Context: an optimization exercise on an open-source flow, tuned for small area. The choices shown serve that exercise and are no tape-out recipe. RTL that was checked went through simulation tests only; none was proved equivalent to the original. The series may have gaps, and a smaller design here may also do less where the tests do not look. The RTL of runs 2 and 3 was laid out without a check of its function. The clock port is modelled as an ideal driver; clocking choices that lean on that would not hold on a real chip.

--- flow/design.v ---
module alu(input	[15:0] a, b, 
		   input	[1:0]  alucont,
           output reg [15:0] result);
  always@(*)
    case(alucont[1:0])
      2'b00: result <= a + b;
      2'b01: result <= a & b;
      2'b10: result <= a - b; 
      default: result <= 16'b0;
    endcase
endmodule
module regfile(input         clk, 
               input         RegWr, 
               input  [2:0]  Rs1, Rs2, Rd, 
               input  [15:0] WBus, 
               output [15:0] Bus1, Bus2);
	reg [15:0] rf[7:0];
	always @(posedge clk)
		if (RegWr && Rd != 0)
			rf[Rd] <= WBus ;
  	assign Bus1 = (Rs1 != 0) ? rf[Rs1] : 0 ;
  	assign Bus2 = (Rs2 != 0) ? rf[Rs2] : 0 ;
endmodule
module adder(input  [15:0] a, b,
             output [15:0] y);
  assign y = a + b;
endmodule
module subtractor(input  [15:0] a, b,
				output	Z, N, V, 
             	output [15:0] y);
	assign y = a - b;
	assign N = y[15];
	assign V = (a[15] ^ b[15]) & (a[15] ^ y[15]);
	assign Z = ~|y;
endmodule
module signext #(parameter WIDTH = 8)  
				(input  [WIDTH-1:0] a,
				input	extendcont,
				output [15:0] y);
  assign y = extendcont ? {{(16-WIDTH){a[WIDTH-1]}}, a} : {{(16-WIDTH){1'b0}}, a};
endmodule
module flopr #(parameter WIDTH = 16)  
              (input                  clk, reset,
               input      [WIDTH-1:0] d, 
               output reg [WIDTH-1:0] q);
  always @(negedge clk, posedge reset)
    if (reset) q <= 0;
    else       q <= d;
endmodule
module flopenr #(parameter WIDTH = 16)
                (input                  clk, reset,
                 input                  en,
                 input      [WIDTH-1:0] d, 
                 output reg [WIDTH-1:0] q);
  always @(negedge clk, posedge reset)
    if      (reset) q <= 0;
    else if (en)    q <= d;
endmodule
module mux2 #(parameter WIDTH = 16)
             (input  [WIDTH-1:0] d0, d1, 
              input              s, 
              output [WIDTH-1:0] y);
  assign y = s ? d1 : d0; 
endmodule
module mux4 #(parameter WIDTH = 16)
             (input  [WIDTH-1:0] d0, d1, d2, d3,
              input  [1:0]       s, 
              output [WIDTH-1:0] y);
  assign y = s[1] ? (s[0] ? d3 : d2) : (s[0] ? d1 : d0); 
endmodule
module controller(input        clk, reset,
                input  [3:0] opcode,
                input        M, N, V, Z, stall,
				output  [1:0] RegSrc1, RegSrc2, RegDest, MEMWBdata, EXALUOp, PCSrc,
				output sign_extend_imm, MEMMemRd, MEMMemWr, MEMSignExtendMemData, EXALUSrc, EXMemDataIn, 
    			output WBRegWr, EXRegWr, MEMRegWr, EXMemRd, EXMemWr, DMemWr, killF
				);
	wire  DRegWr, DALUSrc, DMemDataIn, DMemRd, DSignExtendMemData, selectedRegWr, selectedMemWr;
	wire  EXSignExtendMemData;
	wire [1:0] DALUOp, DWBdata, EXWBdata;
	mainControlUnit mcu(opcode, M,
	RegSrc1, RegSrc2, RegDest, DWBdata,
	sign_extend_imm, DRegWr, DALUSrc, DMemDataIn, DMemRd, DMemWr, DSignExtendMemData);
	alucontrol ac(opcode, DALUOp);
	pccontrol pc(opcode, Z, N, V, PCSrc, killF);
	mux2 #(2) ctrlSignalSelector({DRegWr, DMemWr}, 2'b00, stall, {selectedRegWr, selectedMemWr});
	flopr #(4) EX_IDEXBuffer(clk, reset, {DALUSrc, DALUOp, DMemDataIn}, {EXALUSrc, EXALUOp, EXMemDataIn});
	flopr #(5) MEM_IDEXBuffer(clk, reset, {DMemRd, selectedMemWr, DSignExtendMemData, DWBdata}, {EXMemRd, EXMemWr, EXSignExtendMemData, EXWBdata});
	flopr #(1) WB_IDEXBuffer(clk, reset, {selectedRegWr}, {EXRegWr}); 
	flopr #(5) MEM_EXMEMBuffer(clk, reset, {EXMemRd, EXMemWr, EXSignExtendMemData, EXWBdata}, {MEMMemRd, MEMMemWr, MEMSignExtendMemData, MEMWBdata});
	flopr #(1) WB_EXMEMBuffer(clk, reset, {EXRegWr}, {MEMRegWr});
	flopr #(1) WB_MEMWBBuffer(clk, reset, {MEMRegWr}, {WBRegWr});
endmodule
module mainControlUnit(input  [3:0] op, input mode,
               output       [1:0] RegSrc1, RegSrc2,
               output       [1:0] RegDest, WBdata,
               output       sign_extend_imm, RegWr,
               output       ALUsrc, MemDataIn,
               output 		MemRd, MemWr, 
			   output		Sign_Extend_Data);
  reg [14:0] controls;
  assign {RegSrc1, RegSrc2, RegDest,
          sign_extend_imm, RegWr,
          ALUsrc, MemDataIn, MemRd,
		  MemWr, Sign_Extend_Data, WBdata} = controls;
  always @(*)
    casez({op, mode})
      {4'b0000,   1'b?}: controls <= 15'b000000010000000;  
	  {4'b0001,   1'b?}: controls <= 15'b000000010000000;  
	  {4'b0010,   1'b?}: controls <= 15'b000000010000000;  
	  {4'b0011,  1'b?}: controls <= 15'b010101111000000;  
	  {4'b0100,  1'b?}: controls <= 15'b010101011000000;  
	  {4'b0101,    1'b?}: controls <= 15'b010101111010001;  
	  {4'b0110,   1'b0}: controls <= 15'b010101111010010;  
	  {4'b0110,   1'b1}: controls <= 15'b010101111010110;  
	  {4'b0111,    1'b?}: controls <= 15'b010100101001000;  
	  {4'b1000,   1'b0}: controls <= 15'b010100100000000;  
	  {4'b1000,  1'b1}: controls <= 15'b110100100000000;  
	  {4'b1001,   1'b0}: controls <= 15'b010100100000000;  
	  {4'b1001,  1'b1}: controls <= 15'b110100100000000;  
	  {4'b1010,   1'b0}: controls <= 15'b010100100000000;  
	  {4'b1010,  1'b1}: controls <= 15'b110100100000000;  
	  {4'b1011,   1'b0}: controls <= 15'b010100100000000;  
	  {4'b1011,  1'b1}: controls <= 15'b110100100000000;  
	  {4'b1100,   1'b?}: controls <= 15'b000000000000000;  
	  {4'b1101,  1'b?}: controls <= 15'b000010010000011;  
	  {4'b1110,   1'b?}: controls <= 15'b100000000000000;  
	  {4'b1111,   1'b?}: controls <= 15'b111100000101000;  
	  default: controls <= 15'b111111111111111;  
    endcase
endmodule
module alucontrol(input	[3:0] opcode,
				output reg	[1:0] ALUop);
  always @(*)
    case(opcode)
		4'b0000: ALUop <= 2'b01; 
     	4'b0001: ALUop <= 2'b00;
		4'b0010: ALUop <= 2'b10;
		4'b0011: ALUop <= 2'b00;
		4'b0100: ALUop <= 2'b01;
		4'b0101: ALUop <= 2'b00;
		4'b0110: ALUop <= 2'b00;
		4'b0111: ALUop <= 2'b00;
		4'b1000: ALUop <= 2'b00;
		4'b1001: ALUop <= 2'b00;
		4'b1010: ALUop <= 2'b00;
		4'b1011: ALUop <= 2'b00;
		4'b1100: ALUop <= 2'b00;
		4'b1101: ALUop <= 2'b00;
		4'b1110: ALUop <= 2'b00;
		4'b1111: ALUop <= 2'b00;
		default: ALUop <= 2'b00;
    endcase
endmodule
module pccontrol(input	[3:0] IDOpcode,
	input Z, N, V,
	output [1:0] PCsrc,
	output killF);
	wire branchTaken, jump, rtrn;
	assign branchTaken = ((IDOpcode == 4'b1000) && ((Z == 1) || (N != V))) ||
	((IDOpcode == 4'b1001) && (N == V)) ||
	((IDOpcode == 4'b1010) && (Z == 1)) ||
	((IDOpcode == 4'b1011) && (Z == 0));
	assign jump = (IDOpcode == 4'b1100) || (IDOpcode == 4'b1101);
	assign rtrn = IDOpcode == 4'b1110;
	assign PCsrc = branchTaken ? 2'b01 : 
	(jump ? 2'b10 : 
	(rtrn ?	2'b11 : 2'b00));
	assign killF = (IDOpcode[3:2] == 2'b10) || (IDOpcode == 4'b1100) || (IDOpcode == 4'b1101) || (IDOpcode == 4'b1110);
endmodule
module datapath(input         clk, reset,
				input  [1:0] RegSrc1, RegSrc2, RegDest, MEMWBdata, EXALUOp, PCSrc,
				input sign_extend_imm, MEMSignExtendMemData, EXALUSrc, EXMemDataIn,
    			input WBRegWr, EXRegWr, MEMRegWr, DMemWr, EXMemRd, EXMemWr, killF,
                output	Z, N, V, mode, stall,
                output [15:0] instrAddrF,
                input  [15:0] instrF,
                output [15:0] DataInM, ALUOutM,
                input  [15:0] DataOut, 
                output [3:0]  Opcode);
	wire [15:0] PCPlus2F, branchAddr, selectedInstruction;
	wire [15:0] untakenBranchPC;
	wire [15:0] PCNext;
	wire [1:0] ForwardBus1, ForwardBus2;
	wire ForwardME;
	wire [2:0] RegSrc1D, RegSrc2D, RegDestD;
	wire [15:0] Bus1D, Bus2D, SubOut, instrAddrD, PCPlus2D;
	wire [15:0] ForwardedData1, ForwardedData2, extendedImmediateD, extendedImmediateS, instrD;
	wire EXForwardME;
	wire [2:0] RegDestE;
	wire [15:0] ALUOutE, ALUIn2, SelectedDataIn, DataInE, extendedImmediateE, instrAddrE,
	Bus1E, Bus2E, PCPlus2E;
	wire [15:0] PCPlus2M, extendedDataOut, WrittenDataM;
	wire [2:0] RegDestM;
	wire [15:0] WrittenDataW;
	wire [2:0] RegDestW;
	hazard    h(RegDestE, RegDestM, RegSrc1D, RegSrc2D,
	EXRegWr, MEMRegWr, EXMemRd, DMemWr,
	ForwardME,
	ForwardBus1, ForwardBus2, 
	stall);
	mux2 #(16) untakenBranchMUX(PCPlus2F, instrAddrF, killF, untakenBranchPC);
	mux4 PCinput(untakenBranchPC, branchAddr, {instrAddrF[15:13], instrD[11:0], 1'b0}, Bus1D, PCSrc, PCNext);
	flopenr #(16) PC(clk, reset, ~stall, PCNext, instrAddrF);	 
	adder       pcadd1(instrAddrF, 16'b10, PCPlus2F);	 
	mux2 #(16) fetchedInstructionSelector(instrF, 16'b0000000000000000, killF, selectedInstruction);
	flopenr #(16) PCBufferF(clk, reset, ~stall, instrAddrF, instrAddrD);	 
	flopenr #(16) PCPlusBufferF(clk, reset, ~stall, PCPlus2F, PCPlus2D);	 
	flopenr #(16) FetchedInstrBufferF(clk, reset, ~stall, selectedInstruction, instrD);	 
	assign Opcode = instrD[15:12];
	assign mode = instrD[11];
	mux4 #(3) regSrc1Selector(instrD[8:6], instrD[7:5], 3'b111, 3'b000, RegSrc1, RegSrc1D);			
	mux4 #(3) regSrc2Selector(instrD[5:3], instrD[10:8], instrD[10:8], instrD[11:9], RegSrc2, RegSrc2D);
	mux4 #(3) regDestSelector(instrD[11:9], instrD[10:8], 3'b111, 3'b000, RegDest, RegDestD);
	regfile rf(clk, WBRegWr, RegSrc1D, RegSrc2D, RegDestW, WrittenDataW, Bus1D, Bus2D);
	mux4 #(16) ForwardBus1Selector(Bus1D, ALUOutE, WrittenDataM, WrittenDataW, ForwardBus1, ForwardedData1);
	mux4 #(16) ForwardBus2Selector(Bus2D, ALUOutE, WrittenDataM, WrittenDataW, ForwardBus2, ForwardedData2);
	signext #(5) itype_extender(instrD[4:0], sign_extend_imm, extendedImmediateD);
	adder branchAdder(extendedImmediateD, instrAddrD, branchAddr);
	subtractor sb(ForwardedData1, ForwardedData2, Z, N, V, SubOut);
	flopr #(16) ImmBufferE(clk, reset, extendedImmediateD, extendedImmediateE);
	flopr #(16) PCBufferE(clk, reset, instrAddrD, instrAddrE);
	flopr #(16) Bus1BufferE(clk, reset, ForwardedData1, Bus1E);
	flopr #(16) Bus2BufferE(clk, reset, ForwardedData2, Bus2E);
	flopr #(3) RdE(clk, reset, RegDestD, RegDestE);
	flopr #(16) PCPlusBufferE(clk, reset, PCPlus2D, PCPlus2E);
	flopr #(16) ExtendedSTypeImmediate(clk, reset, {{(7){instrD[8]}} ,instrD[8:0]}, extendedImmediateS);
	flopr #(1)  ForwardMEBuffer(clk, reset, ForwardME, EXForwardME);
	mux2 #(16) ALUInputSelector(Bus2E, extendedImmediateE, EXALUSrc, ALUIn2);
	alu ALU(Bus1E, ALUIn2, EXALUOp, ALUOutE);
	mux2 #(16) ForwardedMemDataSelector(Bus2E, DataOut, EXForwardME, DataInE);
	mux2 #(16) DataInSelector(DataInE, extendedImmediateS, EXMemDataIn, SelectedDataIn);
	flopr #(16) ALUOutBuffer(clk, reset, ALUOutE, ALUOutM);
	flopr #(16)	DataInBuffer(clk, reset, SelectedDataIn, DataInM);
	flopr #(16)	NextPCBuffer(clk, reset, PCPlus2E, PCPlus2M);
	flopr #(3)	RdMBuffer(clk, reset, RegDestE, RegDestM);
	signext #(8) MemDataExtender(DataOut[7:0], MEMSignExtendMemData, extendedDataOut);
	mux4 #(16) WBDataSelector(ALUOutM, DataOut, extendedDataOut, PCPlus2M, MEMWBdata, WrittenDataM);
	flopr #(16) WBDataBuffer(clk, reset, WrittenDataM, WrittenDataW);
	flopr #(3) RdWBuffer(clk, reset, RegDestM, RegDestW);	  
endmodule
module hazard(input [2:0] Rd2, Rd3, Rs1, Rs2, 
              input ExRegWr, MemRegWr, ExMemRd, DMemWr,
              output reg ForwardMemEx,
              output reg [1:0] ForwardBus1, ForwardBus2,
              output reg stall);
 	always @(*)
		begin
			ForwardBus1 = 2'b00; ForwardBus2 = 2'b00;
      		if (Rs1 != 0)
        		if (Rs1 == Rd2 & ExRegWr)
					ForwardBus1 = 2'b01 ;
        		else if (Rs1 == Rd3 & MemRegWr)
					ForwardBus1 = 2'b10 ;
      		if (Rs2 != 0)
        		if (Rs2 == Rd2 & ExRegWr)
					ForwardBus2 = 2'b01 ;
        		else if (Rs2 == Rd3 & MemRegWr)
					ForwardBus2 = 2'b10 ;
			ForwardMemEx = ExMemRd && DMemWr && Rd2 == Rd3 ;
			stall = ExMemRd && (ForwardBus1 == 1 || ForwardBus2 == 1) && !ForwardMemEx ;  
		end
endmodule
module cpu(input         clk, reset,
	input [15:0] dataout, instruction,
	output  MemRd, MemWr,
	output [15:0] datain, instrAddr, dataAddr);
  wire [3:0] opcode;
  wire M, Z, N, V, stall;
  wire [1:0] RegSrc1, RegSrc2, RegDest, MEMWBdata, EXALUOp, PCSrc;
  wire sign_extend_imm, MEMSignExtendMemData, EXALUSrc,
  WBRegWr, EXRegWr, MEMRegWr, EXMemRd, EXMemWr, killF, EXMemDataIn, DMemWr;
  controller c(clk, reset, opcode, M, N, V, Z, stall,
  RegSrc1, RegSrc2, RegDest, MEMWBdata, EXALUOp, PCSrc,
  sign_extend_imm, MemRd, MemWr, MEMSignExtendMemData, EXALUSrc, EXMemDataIn,
  WBRegWr, EXRegWr, MEMRegWr, EXMemRd, EXMemWr, DMemWr, killF);
  datapath dp(clk, reset, RegSrc1, RegSrc2, RegDest, MEMWBdata, EXALUOp, PCSrc,
  sign_extend_imm, MEMSignExtendMemData, EXALUSrc, EXMemDataIn,
  WBRegWr, EXRegWr, MEMRegWr, DMemWr, EXMemRd, EXMemWr, killF, Z, N, V, M, stall,
  instrAddr, instruction, datain, dataAddr, dataout, opcode);
endmodule
--- flow/run.sh ---
#!/bin/bash
# synth_recipe.tcl (not shown) runs the flow's synth.tcl, then flattens the netlist and writes it again
# the make line also repeats each setting of config.mk as NAME=value (left out here)
make -C /OpenROAD-flow-scripts/flow DESIGN_CONFIG=/design/flow/config.mk WORK_HOME=/design/flow/orfs CLKGATE_MAP_FILE= SYNTH_SCRIPT=/design/flow/synth_recipe.tcl finish
--- flow/config.mk ---
export PLATFORM = sky130hd
export DESIGN_NAME = cpu
export DESIGN_NICKNAME = cpu
export VERILOG_FILES = /design/flow/design.v
export SDC_FILE = /design/flow/constraint.sdc
export NUM_CORES = 4
export LEC_CHECK = 0
export CAP_MARGIN = 20
export CORE_MARGIN = 2
export CORE_UTILIZATION = 40
export SLEW_MARGIN = 20
--- flow/constraint.sdc ---
create_clock -name core_clock -period 20.0 [get_ports {clk}]
set_input_delay 4.0000 -clock core_clock [delete_from_list [all_inputs] [get_ports {clk}]]
set_output_delay 4.0000 -clock core_clock [all_outputs]
set_load 0.01 [all_outputs]
**Run 1: port wiring**

Scale: 1.5 px per µm.
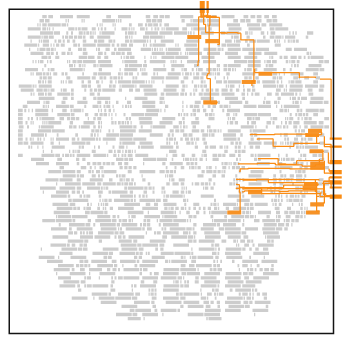
[`dataAddr`] orange | bits: 16 | direction: output | edge: 12 east, 4 north | end cells: 16 | buffers: 16 | wire: 1140 µm
IO Pins: 84
port bufs: 83

**Run 1: routing view**

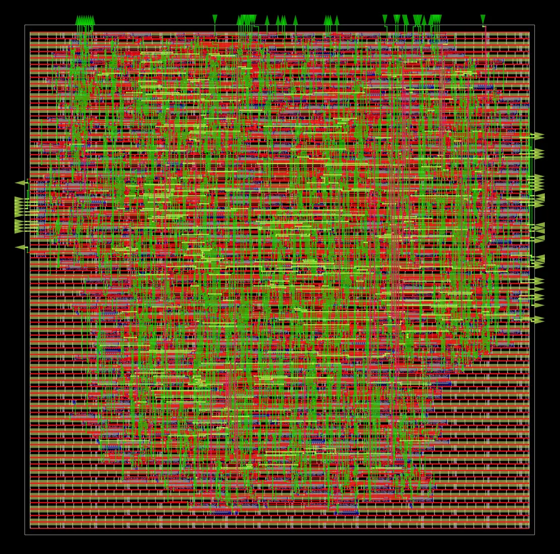
Total GRT Usage: 24.8%
met3 WL post-DR: 3370 µm
routed wl met2: 26800 µm
uppermost layer routed: met4
Metal-1 WL: 26100 µm

==> impl_metrics.tcl, run 1 <==
set metrics [dict create \
    clockBufferDepth 3 \
    cts_root_buf "clkbuf_16" \
    htreeDepth 2 \
    dieArea_mm2 0.0463 \
    worstPathMaxFanout 7 \
    synth_top_family_by_area "compound AO/OA/AOI/OAI gates" \
    synth.top_cell.area_share_pct 29.7 \
    antenna_found_initial 0 \
    relSlewSlack_pct 25.1 \
    status "no timing/DRC/antenna violations" \
    multi_input_area_mm2 0.00829 \
    largest_reg_flops 128 \
    core_area_mm2 0.0441 \
    synth_most_common_cell "dfrtn_1" \
    grt_pass1_vias 13603 \
    syn_inst 1736 \
    skew_ns 0.0167 \
    synth_xor_area_share_pct 3.48 \
    avgRoutedWirePerCell_um 23.2 \
    post_dp_cell_area_mm2 0.0199 \
    dp_cells 2432 \
    fin_nets 1966 \
    diodes 0 \
    yosys-mux-area-fraction_pct 5.95 \
    num_rows 77 \
    multi_input_area_share_pct 38.9 \
    clk_pin_slew_worst_paths_ns 0.05 \
    yosysWarnings 11 \
    num_tap_cells 592 \
    start_kind "input port" \
    synthArstFlopShare_pct 62.4 \
    synthTopCellsByCount "212 x dfrtn_1, 179 x nand2_1, 145 x nor2_1, 128 x edfxtp_1, 122 x a21oi_1" \
    crit_type "input port to flop" \
    max_stage_delay_ns 0.58 \
    tightest_slew_ns 1.12 \
    crit_top_cell "a21oi_1" \
    num-fill-cells 4077 \
    cts_inserted_buffers 39 \
    place_ws_ns -0.349 \
    whs_ns 0.292 \
]
**Run 1: where the registers sit**

Scale: 1.5 px per µm. Other sequential cells in the stronger gray, the rest of the logic in the fainter gray.
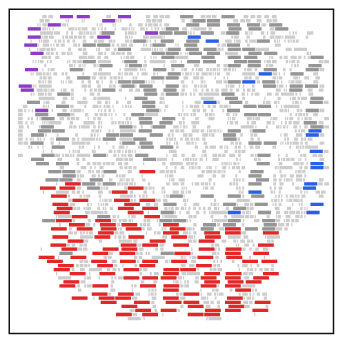
[`dp.ALUOutBuffer.q`] blue | placed flops: 16
[`dp.rf.rf`] red | placed flops: 128
[`dp.PCBufferF.q`] purple | placed flops: 15 | where: north-west
Seq/total area: 42.9%
fin util: 48.3%
Seq. cell area: 0.00915 mm²

[run 1: path summary, 6_finish.rpt]
check,startpoint,end,cells after the start
min reg2reg,dp.PCPlusBufferE.q[12],dp.NextPCBuffer.q[12],0
max reg2reg,dp.rf.rf[6][2],dp.PC.q[14],26
max in group asynchronous,reset,dp.PC.q[8],3
min in group asynchronous,reset,dp.DataInBuffer.q[10],2
max,dataout[7],dp.PC.q[14],26
min,dp.PCPlusBufferE.q[12],dp.NextPCBuffer.q[12],0
[run 1: layer usage]
| layer | track usage, % | vias up | wire (µm) |
|---|---|---|---|
| li1 | - | 6677 | - |
| met1 | 35.0 | 7215 | 26100 |
| met2 | 39.5 | 517 | 26800 |
| met3 | 3.14 | 101 | 3370 |
| met4 | 8.62 | 0 | 1880 |
| met5 | 0 | - | 0 |
**Run 1: critical path on the layout**

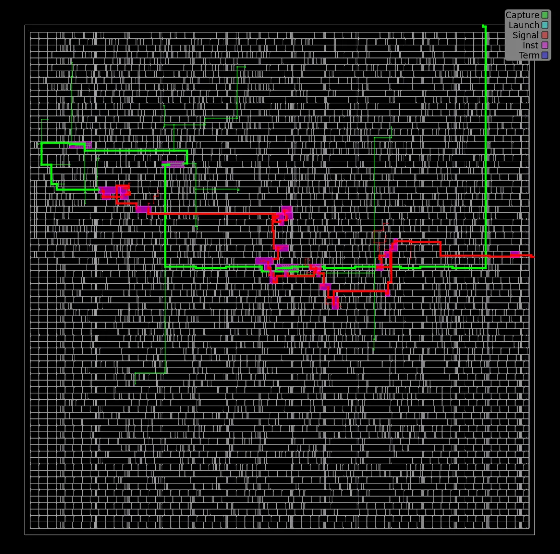

## Run 2: files that changed since run 1, shown whole
==> flow/design.v <==
module cpu(input         clk, reset,
           input  [15:0] dataout, instruction,
           output        MemRd, MemWr,
           output [15:0] datain, instrAddr, dataAddr);
  reg  [15:0] pc;                       
  reg  [15:0] ins;                      
  reg         regwrE, memrdE, memwrE;   
  reg         fmeE;
  reg  [1:0]  wbE;
  reg  [2:0]  rdE;
  reg  [15:0] resE, sdE;
  reg         regwrM, memrdM, memwrM;   
  reg  [1:0]  wbM;
  reg  [2:0]  rdM;
  reg  [15:0] aluM, dinM;
  reg         regwrW;                   
  reg  [2:0]  rdW;
  reg  [15:0] wdW;
  reg  [15:0] r1, r2, r3, r4, r5, r6, r7;
  wire [3:0] op = ins[15:12];
  wire       m  = ins[11];
  wire isAnd  = op == 4'b0000;
  wire isSub  = op == 4'b0010;
  wire isAndi = op == 4'b0100;
  wire isLw   = op == 4'b0101;
  wire isLb   = op == 4'b0110;
  wire isSw   = op == 4'b0111;
  wire isBr   = op[3:2] == 2'b10;
  wire isJc   = op[3:1] == 3'b110;      
  wire isCall = op == 4'b1101;
  wire isRet  = op == 4'b1110;
  wire isSv   = op == 4'b1111;
  wire rtype  = op[3:2] == 2'b00 && op[1:0] != 2'b11;    
  wire itype  = !op[3] && !rtype;                        
  wire regWrD = rtype || (itype && !isSw) || isCall;
  wire memRdD = isLw || isLb;
  wire memWrD = isSw || isSv;
  wire killF  = op[3] && !isSv;
  reg [2:0] rs1, rs2, rd;
  always @(*) begin
    if (isRet)                 rs1 = 3'b111;
    else if (isSv || (isBr && m)) rs1 = 3'b000;
    else if (itype || isBr)    rs1 = ins[7:5];
    else                       rs1 = ins[8:6];
    if (isSv)                  rs2 = ins[11:9];
    else if (itype || isBr)    rs2 = ins[10:8];
    else                       rs2 = ins[5:3];
    if (isCall)                rd = 3'b111;
    else if (itype && !isSw)   rd = ins[10:8];
    else                       rd = ins[11:9];
  end
  function [15:0] rfread(input [2:0] a, input [15:0] x1, x2, x3, x4, x5, x6, x7);
    case (a)
      3'd1: rfread = x1;
      3'd2: rfread = x2;
      3'd3: rfread = x3;
      3'd4: rfread = x4;
      3'd5: rfread = x5;
      3'd6: rfread = x6;
      3'd7: rfread = x7;
      default: rfread = 16'd0;
    endcase
  endfunction
  wire [15:0] wdM = wbM == 2'b01 ? dataout :
                    wbM[1]       ? {{8{wbM[0] & dataout[7]}}, dataout[7:0]} :
                                   aluM;
  wire e1 = rs1 != 0 && rs1 == rdE && regwrE;
  wire m1 = rs1 != 0 && rs1 == rdM && regwrM;
  wire e2 = rs2 != 0 && rs2 == rdE && regwrE;
  wire m2 = rs2 != 0 && rs2 == rdM && regwrM;
  wire [15:0] A  = e1 ? resE : m1 ? wdM : rfread(rs1, r1, r2, r3, r4, r5, r6, r7);
  wire [15:0] F2 = e2 ? resE : m2 ? wdM : rfread(rs2, r1, r2, r3, r4, r5, r6, r7);
  wire fwdME = memrdE && memWrD && rdE == rdM;
  wire stall = memrdE && (e1 || e2) && !fwdME;
  wire [15:0] imm  = {{11{ins[4] && !isAndi}}, ins[4:0]};
  wire [15:0] B    = itype ? imm : F2;
  wire        sub  = isSub || isBr;
  wire [15:0] sum  = A + (sub ? ~B : B) + {15'd0, sub};
  wire [15:0] res  = isCall ? pc : (isAnd || isAndi) ? (A & B) : sum;
  wire Z = sum == 16'd0;
  wire N = sum[15];
  wire V = (A[15] ^ F2[15]) & (A[15] ^ sum[15]);
  wire taken = isBr && (op[1] ? (Z ^ op[0]) : (op[0] ? (N == V) : (Z || N != V)));
  wire [15:0] pc2 = pc + 16'd2;
  wire [15:0] bt  = pc + {{11{ins[4]}}, ins[4:0]} + 16'hfffe;
  wire [15:0] pcn = taken ? bt :
                    isJc  ? {pc[15:13], ins[11:0], 1'b0} :
                    isRet ? r7 :
                    killF ? pc : pc2;
  always @(negedge clk, posedge reset)
    if (reset) begin
      pc <= 16'd0; ins <= 16'd0;
      regwrE <= 1'b0; memrdE <= 1'b0; memwrE <= 1'b0;
      regwrM <= 1'b0; memrdM <= 1'b0; memwrM <= 1'b0;
      regwrW <= 1'b0;
    end else begin
      if (!stall) begin
        pc  <= pcn;
        ins <= killF ? 16'd0 : instruction;
      end
      regwrE <= regWrD && !stall;
      memwrE <= memWrD && !stall;
      memrdE <= memRdD;
      regwrM <= regwrE; memrdM <= memrdE; memwrM <= memwrE;
      regwrW <= regwrM;
    end
  always @(negedge clk) begin
    rdE  <= rd;
    wbE  <= {isLb, isLw || (isLb && m)};
    resE <= res;
    sdE  <= isSv ? {{7{ins[8]}}, ins[8:0]} : F2;
    fmeE <= memrdE && isSw && rdE == rdM;
    rdM  <= rdE; wbM <= wbE; aluM <= resE;
    dinM <= fmeE ? dataout : sdE;
    rdW  <= rdM; wdW <= wdM;
  end
  always @(posedge clk)
    if (regwrW)
      case (rdW)
        3'd1: r1 <= wdW;
        3'd2: r2 <= wdW;
        3'd3: r3 <= wdW;
        3'd4: r4 <= wdW;
        3'd5: r5 <= wdW;
        3'd6: r6 <= wdW;
        3'd7: r7 <= wdW;
        default: ;
      endcase
  assign instrAddr = pc;
  assign dataAddr  = aluM;
  assign datain    = dinM;
  assign MemWr     = memwrM;
  assign MemRd     = memrdM;
endmodule
==> flow/config.mk <==
export PLATFORM = sky130hd
export DESIGN_NAME = cpu
export DESIGN_NICKNAME = cpu
export VERILOG_FILES = /design/flow/design.v
export SDC_FILE = /design/flow/constraint.sdc
export NUM_CORES = 4
export LEC_CHECK = 0
export ABC_AREA = 1
export CAP_MARGIN = 20
export CORE_MARGIN = 2
export CORE_UTILIZATION = 40
export SLEW_MARGIN = 20
**Run 2: critical path on the layout**

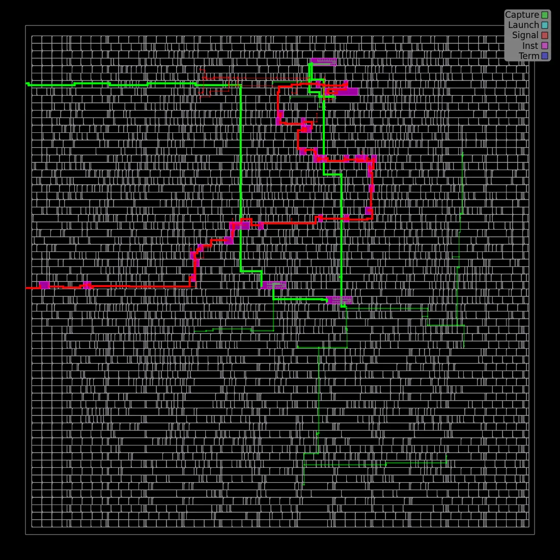
Setup WS post-layout: 1.48 ns
Setup TNS: 0 ns
fin cells: 2241
fin util: 48.7%

**Run 2: floorplan with the power grid**

Scale: 2 px per µm. Pins as bars on the die edge.
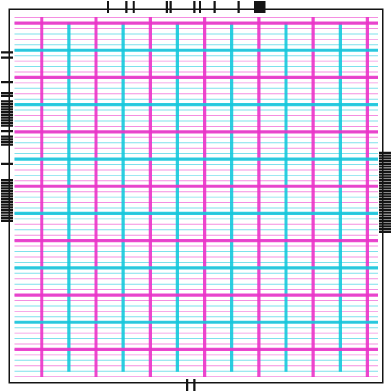
[VSS] magenta
[VDD] cyan
met4 straps: 13
signal pins: 84
met1 rails: 67

**Run 2: routing view**

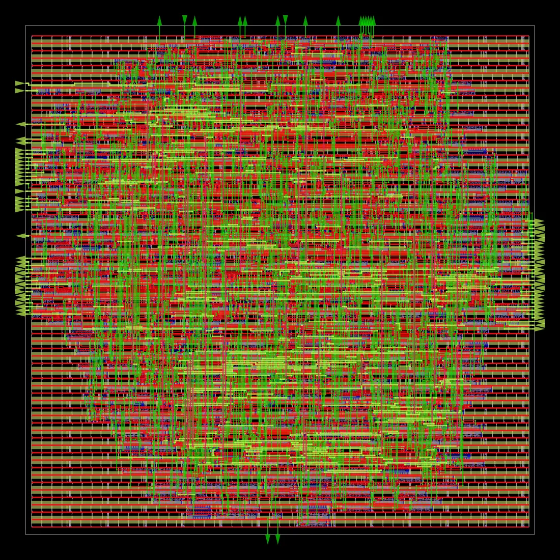
routed wl met2: 20000 µm
met3 WL post-DR: 4220 µm

**Run 2: port wiring**

Scale: 2 px per µm.
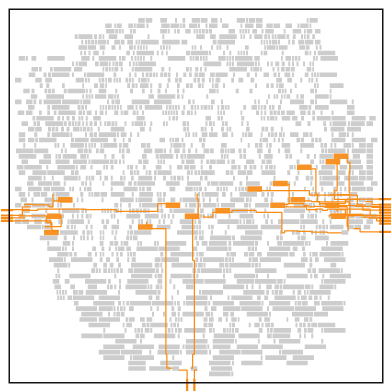
[`dataAddr`] orange | bits: 16 | direction: output | edge: 10 east, 4 west, 2 south | end cells: 16 | buffers: 16 | wire: 950 µm

==> impl_metrics.tcl, run 2 <==
set metrics [dict create \
    synth_most_common_cell "nand2_1" \
    synthTopCellsByCount "380 x nand2_1, 193 x inv_1, 122 x nand3_1, 118 x o21ai_0, 112 x edfxtp_1" \
    status "no timing/DRC/antenna violations" \
    num_rows 66 \
    post_dp_cell_area_mm2 0.0146 \
    tightest_slew_ns 1.18 \
    rr_endpoint "pc[12]" \
    dieArea_mm2 0.0346 \
    synth.top_cell.area_share_pct 25.4 \
    relSlewSlack_pct 21.1 \
    clk_pin_slew_worst_paths_ns 0.05 \
    core_area_mm2 0.0326 \
    start_kind "input port" \
    antenna_found_initial 1 \
    multi_input_area_share_pct 38.0 \
    crit_type "input port to flop" \
    grt_use_total_pct 26.8 \
    use_met3_pct 4.17 \
    io_pins 84 \
    fin_nets 1857 \
    diodes 0 \
]
==> run 2: cell types whose count changed in the layout (fill, tap and decap cells not counted), sizes merged, moves of 86 or more <==
cell and change:
nand2 +218, dfxtp +94, dfrtn -173, mux2i -86, inv +256, nand3 +87
==> run 2: kinds of logic (layout without fill, tap and decap cells) <==
logic type,count (synthesis),in the layout
AOI/OAI and AO/OA,317,317
xor gates and xnor gates,48,48
and+or+nand+nor,675,675
adders and majority gates,46,46
DFF,245,245
buffers and inverters,258,451
muxes,17,17
==> run 2: worst max path at each step <==
| stage | cells after the start | slack, ns | start | end |
|---|---|---|---|---|
| 6_report | 34 | 1.48 | dataout[1] | pc[12] |
| 5_1_grt | 34 | 0.89 | dataout[1] | pc[11] |
| 4_1_cts | 34 | 1.57 | dataout[1] | pc[12] |
| 3_5_place_dp | 34 | 1.03 | dataout[1] | pc[12] |
| 3_3_place_gp | 34 | 1.11 | dataout[1] | pc[1] |
| 2_1_floorplan | 34 | 2.28 | dataout[1] | pc[10] |
**Run 2: gate families picked out**

Scale: 2 px per µm.
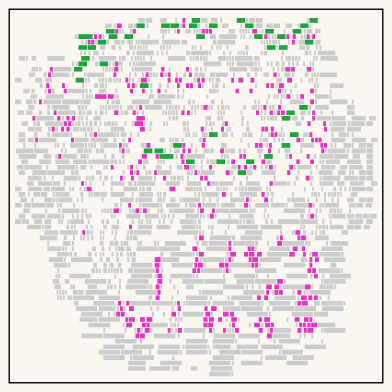

==> inputs of run 3 (changes only) <==
--- a/flow/design.v
+++ b/flow/design.v
@@ -13,9 +13,6 @@
   reg  [1:0]  wbM;
   reg  [2:0]  rdM;
   reg  [15:0] aluM, dinM;
-  reg         regwrW;                   
-  reg  [2:0]  rdW;
-  reg  [15:0] wdW;
   reg  [15:0] r1, r2, r3, r4, r5, r6, r7;
   wire [3:0] op = ins[15:12];
   wire       m  = ins[11];
@@ -92,7 +89,6 @@
       pc <= 16'd0; ins <= 16'd0;
       regwrE <= 1'b0; memrdE <= 1'b0; memwrE <= 1'b0;
       regwrM <= 1'b0; memrdM <= 1'b0; memwrM <= 1'b0;
-      regwrW <= 1'b0;
     end else begin
       if (!stall) begin
         pc  <= pcn;
@@ -102,7 +98,6 @@
       memwrE <= memWrD && !stall;
       memrdE <= memRdD;
       regwrM <= regwrE; memrdM <= memrdE; memwrM <= memwrE;
-      regwrW <= regwrM;
     end
   always @(negedge clk) begin
     rdE  <= rd;
@@ -112,18 +107,17 @@
     fmeE <= memrdE && isSw && rdE == rdM;
     rdM  <= rdE; wbM <= wbE; aluM <= resE;
     dinM <= fmeE ? dataout : sdE;
-    rdW  <= rdM; wdW <= wdM;
   end
-  always @(posedge clk)
-    if (regwrW)
-      case (rdW)
-        3'd1: r1 <= wdW;
-        3'd2: r2 <= wdW;
-        3'd3: r3 <= wdW;
-        3'd4: r4 <= wdW;
-        3'd5: r5 <= wdW;
-        3'd6: r6 <= wdW;
-        3'd7: r7 <= wdW;
+  always @(negedge clk)
+    if (regwrM)
+      case (rdM)
+        3'd1: r1 <= wdM;
+        3'd2: r2 <= wdM;
+        3'd3: r3 <= wdM;
+        3'd4: r4 <= wdM;
+        3'd5: r5 <= wdM;
+        3'd6: r6 <= wdM;
+        3'd7: r7 <= wdM;
         default: ;
       endcase
   assign instrAddr = pc;
**Run 3: gate families picked out**

Scale: 2 px per µm.
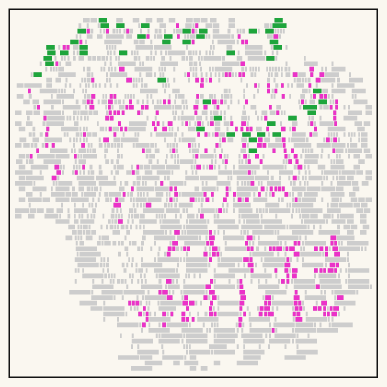
[aoi and oai cells] magenta | cells: 328 | most used: o21ai_0
[fa/ha/maj cells] green | cells: 46 | most used: ha_1

**Run 3: routing view**

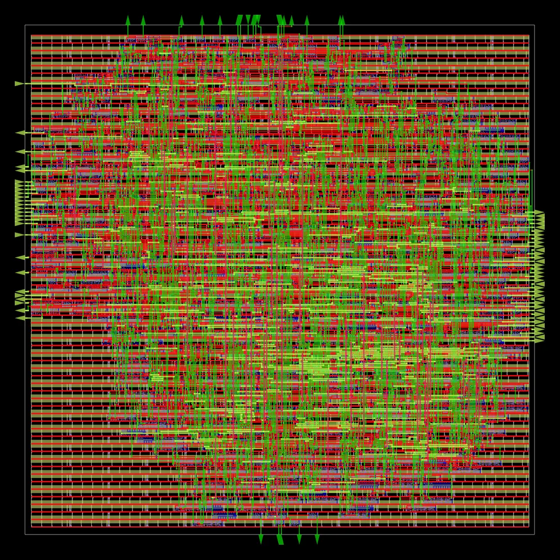
WL per Instance: 20.2 µm
routed wl met2: 20100 µm
Total GRT Usage: 27.1%

**Run 3: port wiring**

Scale: 2 px per µm.
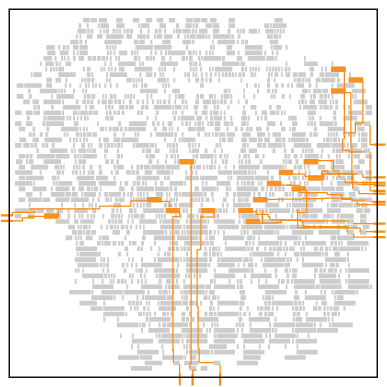

**Run 3: wiring by layer**

Scale: 2 px per µm. Only two layers are drawn.
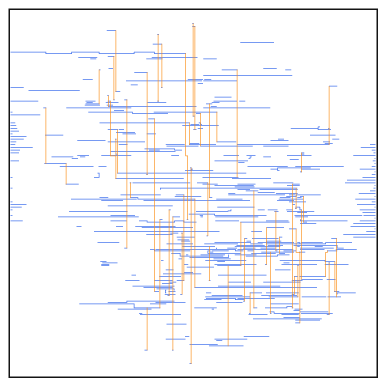
[M4] orange | wire length: 1770 µm
[M3] blue | wire length: 4350 µm
vias: 12584
WL final: 45800 µm

==> impl_metrics.tcl, run 3 <==
set metrics [dict create \
    status "no timing/DRC/antenna violations" \
    synth_most_common_cell "nand2_1" \
    io_pins 84 \
    crit_type "input port to flop" \
    crit_path_start "dataout[1]" \
    hold_depth 0 \
    synth.top_cell.area_share_pct 26.2 \
    hold_end "memwrM" \
    synth_xor_area_share_pct 3.27 \
    htreeDepth 1 \
    grt_util_met1_pct 36.0 \
    syn_inst 1573 \
    multi_input_area_mm2 0.00605 \
    rr_endpoint "pc[12]" \
    seq_share_pct 36.7 \
    grt-busiest-layer "met2" \
    use_met3_pct 6.81 \
    rr_worst_depth 37 \
    wl_met1_um 19600 \
    num_rows 65 \
    maxUsedRoutingLayer "met4" \
    dieArea_mm2 0.0336 \
    core_area_mm2 0.0316 \
    crit_top_cell "nand2_1" \
]
[run 3: changes by cell type in the layout (fill, tap and decap cells not counted), moves of 6 or more]
cell / before / now
inv_1: 285 / 382
nand3_1: 122 / 87
dfxtp_1: 94 / 75
o22ai_1: 29 / 45
a22oi_1: 20 / 8
a31oi_1: 31 / 20
o21ai_0: 118 / 129
o221ai_1: 8 / 17
a2111oi_0: 0 / 6
[run 3: metrics by stage]
stage	hold WS (ns)	util (%)	setup slack (ns)	instances
detailed placement	0.303	44.6	0.317	2023
finish	0.298	50.1	0.677	2261
global placement	0.297	44.6	0.518	2023
floorplan	0.292	-	2.03	1573
global route	0.299	50.1	0.0456	2261
CTS	0.299	50.0	0.854	2261
**Run 3: critical path on the layout**

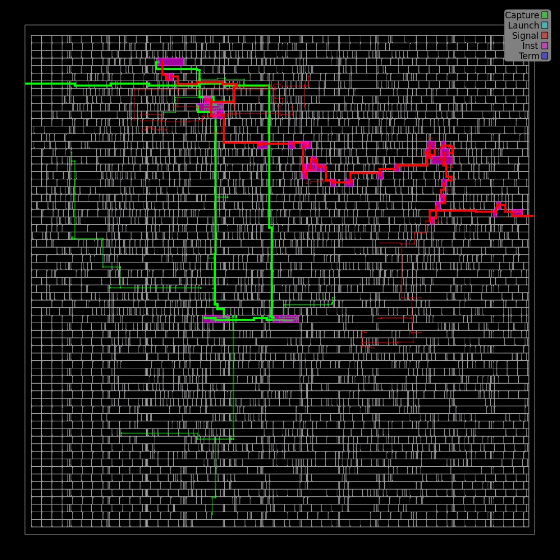

==> inputs of run 4 (changes only) <==
--- a/flow/design.v
+++ b/flow/design.v
@@ -58,6 +58,38 @@
       default: rfread = 16'd0;
     endcase
   endfunction
+  function [15:0] add16(input [15:0] a, b, input cin);
+    integer i;
+    reg c;
+    begin
+      c = cin;
+      for (i = 0; i < 16; i = i + 1) begin
+        add16[i] = a[i] ^ b[i] ^ c;
+        c = (a[i] & b[i]) | (c & (a[i] ^ b[i]));
+      end
+    end
+  endfunction
+  function [15:0] pfx16(input [15:0] a, b, input cin);
+    integer i, l;
+    reg [15:0] g, p, G, P;
+    begin
+      g = a & b;
+      p = a ^ b;
+      G = g; P = p;
+      G[0] = g[0] | (p[0] & cin);
+      for (l = 0; l < 4; l = l + 1)
+        for (i = (2 << l) - 1; i < 16; i = i + (2 << l)) begin
+          G[i] = G[i] | (P[i] & G[i - (1 << l)]);
+          P[i] = P[i] & P[i - (1 << l)];
+        end
+      for (l = 2; l >= 0; l = l - 1)
+        for (i = 3 * (1 << l) - 1; i < 16; i = i + (2 << l)) begin
+          G[i] = G[i] | (P[i] & G[i - (1 << l)]);
+          P[i] = P[i] & P[i - (1 << l)];
+        end
+      pfx16 = p ^ {G[14:0], cin};
+    end
+  endfunction
   wire [15:0] wdM = wbM == 2'b01 ? dataout :
                     wbM[1]       ? {{8{wbM[0] & dataout[7]}}, dataout[7:0]} :
                                    aluM;
@@ -72,14 +104,31 @@
   wire [15:0] imm  = {{11{ins[4] && !isAndi}}, ins[4:0]};
   wire [15:0] B    = itype ? imm : F2;
   wire        sub  = isSub || isBr;
-  wire [15:0] sum  = A + (sub ? ~B : B) + {15'd0, sub};
+  wire [15:0] sum  = pfx16(A, sub ? ~B : B, sub);
   wire [15:0] res  = isCall ? pc : (isAnd || isAndi) ? (A & B) : sum;
   wire Z = sum == 16'd0;
   wire N = sum[15];
   wire V = (A[15] ^ F2[15]) & (A[15] ^ sum[15]);
   wire taken = isBr && (op[1] ? (Z ^ op[0]) : (op[0] ? (N == V) : (Z || N != V)));
-  wire [15:0] pc2 = pc + 16'd2;
-  wire [15:0] bt  = pc + {{11{ins[4]}}, ins[4:0]} + 16'hfffe;
+  wire [5:0]  off = {ins[4], ins[4:0]} + 6'b111110;
+  wire [15:0] lo2 = add16({10'd0, pc[5:0]}, 16'd2, 1'b0);
+  wire [15:0] lob = add16({10'd0, pc[5:0]}, {10'd0, off}, 1'b0);
+  wire [9:0]  hi  = pc[15:6];
+  wire [9:0]  hiInc, hiDec;
+  wire [10:0] ci, bi;                    
+  assign ci[0] = 1'b1;
+  assign bi[0] = 1'b1;
+  genvar g;
+  generate
+    for (g = 0; g < 10; g = g + 1) begin : incdec
+      assign hiInc[g]  = hi[g] ^ ci[g];
+      assign hiDec[g]  = hi[g] ^ bi[g];
+      assign ci[g + 1] = ci[g] & hi[g];
+      assign bi[g + 1] = bi[g] & !hi[g];
+    end
+  endgenerate
+  wire [15:0] pc2 = {lo2[6] ? hiInc : hi, lo2[5:0]};
+  wire [15:0] bt  = {lob[6] == off[5] ? hi : lob[6] ? hiInc : hiDec, lob[5:0]};
   wire [15:0] pcn = taken ? bt :
                     isJc  ? {pc[15:13], ins[11:0], 1'b0} :
                     isRet ? r7 :
==> flow/flow/run.sh (new file) <==
#!/bin/bash
# The standard layout with 1x port buffers, one inverter for the
# falling-edge clock and a clock tree of small buffers without dummy loads.
# Each step's output goes to a log of its own in this folder.
set -euo pipefail
here=$(cd "$(dirname "${BASH_SOURCE[0]}")" && pwd)
export BUFFER_PORTS_ARGS="-buffer_cell sky130_fd_sc_hd__buf_1"
export CTS_ARGS="-sink_clustering_enable -repair_clock_nets -dont_use_dummy_load -buf_list sky130_fd_sc_hd__clkbuf_16 -sink_clustering_size 35 -sink_clustering_max_diameter 80 -delay_buffer_derate 0"
export PRE_CTS_TCL="$here/pre_cts.tcl"
bash standard.sh synth > synth.log 2>&1
bash standard.sh floorplan > floorplan.log 2>&1
bash standard.sh place > place.log 2>&1
bash standard.sh cts > cts.log 2>&1
bash standard.sh finish > finish.log 2>&1
==> flow/flow/pre_cts.tcl (new file) <==
# Keep the one inverter that makes the falling-edge clock instead of cloning it
# next to every flip-flop; clock_tree_synthesis buffers the net it drives.
proc repair_clock_inverters {args} {
  puts "repair_clock_inverters skipped"
}
==> flow/standard.sh (new file) <==
#!/bin/bash
# synth_recipe.tcl (not shown) runs the flow's synth.tcl, then flattens the netlist and writes it again
# the make line also repeats each setting of config.mk as NAME=value (left out here)
make -C /OpenROAD-flow-scripts/flow DESIGN_CONFIG=/design/flow/config.mk WORK_HOME=/design/flow/orfs CLKGATE_MAP_FILE= SYNTH_SCRIPT=/design/flow/synth_recipe.tcl "${@:-finish}"
--- a/flow/config.mk
+++ b/flow/config.mk
@@ -6,7 +6,8 @@
 export NUM_CORES = 4
 export LEC_CHECK = 0
 export ABC_AREA = 1
-export CAP_MARGIN = 20
+export CAP_MARGIN = 5
 export CORE_MARGIN = 2
-export CORE_UTILIZATION = 40
-export SLEW_MARGIN = 20
+export CORE_UTILIZATION = 65
+export GPL_TIMING_DRIVEN = 0
+export SLEW_MARGIN = 5
removed: flow/run.sh
**Run 4: critical path on the layout**

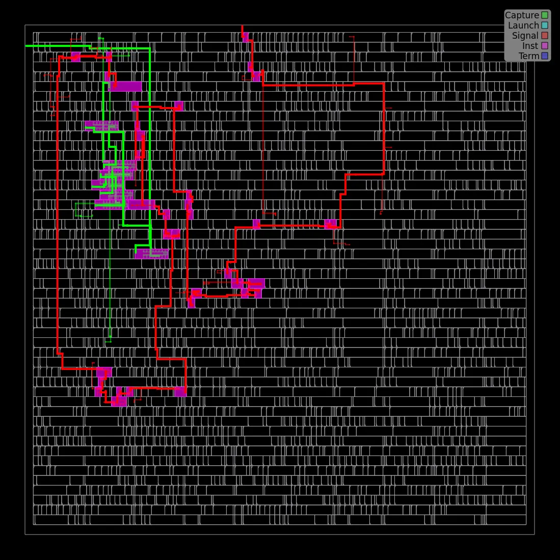
fin cells: 1799
Setup WS post-layout: 0.607 ns

**Run 4: gate families picked out**

Scale: 3 px per µm.
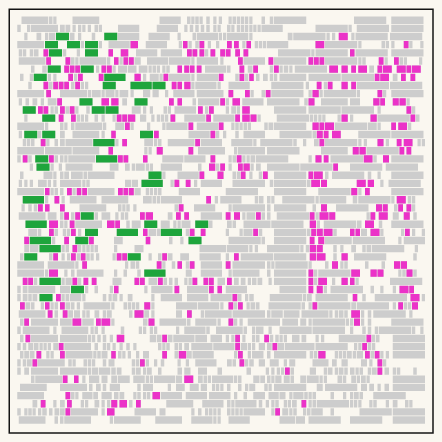
[fa/ha/maj cells] green | cells: 47 | most used: ha_1
[aoi and oai cells] magenta | cells: 349 | most used: o21ai_0 | where: all over the die

==> impl_metrics.tcl, run 4 <==
set metrics [dict create \
    io_buffers 83 \
    clk_pin_slew_worst_paths_ns 0.05 \
    num_rows 50 \
    status "no timing/DRC/antenna violations" \
    final_util_pct 73.9 \
    tightest_slew_ns 1.26 \
    synth_most_common_cell "nand2_1" \
    synthTopCellsByCount "292 x nand2_1, 180 x inv_1, 161 x o21ai_0, 112 x edfxtp_1, 93 x nor2_1" \
    crit_path_start "dataout[3]" \
    dieArea_mm2 0.0198 \
    antenna_found_initial 1 \
    start_kind "input port" \
    synth_xor_area_share_pct 2.31 \
    syn_inst 1444 \
    worstPathMaxFanout 9 \
    wl_um 40900 \
    whs_ns 0.310 \
    register_area_mm2 0.00582 \
    yosys-mux-area-fraction_pct 0.185 \
    grt_pass1_vias 10759 \
    hp-start "memwrE" \
    r2r_start "ins[15]" \
    synth.top_cell.area_share_pct 27.7 \
    multi_input_area_mm2 0.00539 \
]
**Run 4: floorplan with the power grid**

Scale: 3 px per µm. Pins as bars on the die edge.
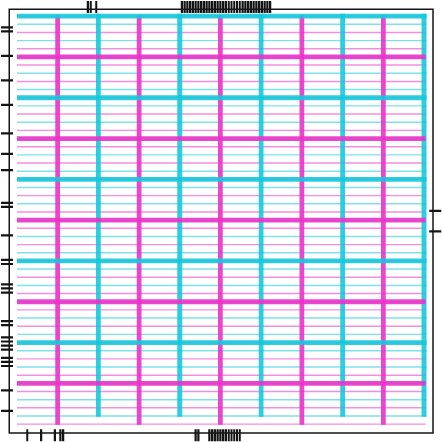
Die Y: 141 µm
area of the core: 0.0185 mm²
Die Wd: 141 µm

**Run 4: port wiring**

Scale: 3 px per µm.
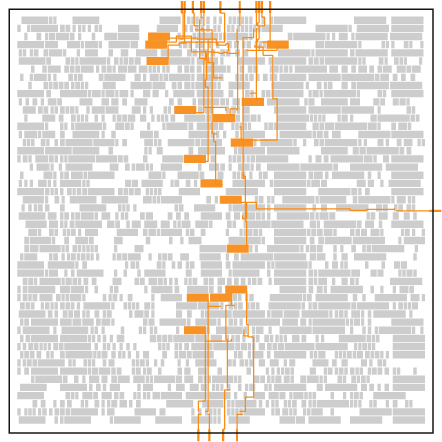

-- run 4: cell types whose count changed in the layout (fill, tap and decap cells not counted), moves of 14 or more --
cell             before  now
buf_1                 0   85
nand4_1              27   12
inv_1               382  179
o21ai_1               1   22
clkdlybuf4s50_1      83    0
buf_4                20    2
clkbuf_1              2   44
o21ai_0             129  158
mux2_2               16    2
nand2_1             375  292
-- run 4: layer usage --
metal  global-route usage (%)  part of all wire [%]
met5                        0                 0.032
met2                     67.7                    46
met3                     7.85                    11
met4                     21.8                   6.1
met1                     53.3                    37
-- run 4: critical path: cells and delay by family --
family,cells,cell delay (ns)
AOI/OAI and AO/OA,13,3.26
xor gates and xnor gates,1,0.12
adders and majority gates,2,0.63
buffers and inverters,3,0.24
and+or+nand+nor,16,1.94
**Run 4: wiring by layer**

Scale: 3 px per µm. Only two layers are drawn.
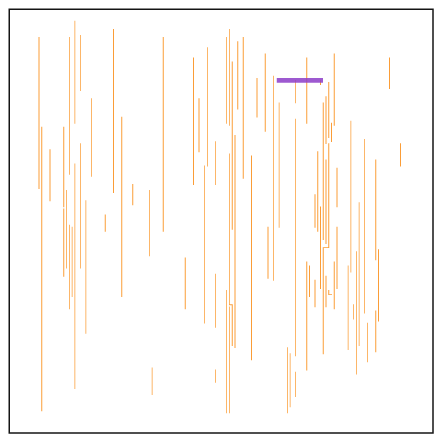

==> inputs of run 5 (changes only) <==
--- a/flow/design.v
+++ b/flow/design.v
@@ -3,7 +3,9 @@
            output        MemRd, MemWr,
            output [15:0] datain, instrAddr, dataAddr);
   reg  [15:0] pc;                       
-  reg  [15:0] ins;                      
+  reg  [15:9] insHi;                    
+  reg  [8:0]  insLo;
+  wire [15:0] ins = {insHi, insLo};
   reg         regwrE, memrdE, memwrE;   
   reg         fmeE;
   reg  [1:0]  wbE;
@@ -135,19 +137,21 @@
                     killF ? pc : pc2;
   always @(negedge clk, posedge reset)
     if (reset) begin
-      pc <= 16'd0; ins <= 16'd0;
+      pc <= 16'd0; insHi <= 7'd0;
       regwrE <= 1'b0; memrdE <= 1'b0; memwrE <= 1'b0;
       regwrM <= 1'b0; memrdM <= 1'b0; memwrM <= 1'b0;
     end else begin
       if (!stall) begin
-        pc  <= pcn;
-        ins <= killF ? 16'd0 : instruction;
+        pc         <= pcn;
+        insHi      <= killF ? 7'd0 : instruction[15:9];
       end
       regwrE <= regWrD && !stall;
       memwrE <= memWrD && !stall;
       memrdE <= memRdD;
       regwrM <= regwrE; memrdM <= memrdE; memwrM <= memwrE;
     end
+  always @(negedge clk)
+    if (!stall) insLo <= killF ? 9'd0 : instruction[8:0];
   always @(negedge clk) begin
     rdE  <= rd;
     wbE  <= {isLb, isLw || (isLb && m)};
--- a/flow/flow/run.sh
+++ b/flow/flow/run.sh
@@ -5,7 +5,7 @@
 set -euo pipefail
 here=$(cd "$(dirname "${BASH_SOURCE[0]}")" && pwd)
 export BUFFER_PORTS_ARGS="-buffer_cell sky130_fd_sc_hd__buf_1"
-export CTS_ARGS="-sink_clustering_enable -repair_clock_nets -dont_use_dummy_load -buf_list sky130_fd_sc_hd__clkbuf_16 -sink_clustering_size 35 -sink_clustering_max_diameter 80 -delay_buffer_derate 0"
+export CTS_ARGS="-sink_clustering_enable -repair_clock_nets -dont_use_dummy_load -buf_list \"sky130_fd_sc_hd__clkbuf_4 sky130_fd_sc_hd__clkbuf_8\" -sink_clustering_size 10 -sink_clustering_max_diameter 40"
 export PRE_CTS_TCL="$here/pre_cts.tcl"
 bash standard.sh synth > synth.log 2>&1
 bash standard.sh floorplan > floorplan.log 2>&1
==> flow/config.mk (replaced) <==
export PLATFORM = sky130hd
export DESIGN_NAME = cpu
export DESIGN_NICKNAME = cpu
export VERILOG_FILES = /design/flow/design.v
export SDC_FILE = /design/flow/constraint.sdc
export NUM_CORES = 4
export LEC_CHECK = 0
export ABC_AREA = 1
export CAP_MARGIN = 20
export CORE_MARGIN = 2
export CORE_UTILIZATION = 40
export SLEW_MARGIN = 20
**Run 5: wiring by layer**

Scale: 2 px per µm. Only two layers are drawn.
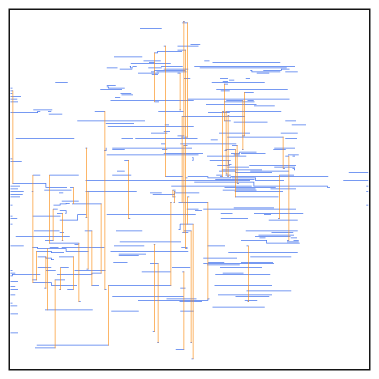
[M4] orange | wire length: 1680 µm
[M3] blue | wire length: 3440 µm
Total GRT Usage: 25.2%
WL final: 41100 µm
WL per Instance: 21.4 µm
vias: 10685

**Run 5: critical path on the layout**

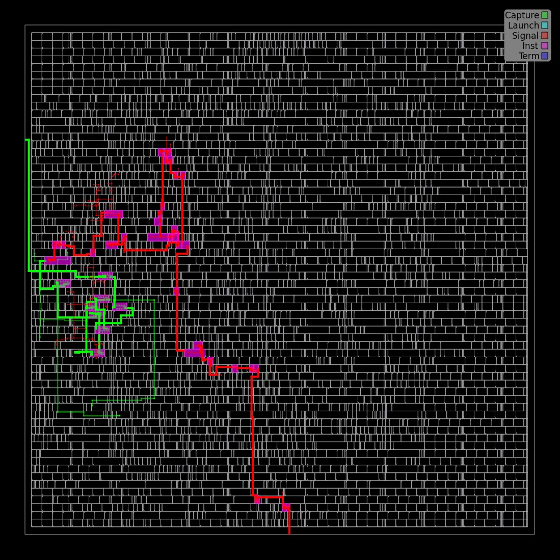
Setup WS post-layout: 1.33 ns
fin cells: 1919
fin util: 44.6%

**Run 5: floorplan with the power grid**

Scale: 2 px per µm. Pins as bars on the die edge.
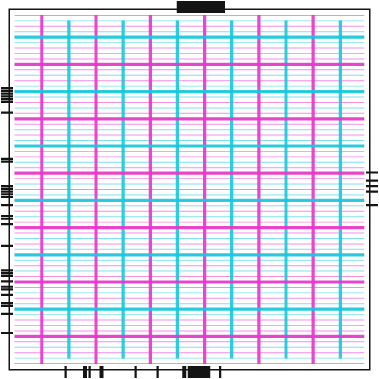
[VDD] cyan
[VSS] magenta
signal pins: 84
rows: 64
met4 straps: 12
met1 rails: 65
met5 straps: 12
Die Y: 180 µm
Die Wd: 180 µm
area of the core: 0.0304 mm²

**Run 5: routing view**

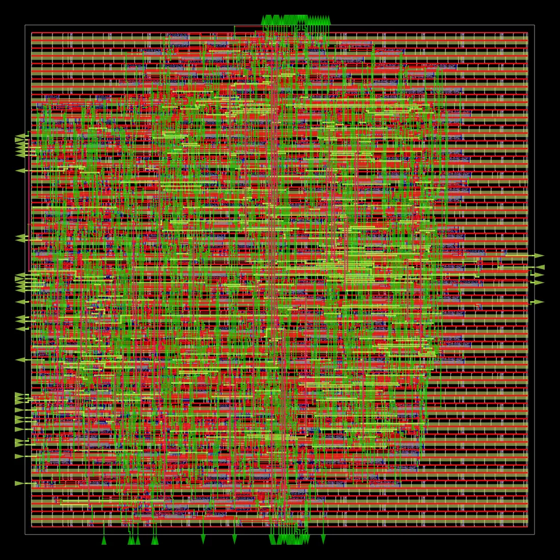
met3 WL post-DR: 3440 µm
Metal-1 WL: 17400 µm
routed wl met2: 18600 µm

==> impl_metrics.tcl, run 5 <==
set metrics [dict create \
    status "no timing/DRC/antenna violations" \
    start_kind "input port" \
    synthArstFlopShare_pct 12.9 \
    crit_type "input port to flop" \
    clk_pin_slew_worst_paths_ns 0.05 \
    yosysWarnings 1 \
    maxUsedRoutingLayer "met4" \
    max_stage_delay_ns 0.53 \
    cp.depth 32 \
    skew_ns 0.0632 \
    fin_setup_tns_ns 0 \
    io_buffers 83 \
    worstPathMaxFanout 25 \
    num_rows 64 \
    rr_worst_depth 39 \
    fin_nets 1606 \
    hold_depth 0 \
    antenna_found_initial 0 \
    grt_pass1_vias 10262 \
    crit_top_cell "o21ai_0" \
    diodes 0 \
    synth_top_family_by_area "simple AND/OR/NAND/NOR gates" \
    grt-busiest-layer "met2" \
    cp_num_buf_inv 4 \
    synth_most_common_cell "nand2_1" \
    synth.top_cell.area_share_pct 29.5 \
    io_pins 84 \
    yosys-mux-area-fraction_pct 0.274 \
]
[run 5: cell count changes in the layout (fill, tap and decap cells not counted), sizes merged, moves of 13 or more]
| cell | change |
|---|---|
| a31oi | +13 |
| nand2 | +19 |
| inv | -18 |
| a22oi | +17 |
| clkbuf | -42 |
| nand4 | +14 |
| o21ai | -64 |
| o22ai | -13 |
[run 5: area by class of cell]
| class | instances | area, µm² |
|---|---|---|
| tap | 396 | 495 |
| timing repair buffer | 112 | 529 |
| fill | 3040 | 16800 |
| multi-input combinational | 977 | 5570 |
| sequential | 225 | 5860 |
| inverter | 175 | 661 |
| clock buffer | 34 | 468 |
[run 5: metrics by stage]
step	std cells	cell area (µm²)
2_1_floorplan	1427	12300
3_3_place_gp	1885	13100
3_5_place_dp	1885	13100
4_1_cts	1919	13600
5_1_grt	1919	13600
6_report	1919	13600
[run 5: worst paths after layout]
check                      slack [ns]        end        from
hold reg to reg                  0.29     memwrM      memwrE
setup reg to reg                11.32     pc[14]   insHi[15]
setup / recovery                 1.33     pc[14]  dataout[1]
max in group asynchronous        6.78      pc[2]       reset
min in group asynchronous       12.88  insHi[11]       reset
hold / removal                   0.29     memwrM      memwrE
==> inputs of run 6 (changes only) <==
--- a/flow/flow/run.sh
+++ b/flow/flow/run.sh
@@ -5,7 +5,7 @@
 set -euo pipefail
 here=$(cd "$(dirname "${BASH_SOURCE[0]}")" && pwd)
 export BUFFER_PORTS_ARGS="-buffer_cell sky130_fd_sc_hd__buf_1"
-export CTS_ARGS="-sink_clustering_enable -repair_clock_nets -dont_use_dummy_load -buf_list \"sky130_fd_sc_hd__clkbuf_4 sky130_fd_sc_hd__clkbuf_8\" -sink_clustering_size 10 -sink_clustering_max_diameter 40"
+export CTS_ARGS="-sink_clustering_enable -repair_clock_nets -dont_use_dummy_load -buf_list sky130_fd_sc_hd__clkbuf_8 -sink_clustering_size 16 -sink_clustering_max_diameter 60"
 export PRE_CTS_TCL="$here/pre_cts.tcl"
 bash standard.sh synth > synth.log 2>&1
 bash standard.sh floorplan > floorplan.log 2>&1
**Run 6: gate families picked out**

Scale: 3 px per µm.
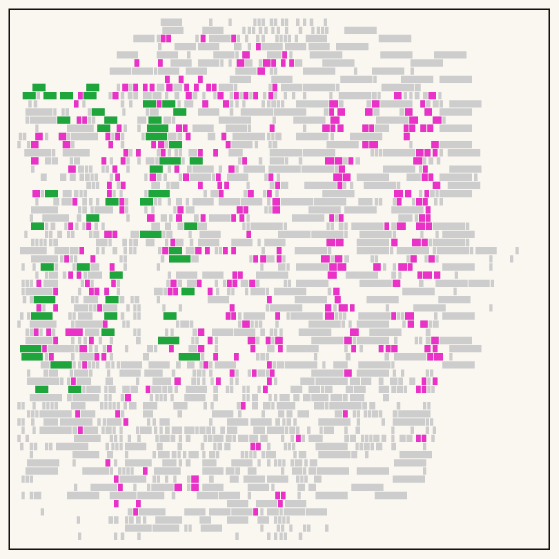
[aoi and oai cells] magenta | cells: 309 | most used: o21ai_0
[fa/ha/maj cells] green | cells: 47 | most used: ha_1

==> impl_metrics.tcl, run 6 <==
set metrics [dict create \
    status "no timing/DRC/antenna violations" \
    io_pins 84 \
    n_sequential_cell 225 \
    synth.top_cell.area_share_pct 29.5 \
    use_met3_pct 4.42 \
    synthArstFlopShare_pct 12.9 \
    relSlewSlack_pct 25.4 \
    crit_path_start "dataout[1]" \
    grt-busiest-layer "met2" \
    crit_end "pc[14]" \
    worstPathMaxFanout 25 \
    rr_endpoint "pc[14]" \
    grt_use_total_pct 25.2 \
    antenna_found_initial 0 \
    dp_cells 1885 \
    core_area_mm2 0.0304 \
    max_stage_delay_ns 0.53 \
    clk_pin_slew_worst_paths_ns 0.05 \
    vias 10685 \
    cp.depth 32 \
    io_buffers 83 \
    clockBufferCount 34 \
    seq_share_pct 43.2 \
    crit_top_cell "o21ai_0" \
    signal_buffers 112 \
    num_rows 64 \
    routed-wl-met3_um 3440 \
    timing.reg2reg.setup_slack_ns 11.32 \
    die_h_um 180 \
    fin_ws_ns 1.33 \
    multi_input_gates 977 \
    maxUsedRoutingLayer "met4" \
    cp_num_buf_inv 4 \
    r2r_start "insHi[15]" \
    crit_type "input port to flop" \
    grt_pass1_vias 10262 \
    wl_um 41100 \
    post_dp_cell_area_mm2 0.0131 \
    fin_setup_tns_ns 0 \
    multi_input_area_share_pct 41.0 \
    crit_family "compound AO/OA/AOI/OAI gates" \
    fin_nets 1606 \
    buf_share_pct 3.90 \
    synthTopCellsByCount "311 x nand2_1, 160 x inv_1, 121 x edfxtp_1, 104 x o21ai_0, 95 x nor2_1" \
    syn_inst 1427 \
    multi_input_area_mm2 0.00557 \
]
**Run 6: port wiring**

Scale: 2 px per µm.
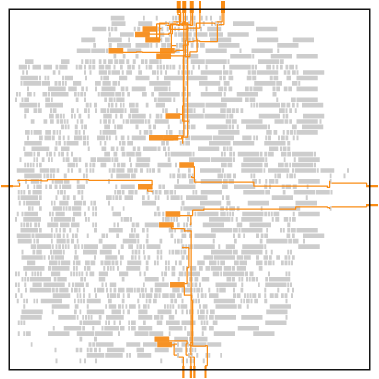
[`dataAddr`] orange | bits: 16 | direction: output | edge: 9 north, 4 south, 2 east, 1 west | end cells: 16 | buffers: 16 | wire: 963 µm

## run 6: cell counts in the layout (fill, tap and decap cells not counted)
Identical to the previous run, type by type.
## run 6: worst min path at each step
stage          cells past startpoint     end    from  slack [ns]
5_1_grt                            0  memwrM  memwrE        0.32
3_5_place_dp                       0  memwrM  memwrE        0.30
2_1_floorplan                      0  memwrM  memwrE        0.29
4_1_cts                            0  memwrM  memwrE        0.30
6_report                           0  memwrM  memwrE        0.29
3_3_place_gp                       0  memwrM  memwrE        0.30
## run 6: kinds of logic after synthesis
kind of cell             Yosys count  share of synthesized area, %
AND/OR/NAND/NOR                  579                          21.8
XOR/XNOR                          32                          2.34
AO/OA/AOI/OAI                    316                          15.2
buffers and inverters            225                          7.28
multiplexers                       3                         0.274
flip-flops                       225                          47.6
adder cells (fa/ha/maj)           47                          5.56
==> inputs of run 7 (changes only) <==
--- a/flow/flow/run.sh
+++ b/flow/flow/run.sh
@@ -5,7 +5,7 @@
 set -euo pipefail
 here=$(cd "$(dirname "${BASH_SOURCE[0]}")" && pwd)
 export BUFFER_PORTS_ARGS="-buffer_cell sky130_fd_sc_hd__buf_1"
-export CTS_ARGS="-sink_clustering_enable -repair_clock_nets -dont_use_dummy_load -buf_list sky130_fd_sc_hd__clkbuf_8 -sink_clustering_size 16 -sink_clustering_max_diameter 60"
+export CTS_ARGS="-sink_clustering_enable -repair_clock_nets -dont_use_dummy_load -buf_list sky130_fd_sc_hd__clkbuf_8 -sink_clustering_size 16 -sink_clustering_max_diameter 60 -delay_buffer_derate 0"
 export PRE_CTS_TCL="$here/pre_cts.tcl"
 bash standard.sh synth > synth.log 2>&1
 bash standard.sh floorplan > floorplan.log 2>&1
--- a/flow/config.mk
+++ b/flow/config.mk
@@ -6,7 +6,8 @@
 export NUM_CORES = 4
 export LEC_CHECK = 0
 export ABC_AREA = 1
-export CAP_MARGIN = 20
+export CAP_MARGIN = 5
 export CORE_MARGIN = 2
 export CORE_UTILIZATION = 40
-export SLEW_MARGIN = 20
+export GPL_TIMING_DRIVEN = 0
+export SLEW_MARGIN = 5
**Run 7: port wiring**

Scale: 2 px per µm.
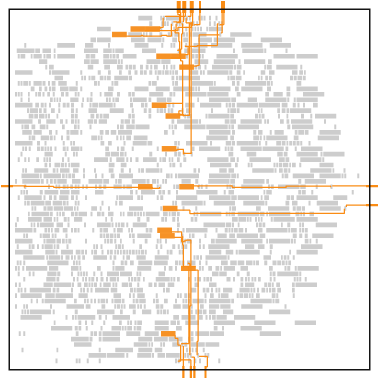
[`dataAddr`] orange | bits: 16 | direction: output | edge: 9 north, 4 south, 2 east, 1 west | end cells: 16 | buffers: 16 | wire: 936 µm

**Run 7: critical path on the layout**

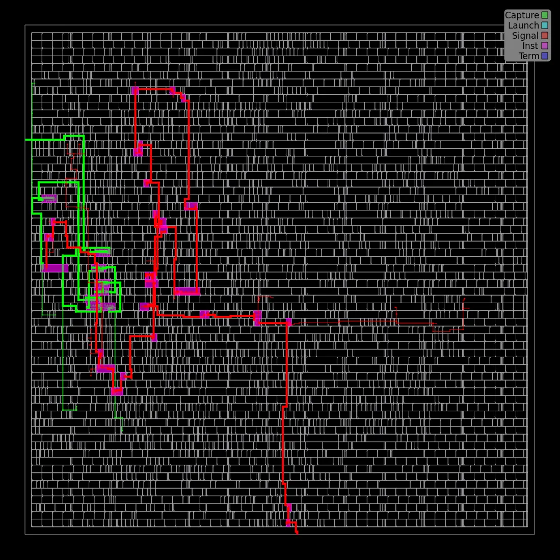
fin util: 45.1%
Setup WS post-layout: 0.671 ns
fin cells: 1948

**Run 7: routing view**

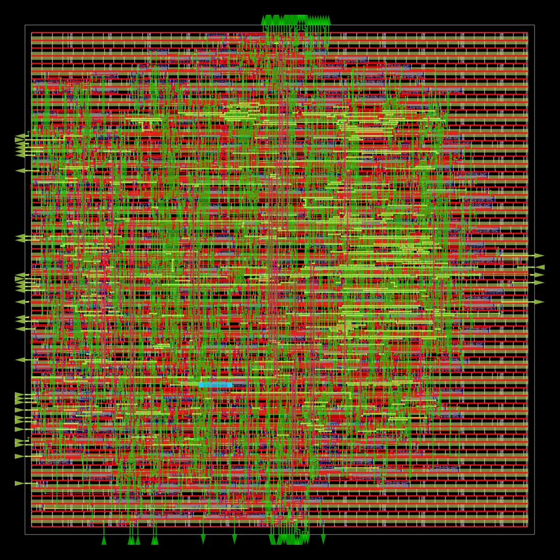
vias: 10995
uppermost layer routed: met5
met3 WL post-DR: 3280 µm
Metal-1 WL: 18100 µm
Total GRT Usage: 26.6%

**Run 7: gate families picked out**

Scale: 3 px per µm.
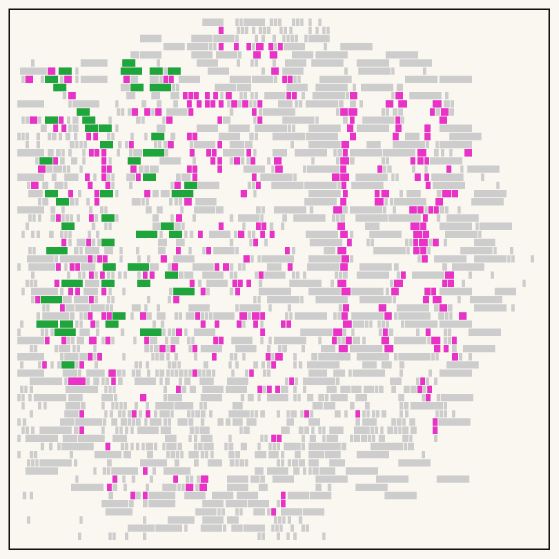
[fa/ha/maj cells] green | cells: 47 | most used: ha_1
[aoi and oai cells] magenta | cells: 309 | most used: o21ai_0
most common cell after layout, fill and taps aside: nand2_1
fraction of standard cell area in multi-input logic: 40.7%

==> impl_metrics.tcl, run 7 <==
set metrics [dict create \
    worstPathMaxFanout 9 \
    dieArea_mm2 0.0322 \
    grt-busiest-layer "met2" \
    use_met3_pct 3.50 \
    crit_end "pc[14]" \
    place_ws_ns -0.468 \
    rr_endpoint "pc[14]" \
    num-fill-cells 3038 \
    dp_cells 1914 \
    status "no timing/DRC/antenna violations" \
    clk_pin_slew_worst_paths_ns 0.05 \
    num_rows 64 \
    diodes 0 \
    rr_worst_depth 42 \
    relSlewSlack_pct 13.8 \
    met2_usage_pct 43.2 \
    post_dp_cell_area_mm2 0.0133 \
    io_buffers 83 \
    r2r_start "insHi[15]" \
    fin_nets 1635 \
    wl_met2_um 20100 \
    avgRoutedWirePerCell_um 22.2 \
    start_kind "input port" \
    skew_ns 0.0482 \
    core_area_mm2 0.0304 \
    syn_inst 1427 \
    max_stage_delay_ns 0.90 \
    timing.reg2reg.setup_slack_ns 11.50 \
    synthTopCellsByCount "311 x nand2_1, 160 x inv_1, 121 x edfxtp_1, 104 x o21ai_0, 95 x nor2_1" \
    die_h_um 180 \
    crit_family "compound AO/OA/AOI/OAI gates" \
]
==> run 7: final cells by class <==
type                            instances  area, µm²  area share [%]
Inverter                              175        661            4.81
Clock buffer                           34        468            3.41
Sequential cell                       225       5860            42.7
Multi-Input combinational cell        977       5580            40.7
Tap cell                              396        495            3.61
Buffer                                 50        236            1.72
Timing Repair Buffer                   91        417            3.04
==> run 7: how the worst min path moves through the flow <==
stage | depth (start not counted) | endpoint | startpoint
6_report | 0 | memwrM | memwrE
3_3_place_gp | 0 | memwrM | memwrE
5_1_grt | 0 | memwrM | memwrE
2_1_floorplan | 0 | memwrM | memwrE
3_5_place_dp | 0 | memwrM | memwrE
4_1_cts | 0 | memwrM | memwrE
==> run 7: cells by family after synthesis <==
family / share of synthesized area, %
and+or+nand+nor: 21.8
AOI/OAI and AO/OA: 15.2
buffers and inverters: 7.28
DFF: 47.6
adders and majority gates: 5.56
xor gates and xnor gates: 2.34
muxes: 0.274
==> run 7: repair_timing <==
item / in CTS / in global routing
setup buffers: 0 / 0
setup endpoints to repair: 0 / 3
resized for setup: 0 / 1
hold buffers: 0 / 0
**Run 7: wiring by layer**

Scale: 2 px per µm. Only two layers are drawn.
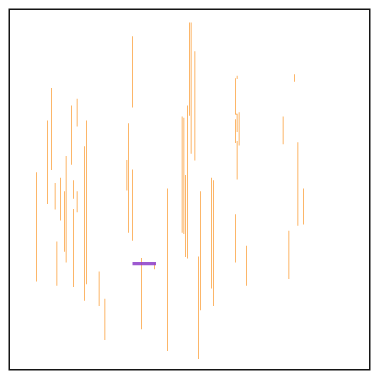

==> inputs of run 8 (changes only) <==
--- a/flow/design.v
+++ b/flow/design.v
@@ -3,9 +3,7 @@
            output        MemRd, MemWr,
            output [15:0] datain, instrAddr, dataAddr);
   reg  [15:0] pc;                       
-  reg  [15:9] insHi;                    
-  reg  [8:0]  insLo;
-  wire [15:0] ins = {insHi, insLo};
+  reg  [15:0] ins;                      
   reg         regwrE, memrdE, memwrE;   
   reg         fmeE;
   reg  [1:0]  wbE;
@@ -137,21 +135,19 @@
                     killF ? pc : pc2;
   always @(negedge clk, posedge reset)
     if (reset) begin
-      pc <= 16'd0; insHi <= 7'd0;
+      pc <= 16'd0; ins <= 16'd0;
       regwrE <= 1'b0; memrdE <= 1'b0; memwrE <= 1'b0;
       regwrM <= 1'b0; memrdM <= 1'b0; memwrM <= 1'b0;
     end else begin
       if (!stall) begin
-        pc         <= pcn;
-        insHi      <= killF ? 7'd0 : instruction[15:9];
+        pc  <= pcn;
+        ins <= killF ? 16'd0 : instruction;
       end
       regwrE <= regWrD && !stall;
       memwrE <= memWrD && !stall;
       memrdE <= memRdD;
       regwrM <= regwrE; memrdM <= memrdE; memwrM <= memwrE;
     end
-  always @(negedge clk)
-    if (!stall) insLo <= killF ? 9'd0 : instruction[8:0];
   always @(negedge clk) begin
     rdE  <= rd;
     wbE  <= {isLb, isLw || (isLb && m)};
--- a/flow/flow/run.sh
+++ b/flow/flow/run.sh
@@ -5,8 +5,10 @@
 set -euo pipefail
 here=$(cd "$(dirname "${BASH_SOURCE[0]}")" && pwd)
 export BUFFER_PORTS_ARGS="-buffer_cell sky130_fd_sc_hd__buf_1"
-export CTS_ARGS="-sink_clustering_enable -repair_clock_nets -dont_use_dummy_load -buf_list sky130_fd_sc_hd__clkbuf_8 -sink_clustering_size 16 -sink_clustering_max_diameter 60 -delay_buffer_derate 0"
+export CTS_ARGS="-sink_clustering_enable -repair_clock_nets -dont_use_dummy_load -buf_list sky130_fd_sc_hd__clkbuf_8 -sink_clustering_size 16 -sink_clustering_max_diameter 60"
 export PRE_CTS_TCL="$here/pre_cts.tcl"
+export POST_CTS_TCL="$here/post_cts.tcl"
+export PRE_GLOBAL_PLACE_TCL="$here/pre_place.tcl"
 bash standard.sh synth > synth.log 2>&1
 bash standard.sh floorplan > floorplan.log 2>&1
 bash standard.sh place > place.log 2>&1
==> flow/flow/post_cts.tcl (new file) <==
set upsized 0
foreach inst [[ord::get_db_block] getInsts] {
  if {[[$inst getMaster] getName] != "sky130_fd_sc_hd__clkbuf_8"} { continue }
  set net [[$inst findITerm X] getNet]
  if {$net == "NULL"} { continue }
  if {[llength [$net getITerms]] - 1 > 16} {
    replace_cell [$inst getName] sky130_fd_sc_hd__clkbuf_16
    incr upsized
  }
}
puts "post_cts: upsized $upsized clock buffers"
if {$upsized > 0} {
  detailed_placement
  check_placement -verbose
}
==> flow/flow/pre_place.tcl (new file) <==
# Global placement runs without its timing-driven repair; remove the buffers synthesis
# left, as the timing-driven mode would, and leave fixes to the later repair steps.
remove_buffers
--- a/flow/config.mk
+++ b/flow/config.mk
@@ -6,8 +6,8 @@
 export NUM_CORES = 4
 export LEC_CHECK = 0
 export ABC_AREA = 1
-export CAP_MARGIN = 5
+export CAP_MARGIN = 20
 export CORE_MARGIN = 2
 export CORE_UTILIZATION = 40
 export GPL_TIMING_DRIVEN = 0
-export SLEW_MARGIN = 5
+export SLEW_MARGIN = 20
**Run 8: wiring by layer**

Scale: 2 px per µm. Only two layers are drawn.
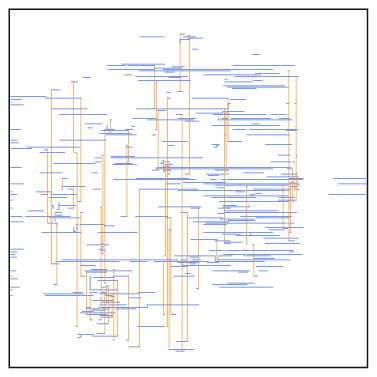
[M3] blue | wire length: 3700 µm
[M4] orange | wire length: 1980 µm
WL final: 40800 µm
WL per Instance: 21.4 µm
vias: 10768

**Run 8: critical path on the layout**

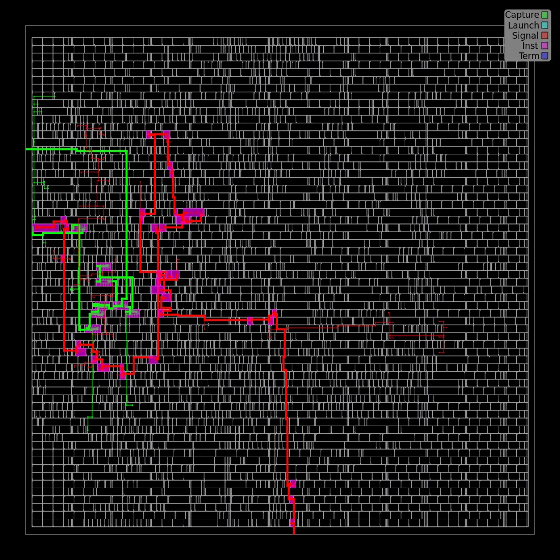
fin cells: 1907
fin util: 44.8%
Setup WS post-layout: 0.704 ns

==> impl_metrics.tcl, run 8 <==
set metrics [dict create \
    status "no timing/DRC/antenna violations" \
    rr_worst_depth 43 \
    crit_end "pc[14]" \
    io_pins 84 \
    register_area_mm2 0.00582 \
    antenna_found_initial 1 \
    synth_xor_area_share_pct 2.31 \
    grt_use_total_pct 26.3 \
    syn_inst 1444 \
    hold_depth 0 \
    final_common_cell "nand2_1" \
    cp_num_buf_inv 4 \
    timing.reg2reg.setup_slack_ns 10.86 \
    synth_compound_gate_area_share_pct 16.8 \
    crit_type "input port to flop" \
    synth_most_common_cell "nand2_1" \
    design_area_mm2 0.0134 \
    rr_endpoint "pc[14]" \
    synth_fa_ha_area_share_pct 5.64 \
    tightest_slew_ns 1.07 \
    start_kind "input port" \
    crit_family "compound AO/OA/AOI/OAI gates" \
    r2r_start "ins[15]" \
    cp.depth 35 \
    place_ws_ns -0.657 \
    post_dp_cell_area_mm2 0.0129 \
    fin_setup_tns_ns 0 \
    whs_ns 0.298 \
    synthTopCellsByCount "292 x nand2_1, 180 x inv_1, 161 x o21ai_0, 112 x edfxtp_1, 93 x nor2_1" \
    hold_end "memwrM" \
    dp_cells 1872 \
    clk_pin_slew_worst_paths_ns 0.05 \
    synth.top_cell.area_share_pct 27.7 \
    synth-simple-area-share_pct 19.2 \
    num-fill-cells 2972 \
    fin_nets 1599 \
    skew_ns 0.157 \
    multi_input_area_mm2 0.00542 \
    num_rows 63 \
    hp-start "memwrE" \
    synthArstFlopShare_pct 16.9 \
    yosysWarnings 1 \
    synth_top_family_by_area "simple AND/OR/NAND/NOR gates" \
    worstPathMaxFanout 29 \
    grt_pass1_vias 10268 \
    crit_path_start "dataout[2]" \
    io_buffers 83 \
    yosys-mux-area-fraction_pct 0.185 \
]
**Run 8: floorplan with the power grid**

Scale: 2 px per µm. Pins as bars on the die edge.
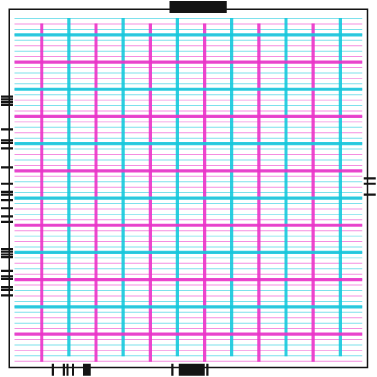
Die Y: 178 µm
Die Wd: 178 µm
area of the core: 0.0298 mm²

**Run 8: routing view**

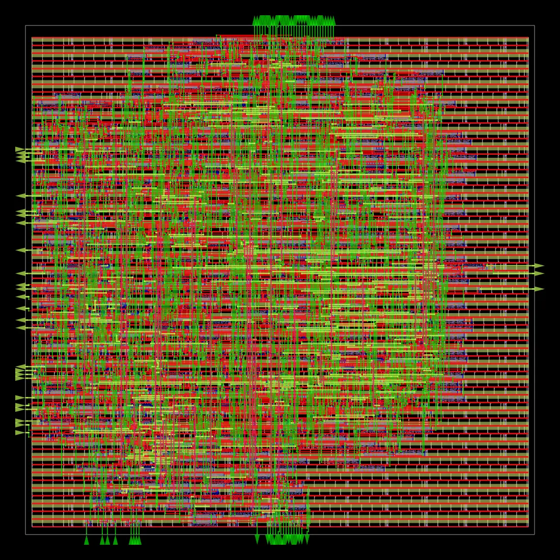
met3 WL post-DR: 3700 µm
routed wl met2: 18300 µm

-- run 8: changes by cell type after synthesis, sizes merged, moves of 7 or more --
cell and change:
o21bai -7, edfxtp -9, nand2 -19, o22ai +13, nand4 -14, a31oi -13, clkbuf +8, o221ai +12
dfrtn +9, nand3 -12, inv +18, o21ai +64, a22oi -17
-- run 8: layer usage --
metal	track usage, %	wire [µm]	vias to the layer above
li1	-	-	5039
met1	35.8	16700	5013
met2	41.5	18300	592
met3	3.82	3700	124
met4	12.3	1980	0
met5	0	0	-
-- run 8: layout make-up --
| class | instances | area share, % |
|---|---|---|
| flip-flops and latches | 225 | 43.6 |
| multi-input cells | 974 | 40.6 |
| inverters | 189 | 5.33 |
| clock buffers | 34 | 3.67 |
| well taps | 390 | 3.65 |
| repair buffers | 94 | 3.19 |
| diodes | 1 | 0.0187 |
**Run 8: gate families picked out**

Scale: 3 px per µm.
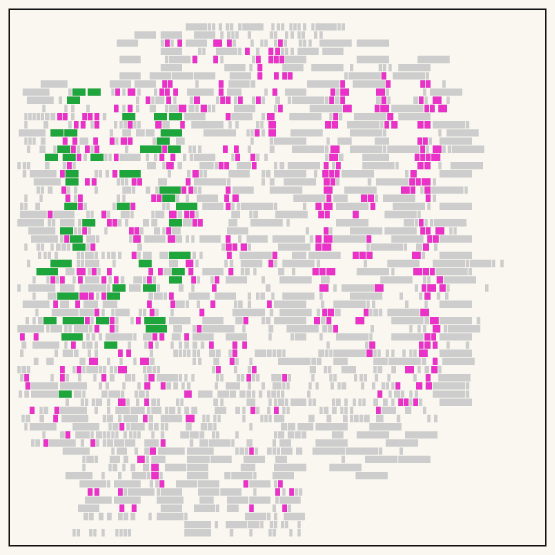

==> inputs of run 9 (changes only) <==
--- a/flow/config.mk
+++ b/flow/config.mk
@@ -8,6 +8,6 @@
 export ABC_AREA = 1
 export CAP_MARGIN = 20
 export CORE_MARGIN = 2
-export CORE_UTILIZATION = 40
+export CORE_UTILIZATION = 55
 export GPL_TIMING_DRIVEN = 0
 export SLEW_MARGIN = 20
**Run 9: gate families picked out**

Scale: 3 px per µm.
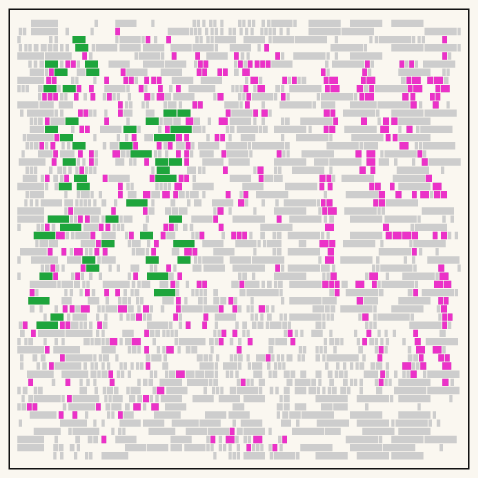
[fa/ha/maj cells] green | cells: 47 | most used: ha_1
[aoi and oai cells] magenta | cells: 349 | most used: o21ai_0 | where: all over the die
fraction of standard cell area in multi-input logic: 40.9%
fin cells: 1798

**Run 9: routing view**

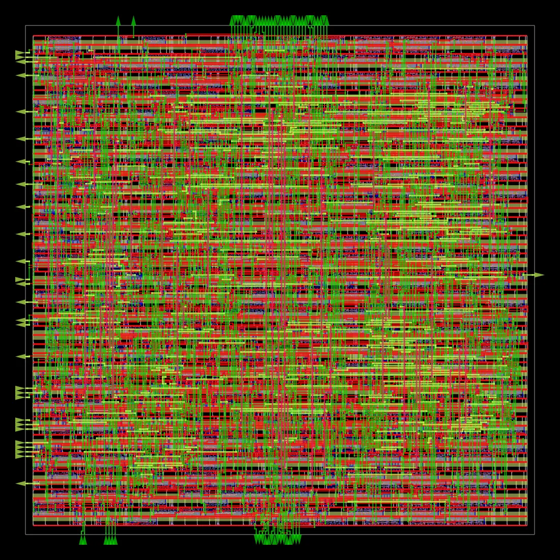
met3 WL post-DR: 3860 µm
Metal-1 WL: 16800 µm

==> impl_metrics.tcl, run 9 <==
set metrics [dict create \
    start_kind "input port" \
    antenna_found_initial 0 \
    synth.top_cell.area_share_pct 27.7 \
    diodes 0 \
    synth_most_common_cell "nand2_1" \
    syn_inst 1444 \
    synthTopCellsByCount "292 x nand2_1, 180 x inv_1, 161 x o21ai_0, 112 x edfxtp_1, 93 x nor2_1" \
    die_w_um 153 \
    synth_fa_ha_area_share_pct 5.64 \
    io_buffers 83 \
    yosysWarnings 1 \
    synthArstFlopShare_pct 16.9 \
    rr_worst_depth 41 \
    fin_setup_tns_ns 0 \
    crit_type "input port to flop" \
    skew_ns 0.151 \
    die_h_um 153 \
    grt_pass1_vias 10453 \
    io_pins 84 \
    fin_nets 1601 \
    whs_ns 0.308 \
    status "no timing/DRC/antenna violations" \
    rr_endpoint "pc[6]" \
    worstPathMaxFanout 29 \
    max_stage_delay_ns 0.37 \
    synth_xor_area_share_pct 2.31 \
    hold_depth 0 \
    crit_path_start "dataout[3]" \
    final_common_cell "nand2_1" \
    place_ws_ns -0.637 \
    hp-start "memwrE" \
    wl_met2_um 18000 \
    synth_compound_gate_area_share_pct 16.8 \
    crit_family "compound AO/OA/AOI/OAI gates" \
    core_area_mm2 0.0218 \
    r2r_start "ins[15]" \
    hold_end "memwrM" \
    dieArea_mm2 0.0233 \
    synth-simple-area-share_pct 19.2 \
]
**Run 9: wiring by layer**

Scale: 2 px per µm. Only two layers are drawn.
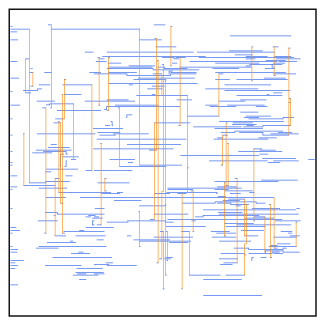
WL per Instance: 22.5 µm
WL final: 40400 µm
vias: 10922
Total GRT Usage: 35.0%

**Run 9: critical path on the layout**

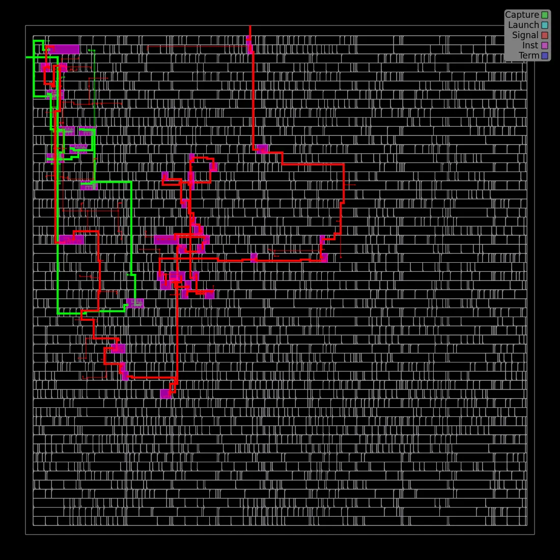
fin util: 60.9%
Setup WS post-layout: 0.818 ns

[run 9: cell count changes in the layout (fill, tap and decap cells not counted)]
| cell | before | now |
|---|---|---|
| buf_6 | 2 | 5 |
| nor2_2 | 13 | 16 |
| nor2_4 | 9 | 6 |
| o21ai_2 | 3 | 5 |
| buf_2 | 1 | 0 |
| diode_2 | 1 | 0 |
| nand2_2 | 12 | 11 |
| nand2_4 | 1 | 2 |
| o21ai_0 | 152 | 151 |
| o21ai_1 | 27 | 26 |
[run 9: stage by stage]
step | utilization [%] | instances | instance area, µm²
2_1_floorplan | - | 1444 | 12200
3_3_place_gp | 57.7 | 1751 | 12600
3_5_place_dp | 58.5 | 1764 | 12700
5_1_grt | 60.9 | 1798 | 13200
6_report | 60.9 | 1798 | 13200
[run 9: cell type report]
class / count / area (µm²)
inverters: 189 / 712
clock buffers: 34 / 490
repair buffers: 96 / 455
flip-flops and latches: 225 / 5820
fillers: 1986 / 8510
multi-input cells: 974 / 5420
well taps: 280 / 350
[run 9: metal layers]
metal  track usage [%]  up-vias
met5                 0        -
met4              15.6        0
met3              5.46      115
met2              54.5      614
met1              48.7     5161
li1                  -     5032
**Run 9: port wiring**

Scale: 2 px per µm.
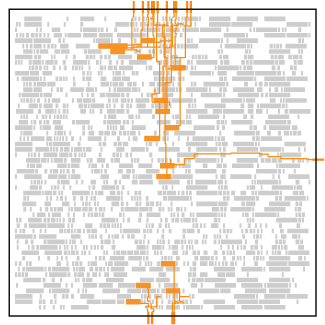

==> inputs of run 10 (changes only) <==
--- a/flow/flow/run.sh
+++ b/flow/flow/run.sh
@@ -8,7 +8,6 @@
 export CTS_ARGS="-sink_clustering_enable -repair_clock_nets -dont_use_dummy_load -buf_list sky130_fd_sc_hd__clkbuf_8 -sink_clustering_size 16 -sink_clustering_max_diameter 60"
 export PRE_CTS_TCL="$here/pre_cts.tcl"
 export POST_CTS_TCL="$here/post_cts.tcl"
-export PRE_GLOBAL_PLACE_TCL="$here/pre_place.tcl"
 bash standard.sh synth > synth.log 2>&1
 bash standard.sh floorplan > floorplan.log 2>&1
 bash standard.sh place > place.log 2>&1
--- a/flow/config.mk
+++ b/flow/config.mk
@@ -8,6 +8,5 @@
 export ABC_AREA = 1
 export CAP_MARGIN = 20
 export CORE_MARGIN = 2
-export CORE_UTILIZATION = 55
-export GPL_TIMING_DRIVEN = 0
+export CORE_UTILIZATION = 40
 export SLEW_MARGIN = 20
removed: flow/flow/pre_place.tcl
**Run 10: port wiring**

Scale: 2 px per µm.
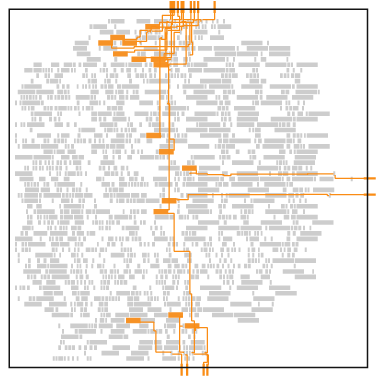

**Run 10: wiring by layer**

Scale: 2 px per µm. Only two layers are drawn.
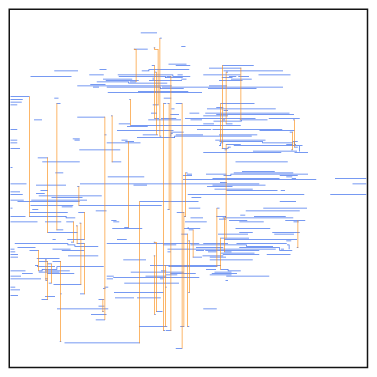
WL final: 41300 µm
Total GRT Usage: 26.7%

**Run 10: critical path on the layout**

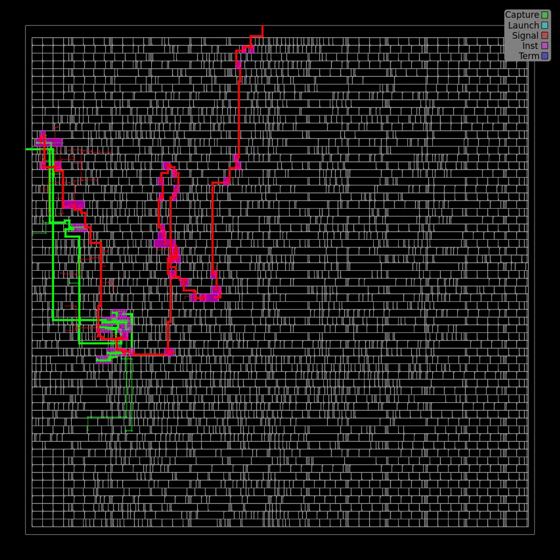
fin util: 45.0%
fin cells: 1923
Setup WS post-layout: 1.34 ns

**Run 10: routing view**

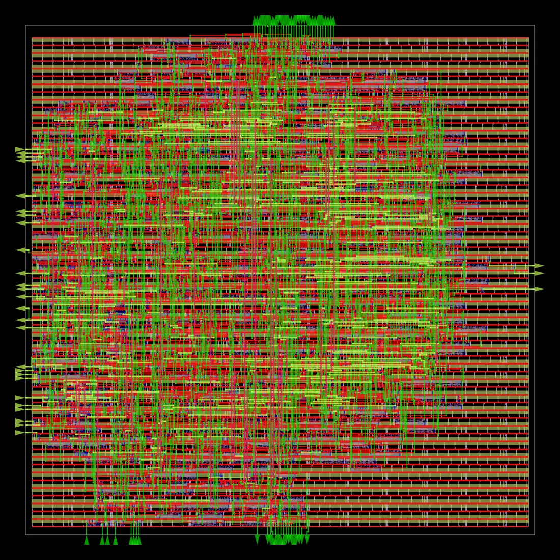
uppermost layer routed: met4
Metal-1 WL: 17400 µm
vias: 10974
met3 WL post-DR: 3850 µm

==> impl_metrics.tcl, run 10 <==
set metrics [dict create \
    crit_top_cell "o21ai_0" \
    max_stage_delay_ns 0.37 \
    rr_worst_depth 41 \
    status "no timing/DRC/antenna violations" \
    synth_top_family_by_area "simple AND/OR/NAND/NOR gates" \
    synth_compound_gate_area_share_pct 16.8 \
    crit_path_start "dataout[3]" \
    rr_endpoint "pc[7]" \
    hp-start "memwrE" \
    yosysWarnings 1 \
    yosys-mux-area-fraction_pct 0.185 \
    skew_ns 0.0413 \
    tightest_slew_ns 0.983 \
    die_h_um 178 \
    die_w_um 178 \
    crit_end "pc[7]" \
    io_pins 84 \
    synthArstFlopShare_pct 16.9 \
    fin_nets 1616 \
    synth.top_cell.area_share_pct 27.7 \
    crit_type "input port to flop" \
    synthTopCellsByCount "292 x nand2_1, 180 x inv_1, 161 x o21ai_0, 112 x edfxtp_1, 93 x nor2_1" \
    hold_depth 0 \
    num-fill-cells 2912 \
]
-- run 10: metrics by stage --
stage          util (%)  instance area (µm²)  std cells  setup WS [ns]
6_report           45.0                13400       1923           1.34
5_1_grt            45.0                13400       1923          0.644
3_5_place_dp       43.3                12900       1889          0.286
3_3_place_gp       43.3                12900       1889          0.402
2_1_floorplan         -                12200       1444           1.08
-- run 10: final cells by class --
class                   count  area, µm²  area share (%)
flip-flops and latches    225       5820            43.4
inverters                 189        712            5.31
well taps                 390        488            3.64
multi-input cells         974       5380            40.1
repair buffers            111        522            3.89
clock buffers              34        490            3.66
-- run 10: critical path, delay by kind of cell --
family | cells | cell delay (ns)
buffers and inverters | 3 | 0.23
AND/OR/NAND/NOR | 13 | 1.86
adder cells (fa/ha/maj) | 2 | 0.61
AO/OA/AOI/OAI | 14 | 2.74
XOR/XNOR | 1 | 0.12
-- run 10: routing by layer --
layer	track usage [%]	vias up	part of all wire [%]	wire (µm)
met4	13.2	0	4.1	1690
met2	40.7	569	44	18300
li1	-	5079	-	-
met1	36.7	5216	42	17400
met3	4.39	110	9.3	3850
met5	0	-	0	0
**Run 10: gate families picked out**

Scale: 3 px per µm.
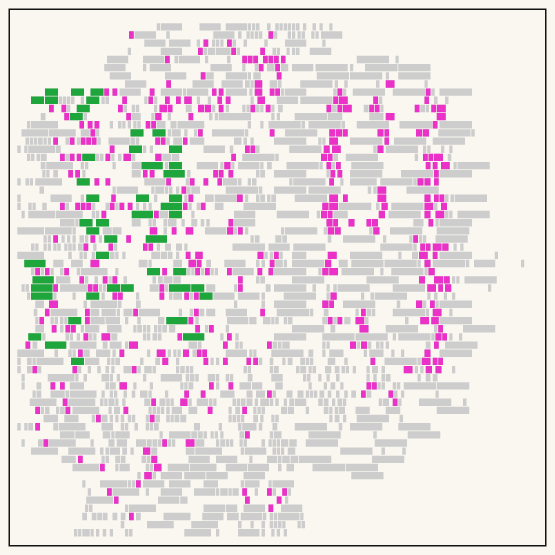

==> inputs of run 11 (changes only) <==
--- a/flow/flow/run.sh
+++ b/flow/flow/run.sh
@@ -8,6 +8,7 @@
 export CTS_ARGS="-sink_clustering_enable -repair_clock_nets -dont_use_dummy_load -buf_list sky130_fd_sc_hd__clkbuf_8 -sink_clustering_size 16 -sink_clustering_max_diameter 60"
 export PRE_CTS_TCL="$here/pre_cts.tcl"
 export POST_CTS_TCL="$here/post_cts.tcl"
+export PRE_GLOBAL_PLACE_TCL="$here/pre_place.tcl"
 bash standard.sh synth > synth.log 2>&1
 bash standard.sh floorplan > floorplan.log 2>&1
 bash standard.sh place > place.log 2>&1
==> flow/flow/post_cts.tcl (replaced) <==
set resized 0
foreach inst [[ord::get_db_block] getInsts] {
  set master [[$inst getMaster] getName]
  if {![regexp {^sky130_fd_sc_hd__clkbuf_(\d+)$} $master -> size]} { continue }
  set net [[$inst findITerm X] getNet]
  if {$net == "NULL"} { continue }
  set loads [expr {[llength [$net getITerms]] - 1}]
  set want $size
  if {$loads > 16} {
    set want 16
  } elseif {[string match "delaybuf_*" [$inst getName]] && $loads == 1} {
    set want 2
  }
  if {$want != $size} {
    replace_cell [$inst getName] sky130_fd_sc_hd__clkbuf_$want
    incr resized
  }
}
puts "post_cts: resized $resized clock buffers"
if {$resized > 0} {
  detailed_placement
  check_placement -verbose
}
==> flow/flow/pre_place.tcl (new file) <==
# Global placement runs without its timing-driven repair; remove the buffers synthesis
# left, as the timing-driven mode would, and leave fixes to the later repair steps.
remove_buffers
--- a/flow/config.mk
+++ b/flow/config.mk
@@ -9,4 +9,5 @@
 export CAP_MARGIN = 20
 export CORE_MARGIN = 2
 export CORE_UTILIZATION = 40
+export GPL_TIMING_DRIVEN = 0
 export SLEW_MARGIN = 20
**Run 11: gate families picked out**

Scale: 3 px per µm.
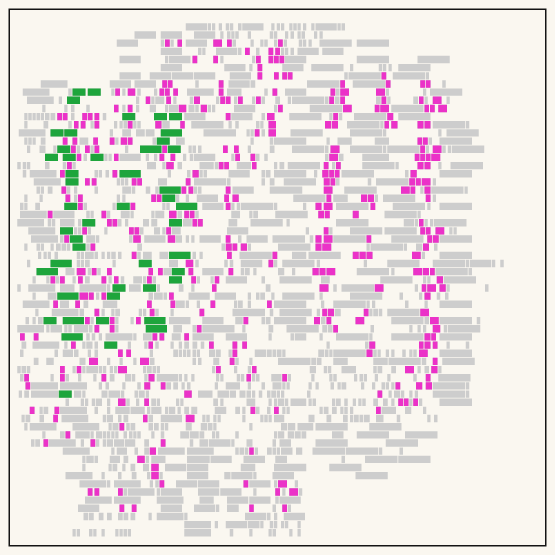
[fa/ha/maj cells] green | cells: 47 | most used: ha_1
[aoi and oai cells] magenta | cells: 349 | most used: o21ai_0

**Run 11: critical path on the layout**

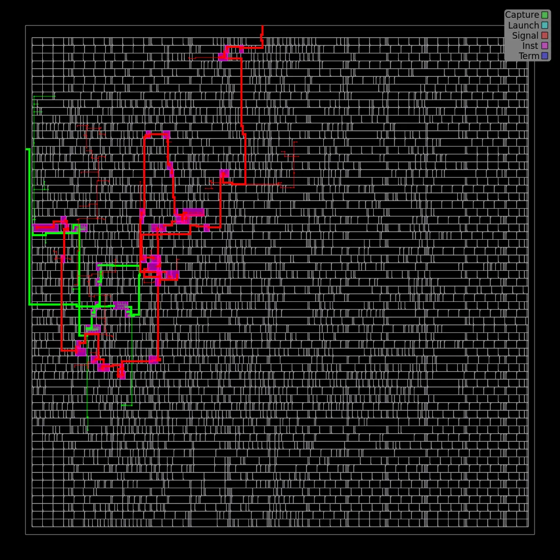
fin util: 44.6%
fin cells: 1907
Setup WS post-layout: 0.727 ns

==> impl_metrics.tcl, run 11 <==
set metrics [dict create \
    status "no timing/DRC/antenna violations" \
    max_stage_delay_ns 0.43 \
    syn_inst 1444 \
    cp.depth 35 \
    fin_nets 1599 \
    post_dp_cell_area_mm2 0.0129 \
    rr_worst_depth 43 \
    worstPathMaxFanout 29 \
    routed-wl-met3_um 3410 \
    whs_ns 0.298 \
    synthArstFlopShare_pct 16.9 \
    final_common_cell "nand2_1" \
    crit_top_cell "o21ai_0" \
    maxUsedRoutingLayer "met4" \
    design_area_mm2 0.0133 \
    hold_end "memwrM" \
    timing.reg2reg.setup_slack_ns 10.92 \
    skew_ns 0.183 \
    synth_compound_gate_area_share_pct 16.8 \
    place_ws_ns -0.657 \
    io_pins 84 \
    dp_cells 1872 \
    use_met3_pct 3.64 \
    start_kind "input port" \
    clk_pin_slew_worst_paths_ns 0.05 \
    num-fill-cells 2988 \
    dieArea_mm2 0.0318 \
    synth.top_cell.area_share_pct 27.7 \
    synth-simple-area-share_pct 19.2 \
    antenna_found_initial 1 \
    synth_most_common_cell "nand2_1" \
    grt_pass1_vias 10252 \
    die_h_um 178 \
    yosysWarnings 1 \
    io_buffers 83 \
    synthTopCellsByCount "292 x nand2_1, 180 x inv_1, 161 x o21ai_0, 112 x edfxtp_1, 93 x nor2_1" \
    rr_endpoint "pc[14]" \
    relSlewSlack_pct 29.6 \
    num_rows 63 \
    met2_usage_pct 40.8 \
    hp-start "memwrE" \
    die_w_um 178 \
    yosys-mux-area-fraction_pct 0.185 \
    synth_xor_area_share_pct 2.31 \
    grt-busiest-layer "met2" \
]
**Run 11: routing view**

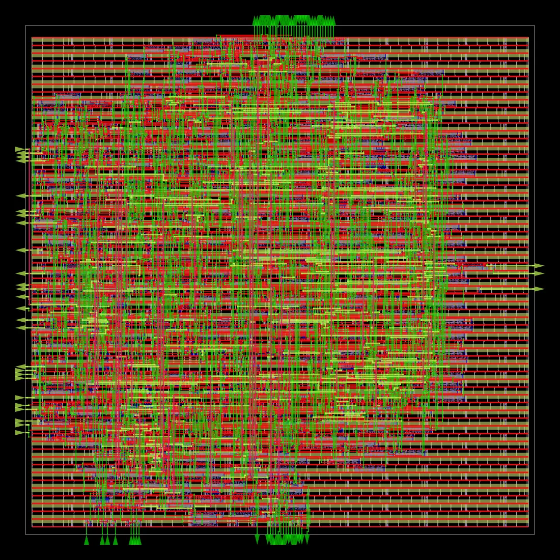
Total GRT Usage: 26.2%
vias: 10718
routed wl met2: 18100 µm
Metal-1 WL: 17000 µm
WL final: 40600 µm

**Run 11: port wiring**

Scale: 2 px per µm.
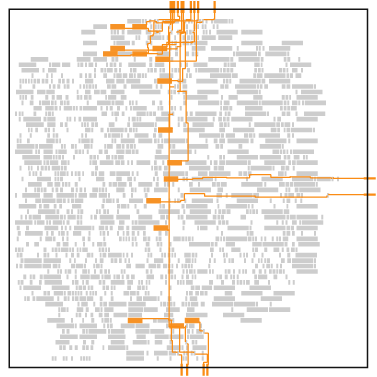

[run 11: metrics by stage]
step	setup TNS (ns)
finish	0
global route	0
detailed placement	-9.67
global placement	-9.28
floorplan	0
[run 11: cell families (layout without fill, tap and decap cells)]
family                     after synthesis  count (layout)
AOI/OAI and AO/OA                      357             357
adders and majority gates               47              47
muxes                                    2               2
and+or+nand+nor                        536             536
xor gates and xnor gates                32              32
buffers and inverters                  245             317
DFF                                    225             225
other                                    0               1
[run 11: layout make-up]
cell class	count	area (µm²)	share of cell area, %
flip-flops and latches	225	5820	43.8
multi-input cells	974	5430	40.9
inverters	189	712	5.36
well taps	390	488	3.67
repair buffers	94	427	3.21
clock buffers	34	412	3.10
diodes	1	2.50	0.0188
**Run 11: wiring by layer**

Scale: 2 px per µm. Only two layers are drawn.
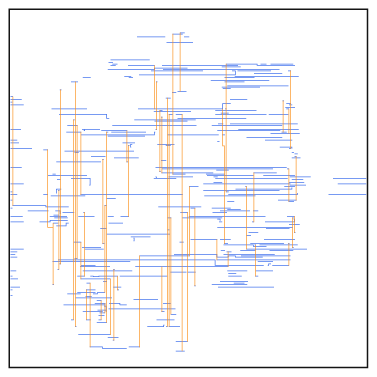

==> inputs of run 12 (changes only) <==
--- a/flow/flow/post_cts.tcl
+++ b/flow/flow/post_cts.tcl
@@ -10,6 +10,10 @@
     set want 16
   } elseif {[string match "delaybuf_*" [$inst getName]] && $loads == 1} {
     set want 2
+  } elseif {$loads <= 6 && $size > 4} {
+    set want 4
+  } elseif {0} {
+    set want 2
   }
   if {$want != $size} {
     replace_cell [$inst getName] sky130_fd_sc_hd__clkbuf_$want
**Run 12: wiring by layer**

Scale: 2 px per µm. Only two layers are drawn.
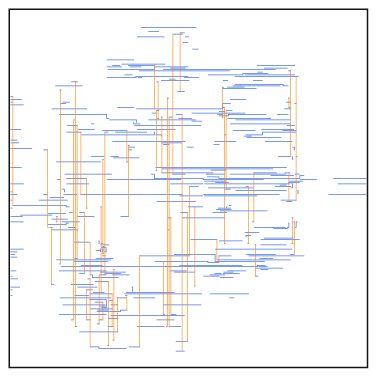
[M4] orange | wire length: 2150 µm
[M3] blue | wire length: 3560 µm
Total GRT Usage: 26.2%
WL per Instance: 21.3 µm
vias: 10735
WL final: 40700 µm

**Run 12: port wiring**

Scale: 2 px per µm.
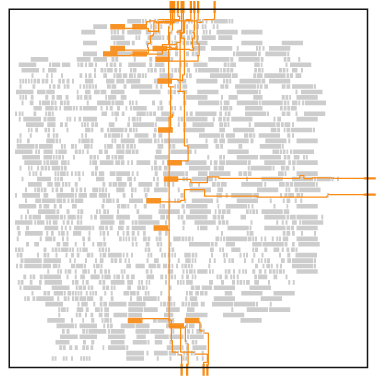
[`dataAddr`] orange | bits: 16 | direction: output | edge: 10 north, 4 south, 2 east | end cells: 16 | buffers: 16 | wire: 944 µm

==> impl_metrics.tcl, run 12 <==
set metrics [dict create \
    yosys-mux-area-fraction_pct 0.185 \
    diodes 2 \
    design_area_mm2 0.0133 \
    crit_family "compound AO/OA/AOI/OAI gates" \
    core_area_mm2 0.0298 \
    antenna_found_initial 2 \
    skew_ns 0.183 \
    final_cell_mix "292 x nand2_1, 179 x inv_1, 152 x o21ai_0" \
    synth_xor_area_share_pct 2.31 \
    die_w_um 178 \
    synth_most_common_cell "nand2_1" \
    crit_type "input port to flop" \
    seq_share_pct 43.9 \
    synthTopCellsByCount "292 x nand2_1, 180 x inv_1, 161 x o21ai_0, 112 x edfxtp_1, 93 x nor2_1" \
    buf_share_pct 3.22 \
    status "no timing/DRC/antenna violations" \
    crit_top_cell "o21ai_0" \
    synth_top_family_by_area "simple AND/OR/NAND/NOR gates" \
    start_kind "input port" \
    final_common_cell "nand2_1" \
    synthArstFlopShare_pct 16.9 \
    relSlewSlack_pct 28.7 \
    clk_pin_slew_worst_paths_ns 0.05 \
    cp_num_buf_inv 4 \
    multi_input_gates 974 \
    io_pins 84 \
    synth-simple-area-share_pct 19.2 \
    num_tap_cells 390 \
    num-fill-cells 2994 \
    multi_input_area_share_pct 41.0 \
    synth.top_cell.area_share_pct 27.7 \
    multi_input_area_mm2 0.00543 \
    io_buffers 83 \
    signal_buffers 94 \
    n_all_inverters 189 \
    hold_class "flop to flop" \
    grt_pass1_vias 10261 \
    synth_compound_gate_area_share_pct 16.8 \
    clock_cell_area_share_pct 2.82 \
    synth_fa_ha_area_share_pct 5.64 \
    grt_first_pass_wirelength_um 61400 \
    syn_inst 1444 \
    register_area_mm2 0.00582 \
    dieArea_mm2 0.0318 \
    clockBufferCount 34 \
    yosysWarnings 1 \
    max_stage_delay_ns 0.44 \
    fin_nets 1599 \
    worstPathMaxFanout 29 \
    dominant-cell-class "registers" \
]
**Run 12: gate families picked out**

Scale: 3 px per µm.
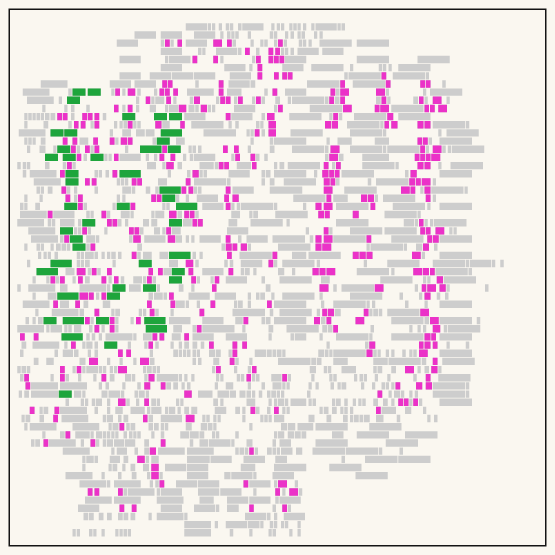
[aoi and oai cells] magenta | cells: 349 | most used: o21ai_0
[fa/ha/maj cells] green | cells: 47 | most used: ha_1

**Run 12: critical path on the layout**

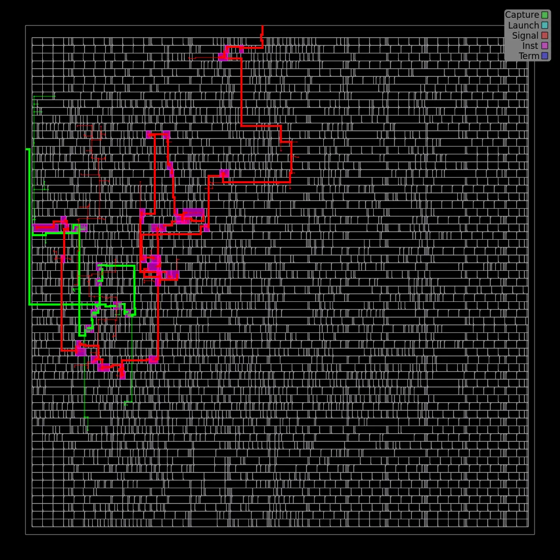
Setup WS post-layout: 0.691 ns
fin util: 44.5%
fin cells: 1908

==> run 12: worst paths after layout <==
kind                       cells past startpoint  slack, ns      to  startpoint
setup / recovery                              35       0.69  pc[14]  dataout[3]
hold / removal                                 0       0.30  memwrM      memwrE
setup reg to reg                              43      10.88  pc[14]     ins[15]
hold reg to reg                                0       0.30  memwrM      memwrE
max in group asynchronous                      3       6.67   pc[8]       reset
min in group asynchronous                      2      12.82  ins[5]       reset
==> run 12: cell families after synthesis <==
kind of cell | count (synthesis)
simple gates | 536
compound gates | 357
buf+inv | 245
flops | 225
fa+ha+maj | 47
xor+xnor | 32
mux | 2
==> run 12: per-layer routing <==
metal / vias up / wire length (µm) / global-route usage (%)
li1: 5034 / - / -
met3: 122 / 3560 / 3.69
met5: - / 0 / 0
met1: 5004 / 16900 / 35.5
met2: 575 / 18100 / 40.7
met4: 0 / 2150 / 13.7
==> run 12: through the flow <==
step | std cells | setup TNS [ns] | worst slack, ns | hold slack [ns]
final | 1908 | 0 | 0.691 | 0.298
after global routing | 1907 | 0 | 0.0549 | 0.310
after detailed placement | 1872 | -9.67 | -0.657 | 0.299
after global placement | 1861 | -9.28 | -0.652 | 0.294
after floorplan | 1444 | 0 | 1.08 | 0.292
**Run 12: routing view**

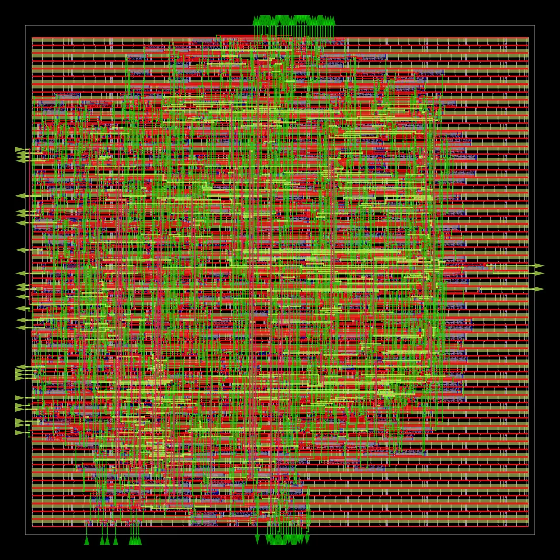

==> inputs of run 13 (changes only) <==
--- a/flow/flow/post_cts.tcl
+++ b/flow/flow/post_cts.tcl
@@ -25,3 +25,8 @@
   detailed_placement
   check_placement -verbose
 }
+
+# Synthesis leaves cells sized for speed on paths with slack to spare; size them down.
+repair_timing -recover_power 100 -verbose
+detailed_placement
+check_placement -verbose
**Run 13: routing view**

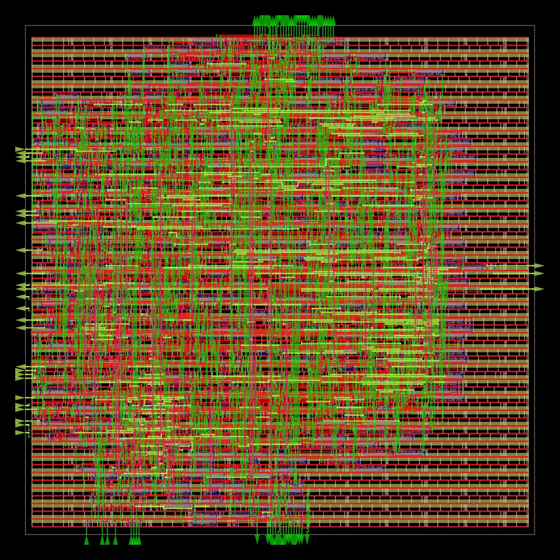
vias: 10764
WL per Instance: 21.4 µm
met3 WL post-DR: 3450 µm

**Run 13: critical path on the layout**

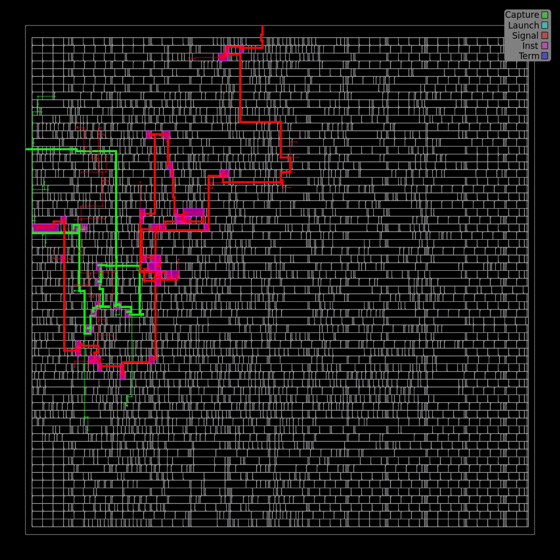
fin cells: 1907
fin util: 44.1%

**Run 13: gate families picked out**

Scale: 3 px per µm.
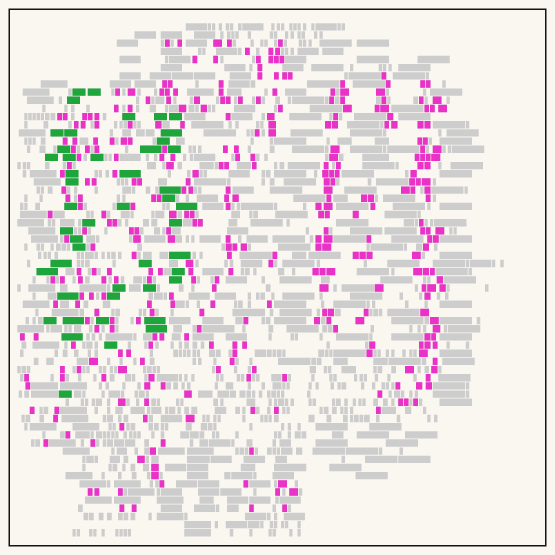
fraction of standard cell area in multi-input logic: 40.9%

**Run 13: wiring by layer**

Scale: 2 px per µm. Only two layers are drawn.
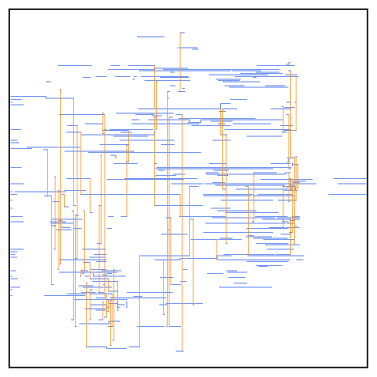
WL final: 40800 µm
Total GRT Usage: 26.2%

==> impl_metrics.tcl, run 13 <==
set metrics [dict create \
    start_kind "input port" \
    dieArea_mm2 0.0318 \
    synth_most_common_cell "nand2_1" \
    num-fill-cells 3015 \
    yosysWarnings 1 \
    crit_type "input port to flop" \
    hold_depth 0 \
    design_area_mm2 0.0131 \
    timing.reg2reg.setup_slack_ns 10.95 \
    synth_compound_gate_area_share_pct 16.8 \
    syn_inst 1444 \
    place_ws_ns -0.657 \
    grt_pass1_vias 10262 \
    final_cell_mix "295 x nand2_1, 181 x inv_1, 158 x o21ai_0" \
    synthArstFlopShare_pct 16.9 \
    synth.top_cell.area_share_pct 27.7 \
    crit_path_start "dataout[3]" \
    synth_xor_area_share_pct 2.31 \
    synthTopCellsByCount "292 x nand2_1, 180 x inv_1, 161 x o21ai_0, 112 x edfxtp_1, 93 x nor2_1" \
    post_dp_cell_area_mm2 0.0129 \
    die_w_um 178 \
    rr_endpoint "pc[14]" \
    crit_top_cell "o21ai_0" \
    skew_ns 0.183 \
    synth_fa_ha_area_share_pct 5.64 \
    synth-simple-area-share_pct 19.2 \
    crit_family "compound AO/OA/AOI/OAI gates" \
    max_stage_delay_ns 0.47 \
    worstPathMaxFanout 29 \
    hold_end "memwrM" \
    grt_first_pass_wirelength_um 61500 \
    hp-start "memwrE" \
    io_pins 84 \
    r2r_start "ins[15]" \
    status "no timing/DRC/antenna violations" \
    die_h_um 178 \
    num_rows 63 \
    tightest_slew_ns 1.06 \
    cp.depth 34 \
    rr_worst_depth 38 \
    relSlewSlack_pct 28.9 \
    fin_setup_tns_ns 0 \
    register_area_mm2 0.00582 \
    critPathArrivalTime_ns 10.01 \
    cp_num_buf_inv 4 \
    yosys-mux-area-fraction_pct 0.185 \
    hold_class "flop to flop" \
    rsz0062_at_grt "false" \
    whs_ns 0.298 \
]
-- run 13: changes by cell type in the layout (fill, tap and decap cells not counted), moves of 2 or more --
cell and change:
buf_4 -2, buf_8 -2, clkbuf_1 +6, inv_1 +2, inv_2 -2, nand2_1 +3
nand2_2 -4, nor2_1 +4, nor2_2 -3, o21ai_0 +6, o21ai_1 -4, o21ai_2 -2
-- run 13: per-layer routing --
metal	routed length (µm)	GRT usage (%)
met1	17000	35.8
met2	18200	41.3
met3	3450	3.13
met4	2060	12.7
met5	0	0
-- run 13: cell type report --
type / instances / area share (%)
Antenna cell: 1 / 0.0190
Multi-Input combinational cell: 974 / 40.9
Tap cell: 390 / 3.71
Clock buffer: 34 / 2.85
Sequential cell: 225 / 44.2
Inverter: 189 / 5.41
Timing Repair Buffer: 94 / 2.85
-- run 13: metrics by stage --
stage | cells
final | 1907
after global routing | 1907
after detailed placement | 1872
after floorplan | 1444
after global placement | 1861
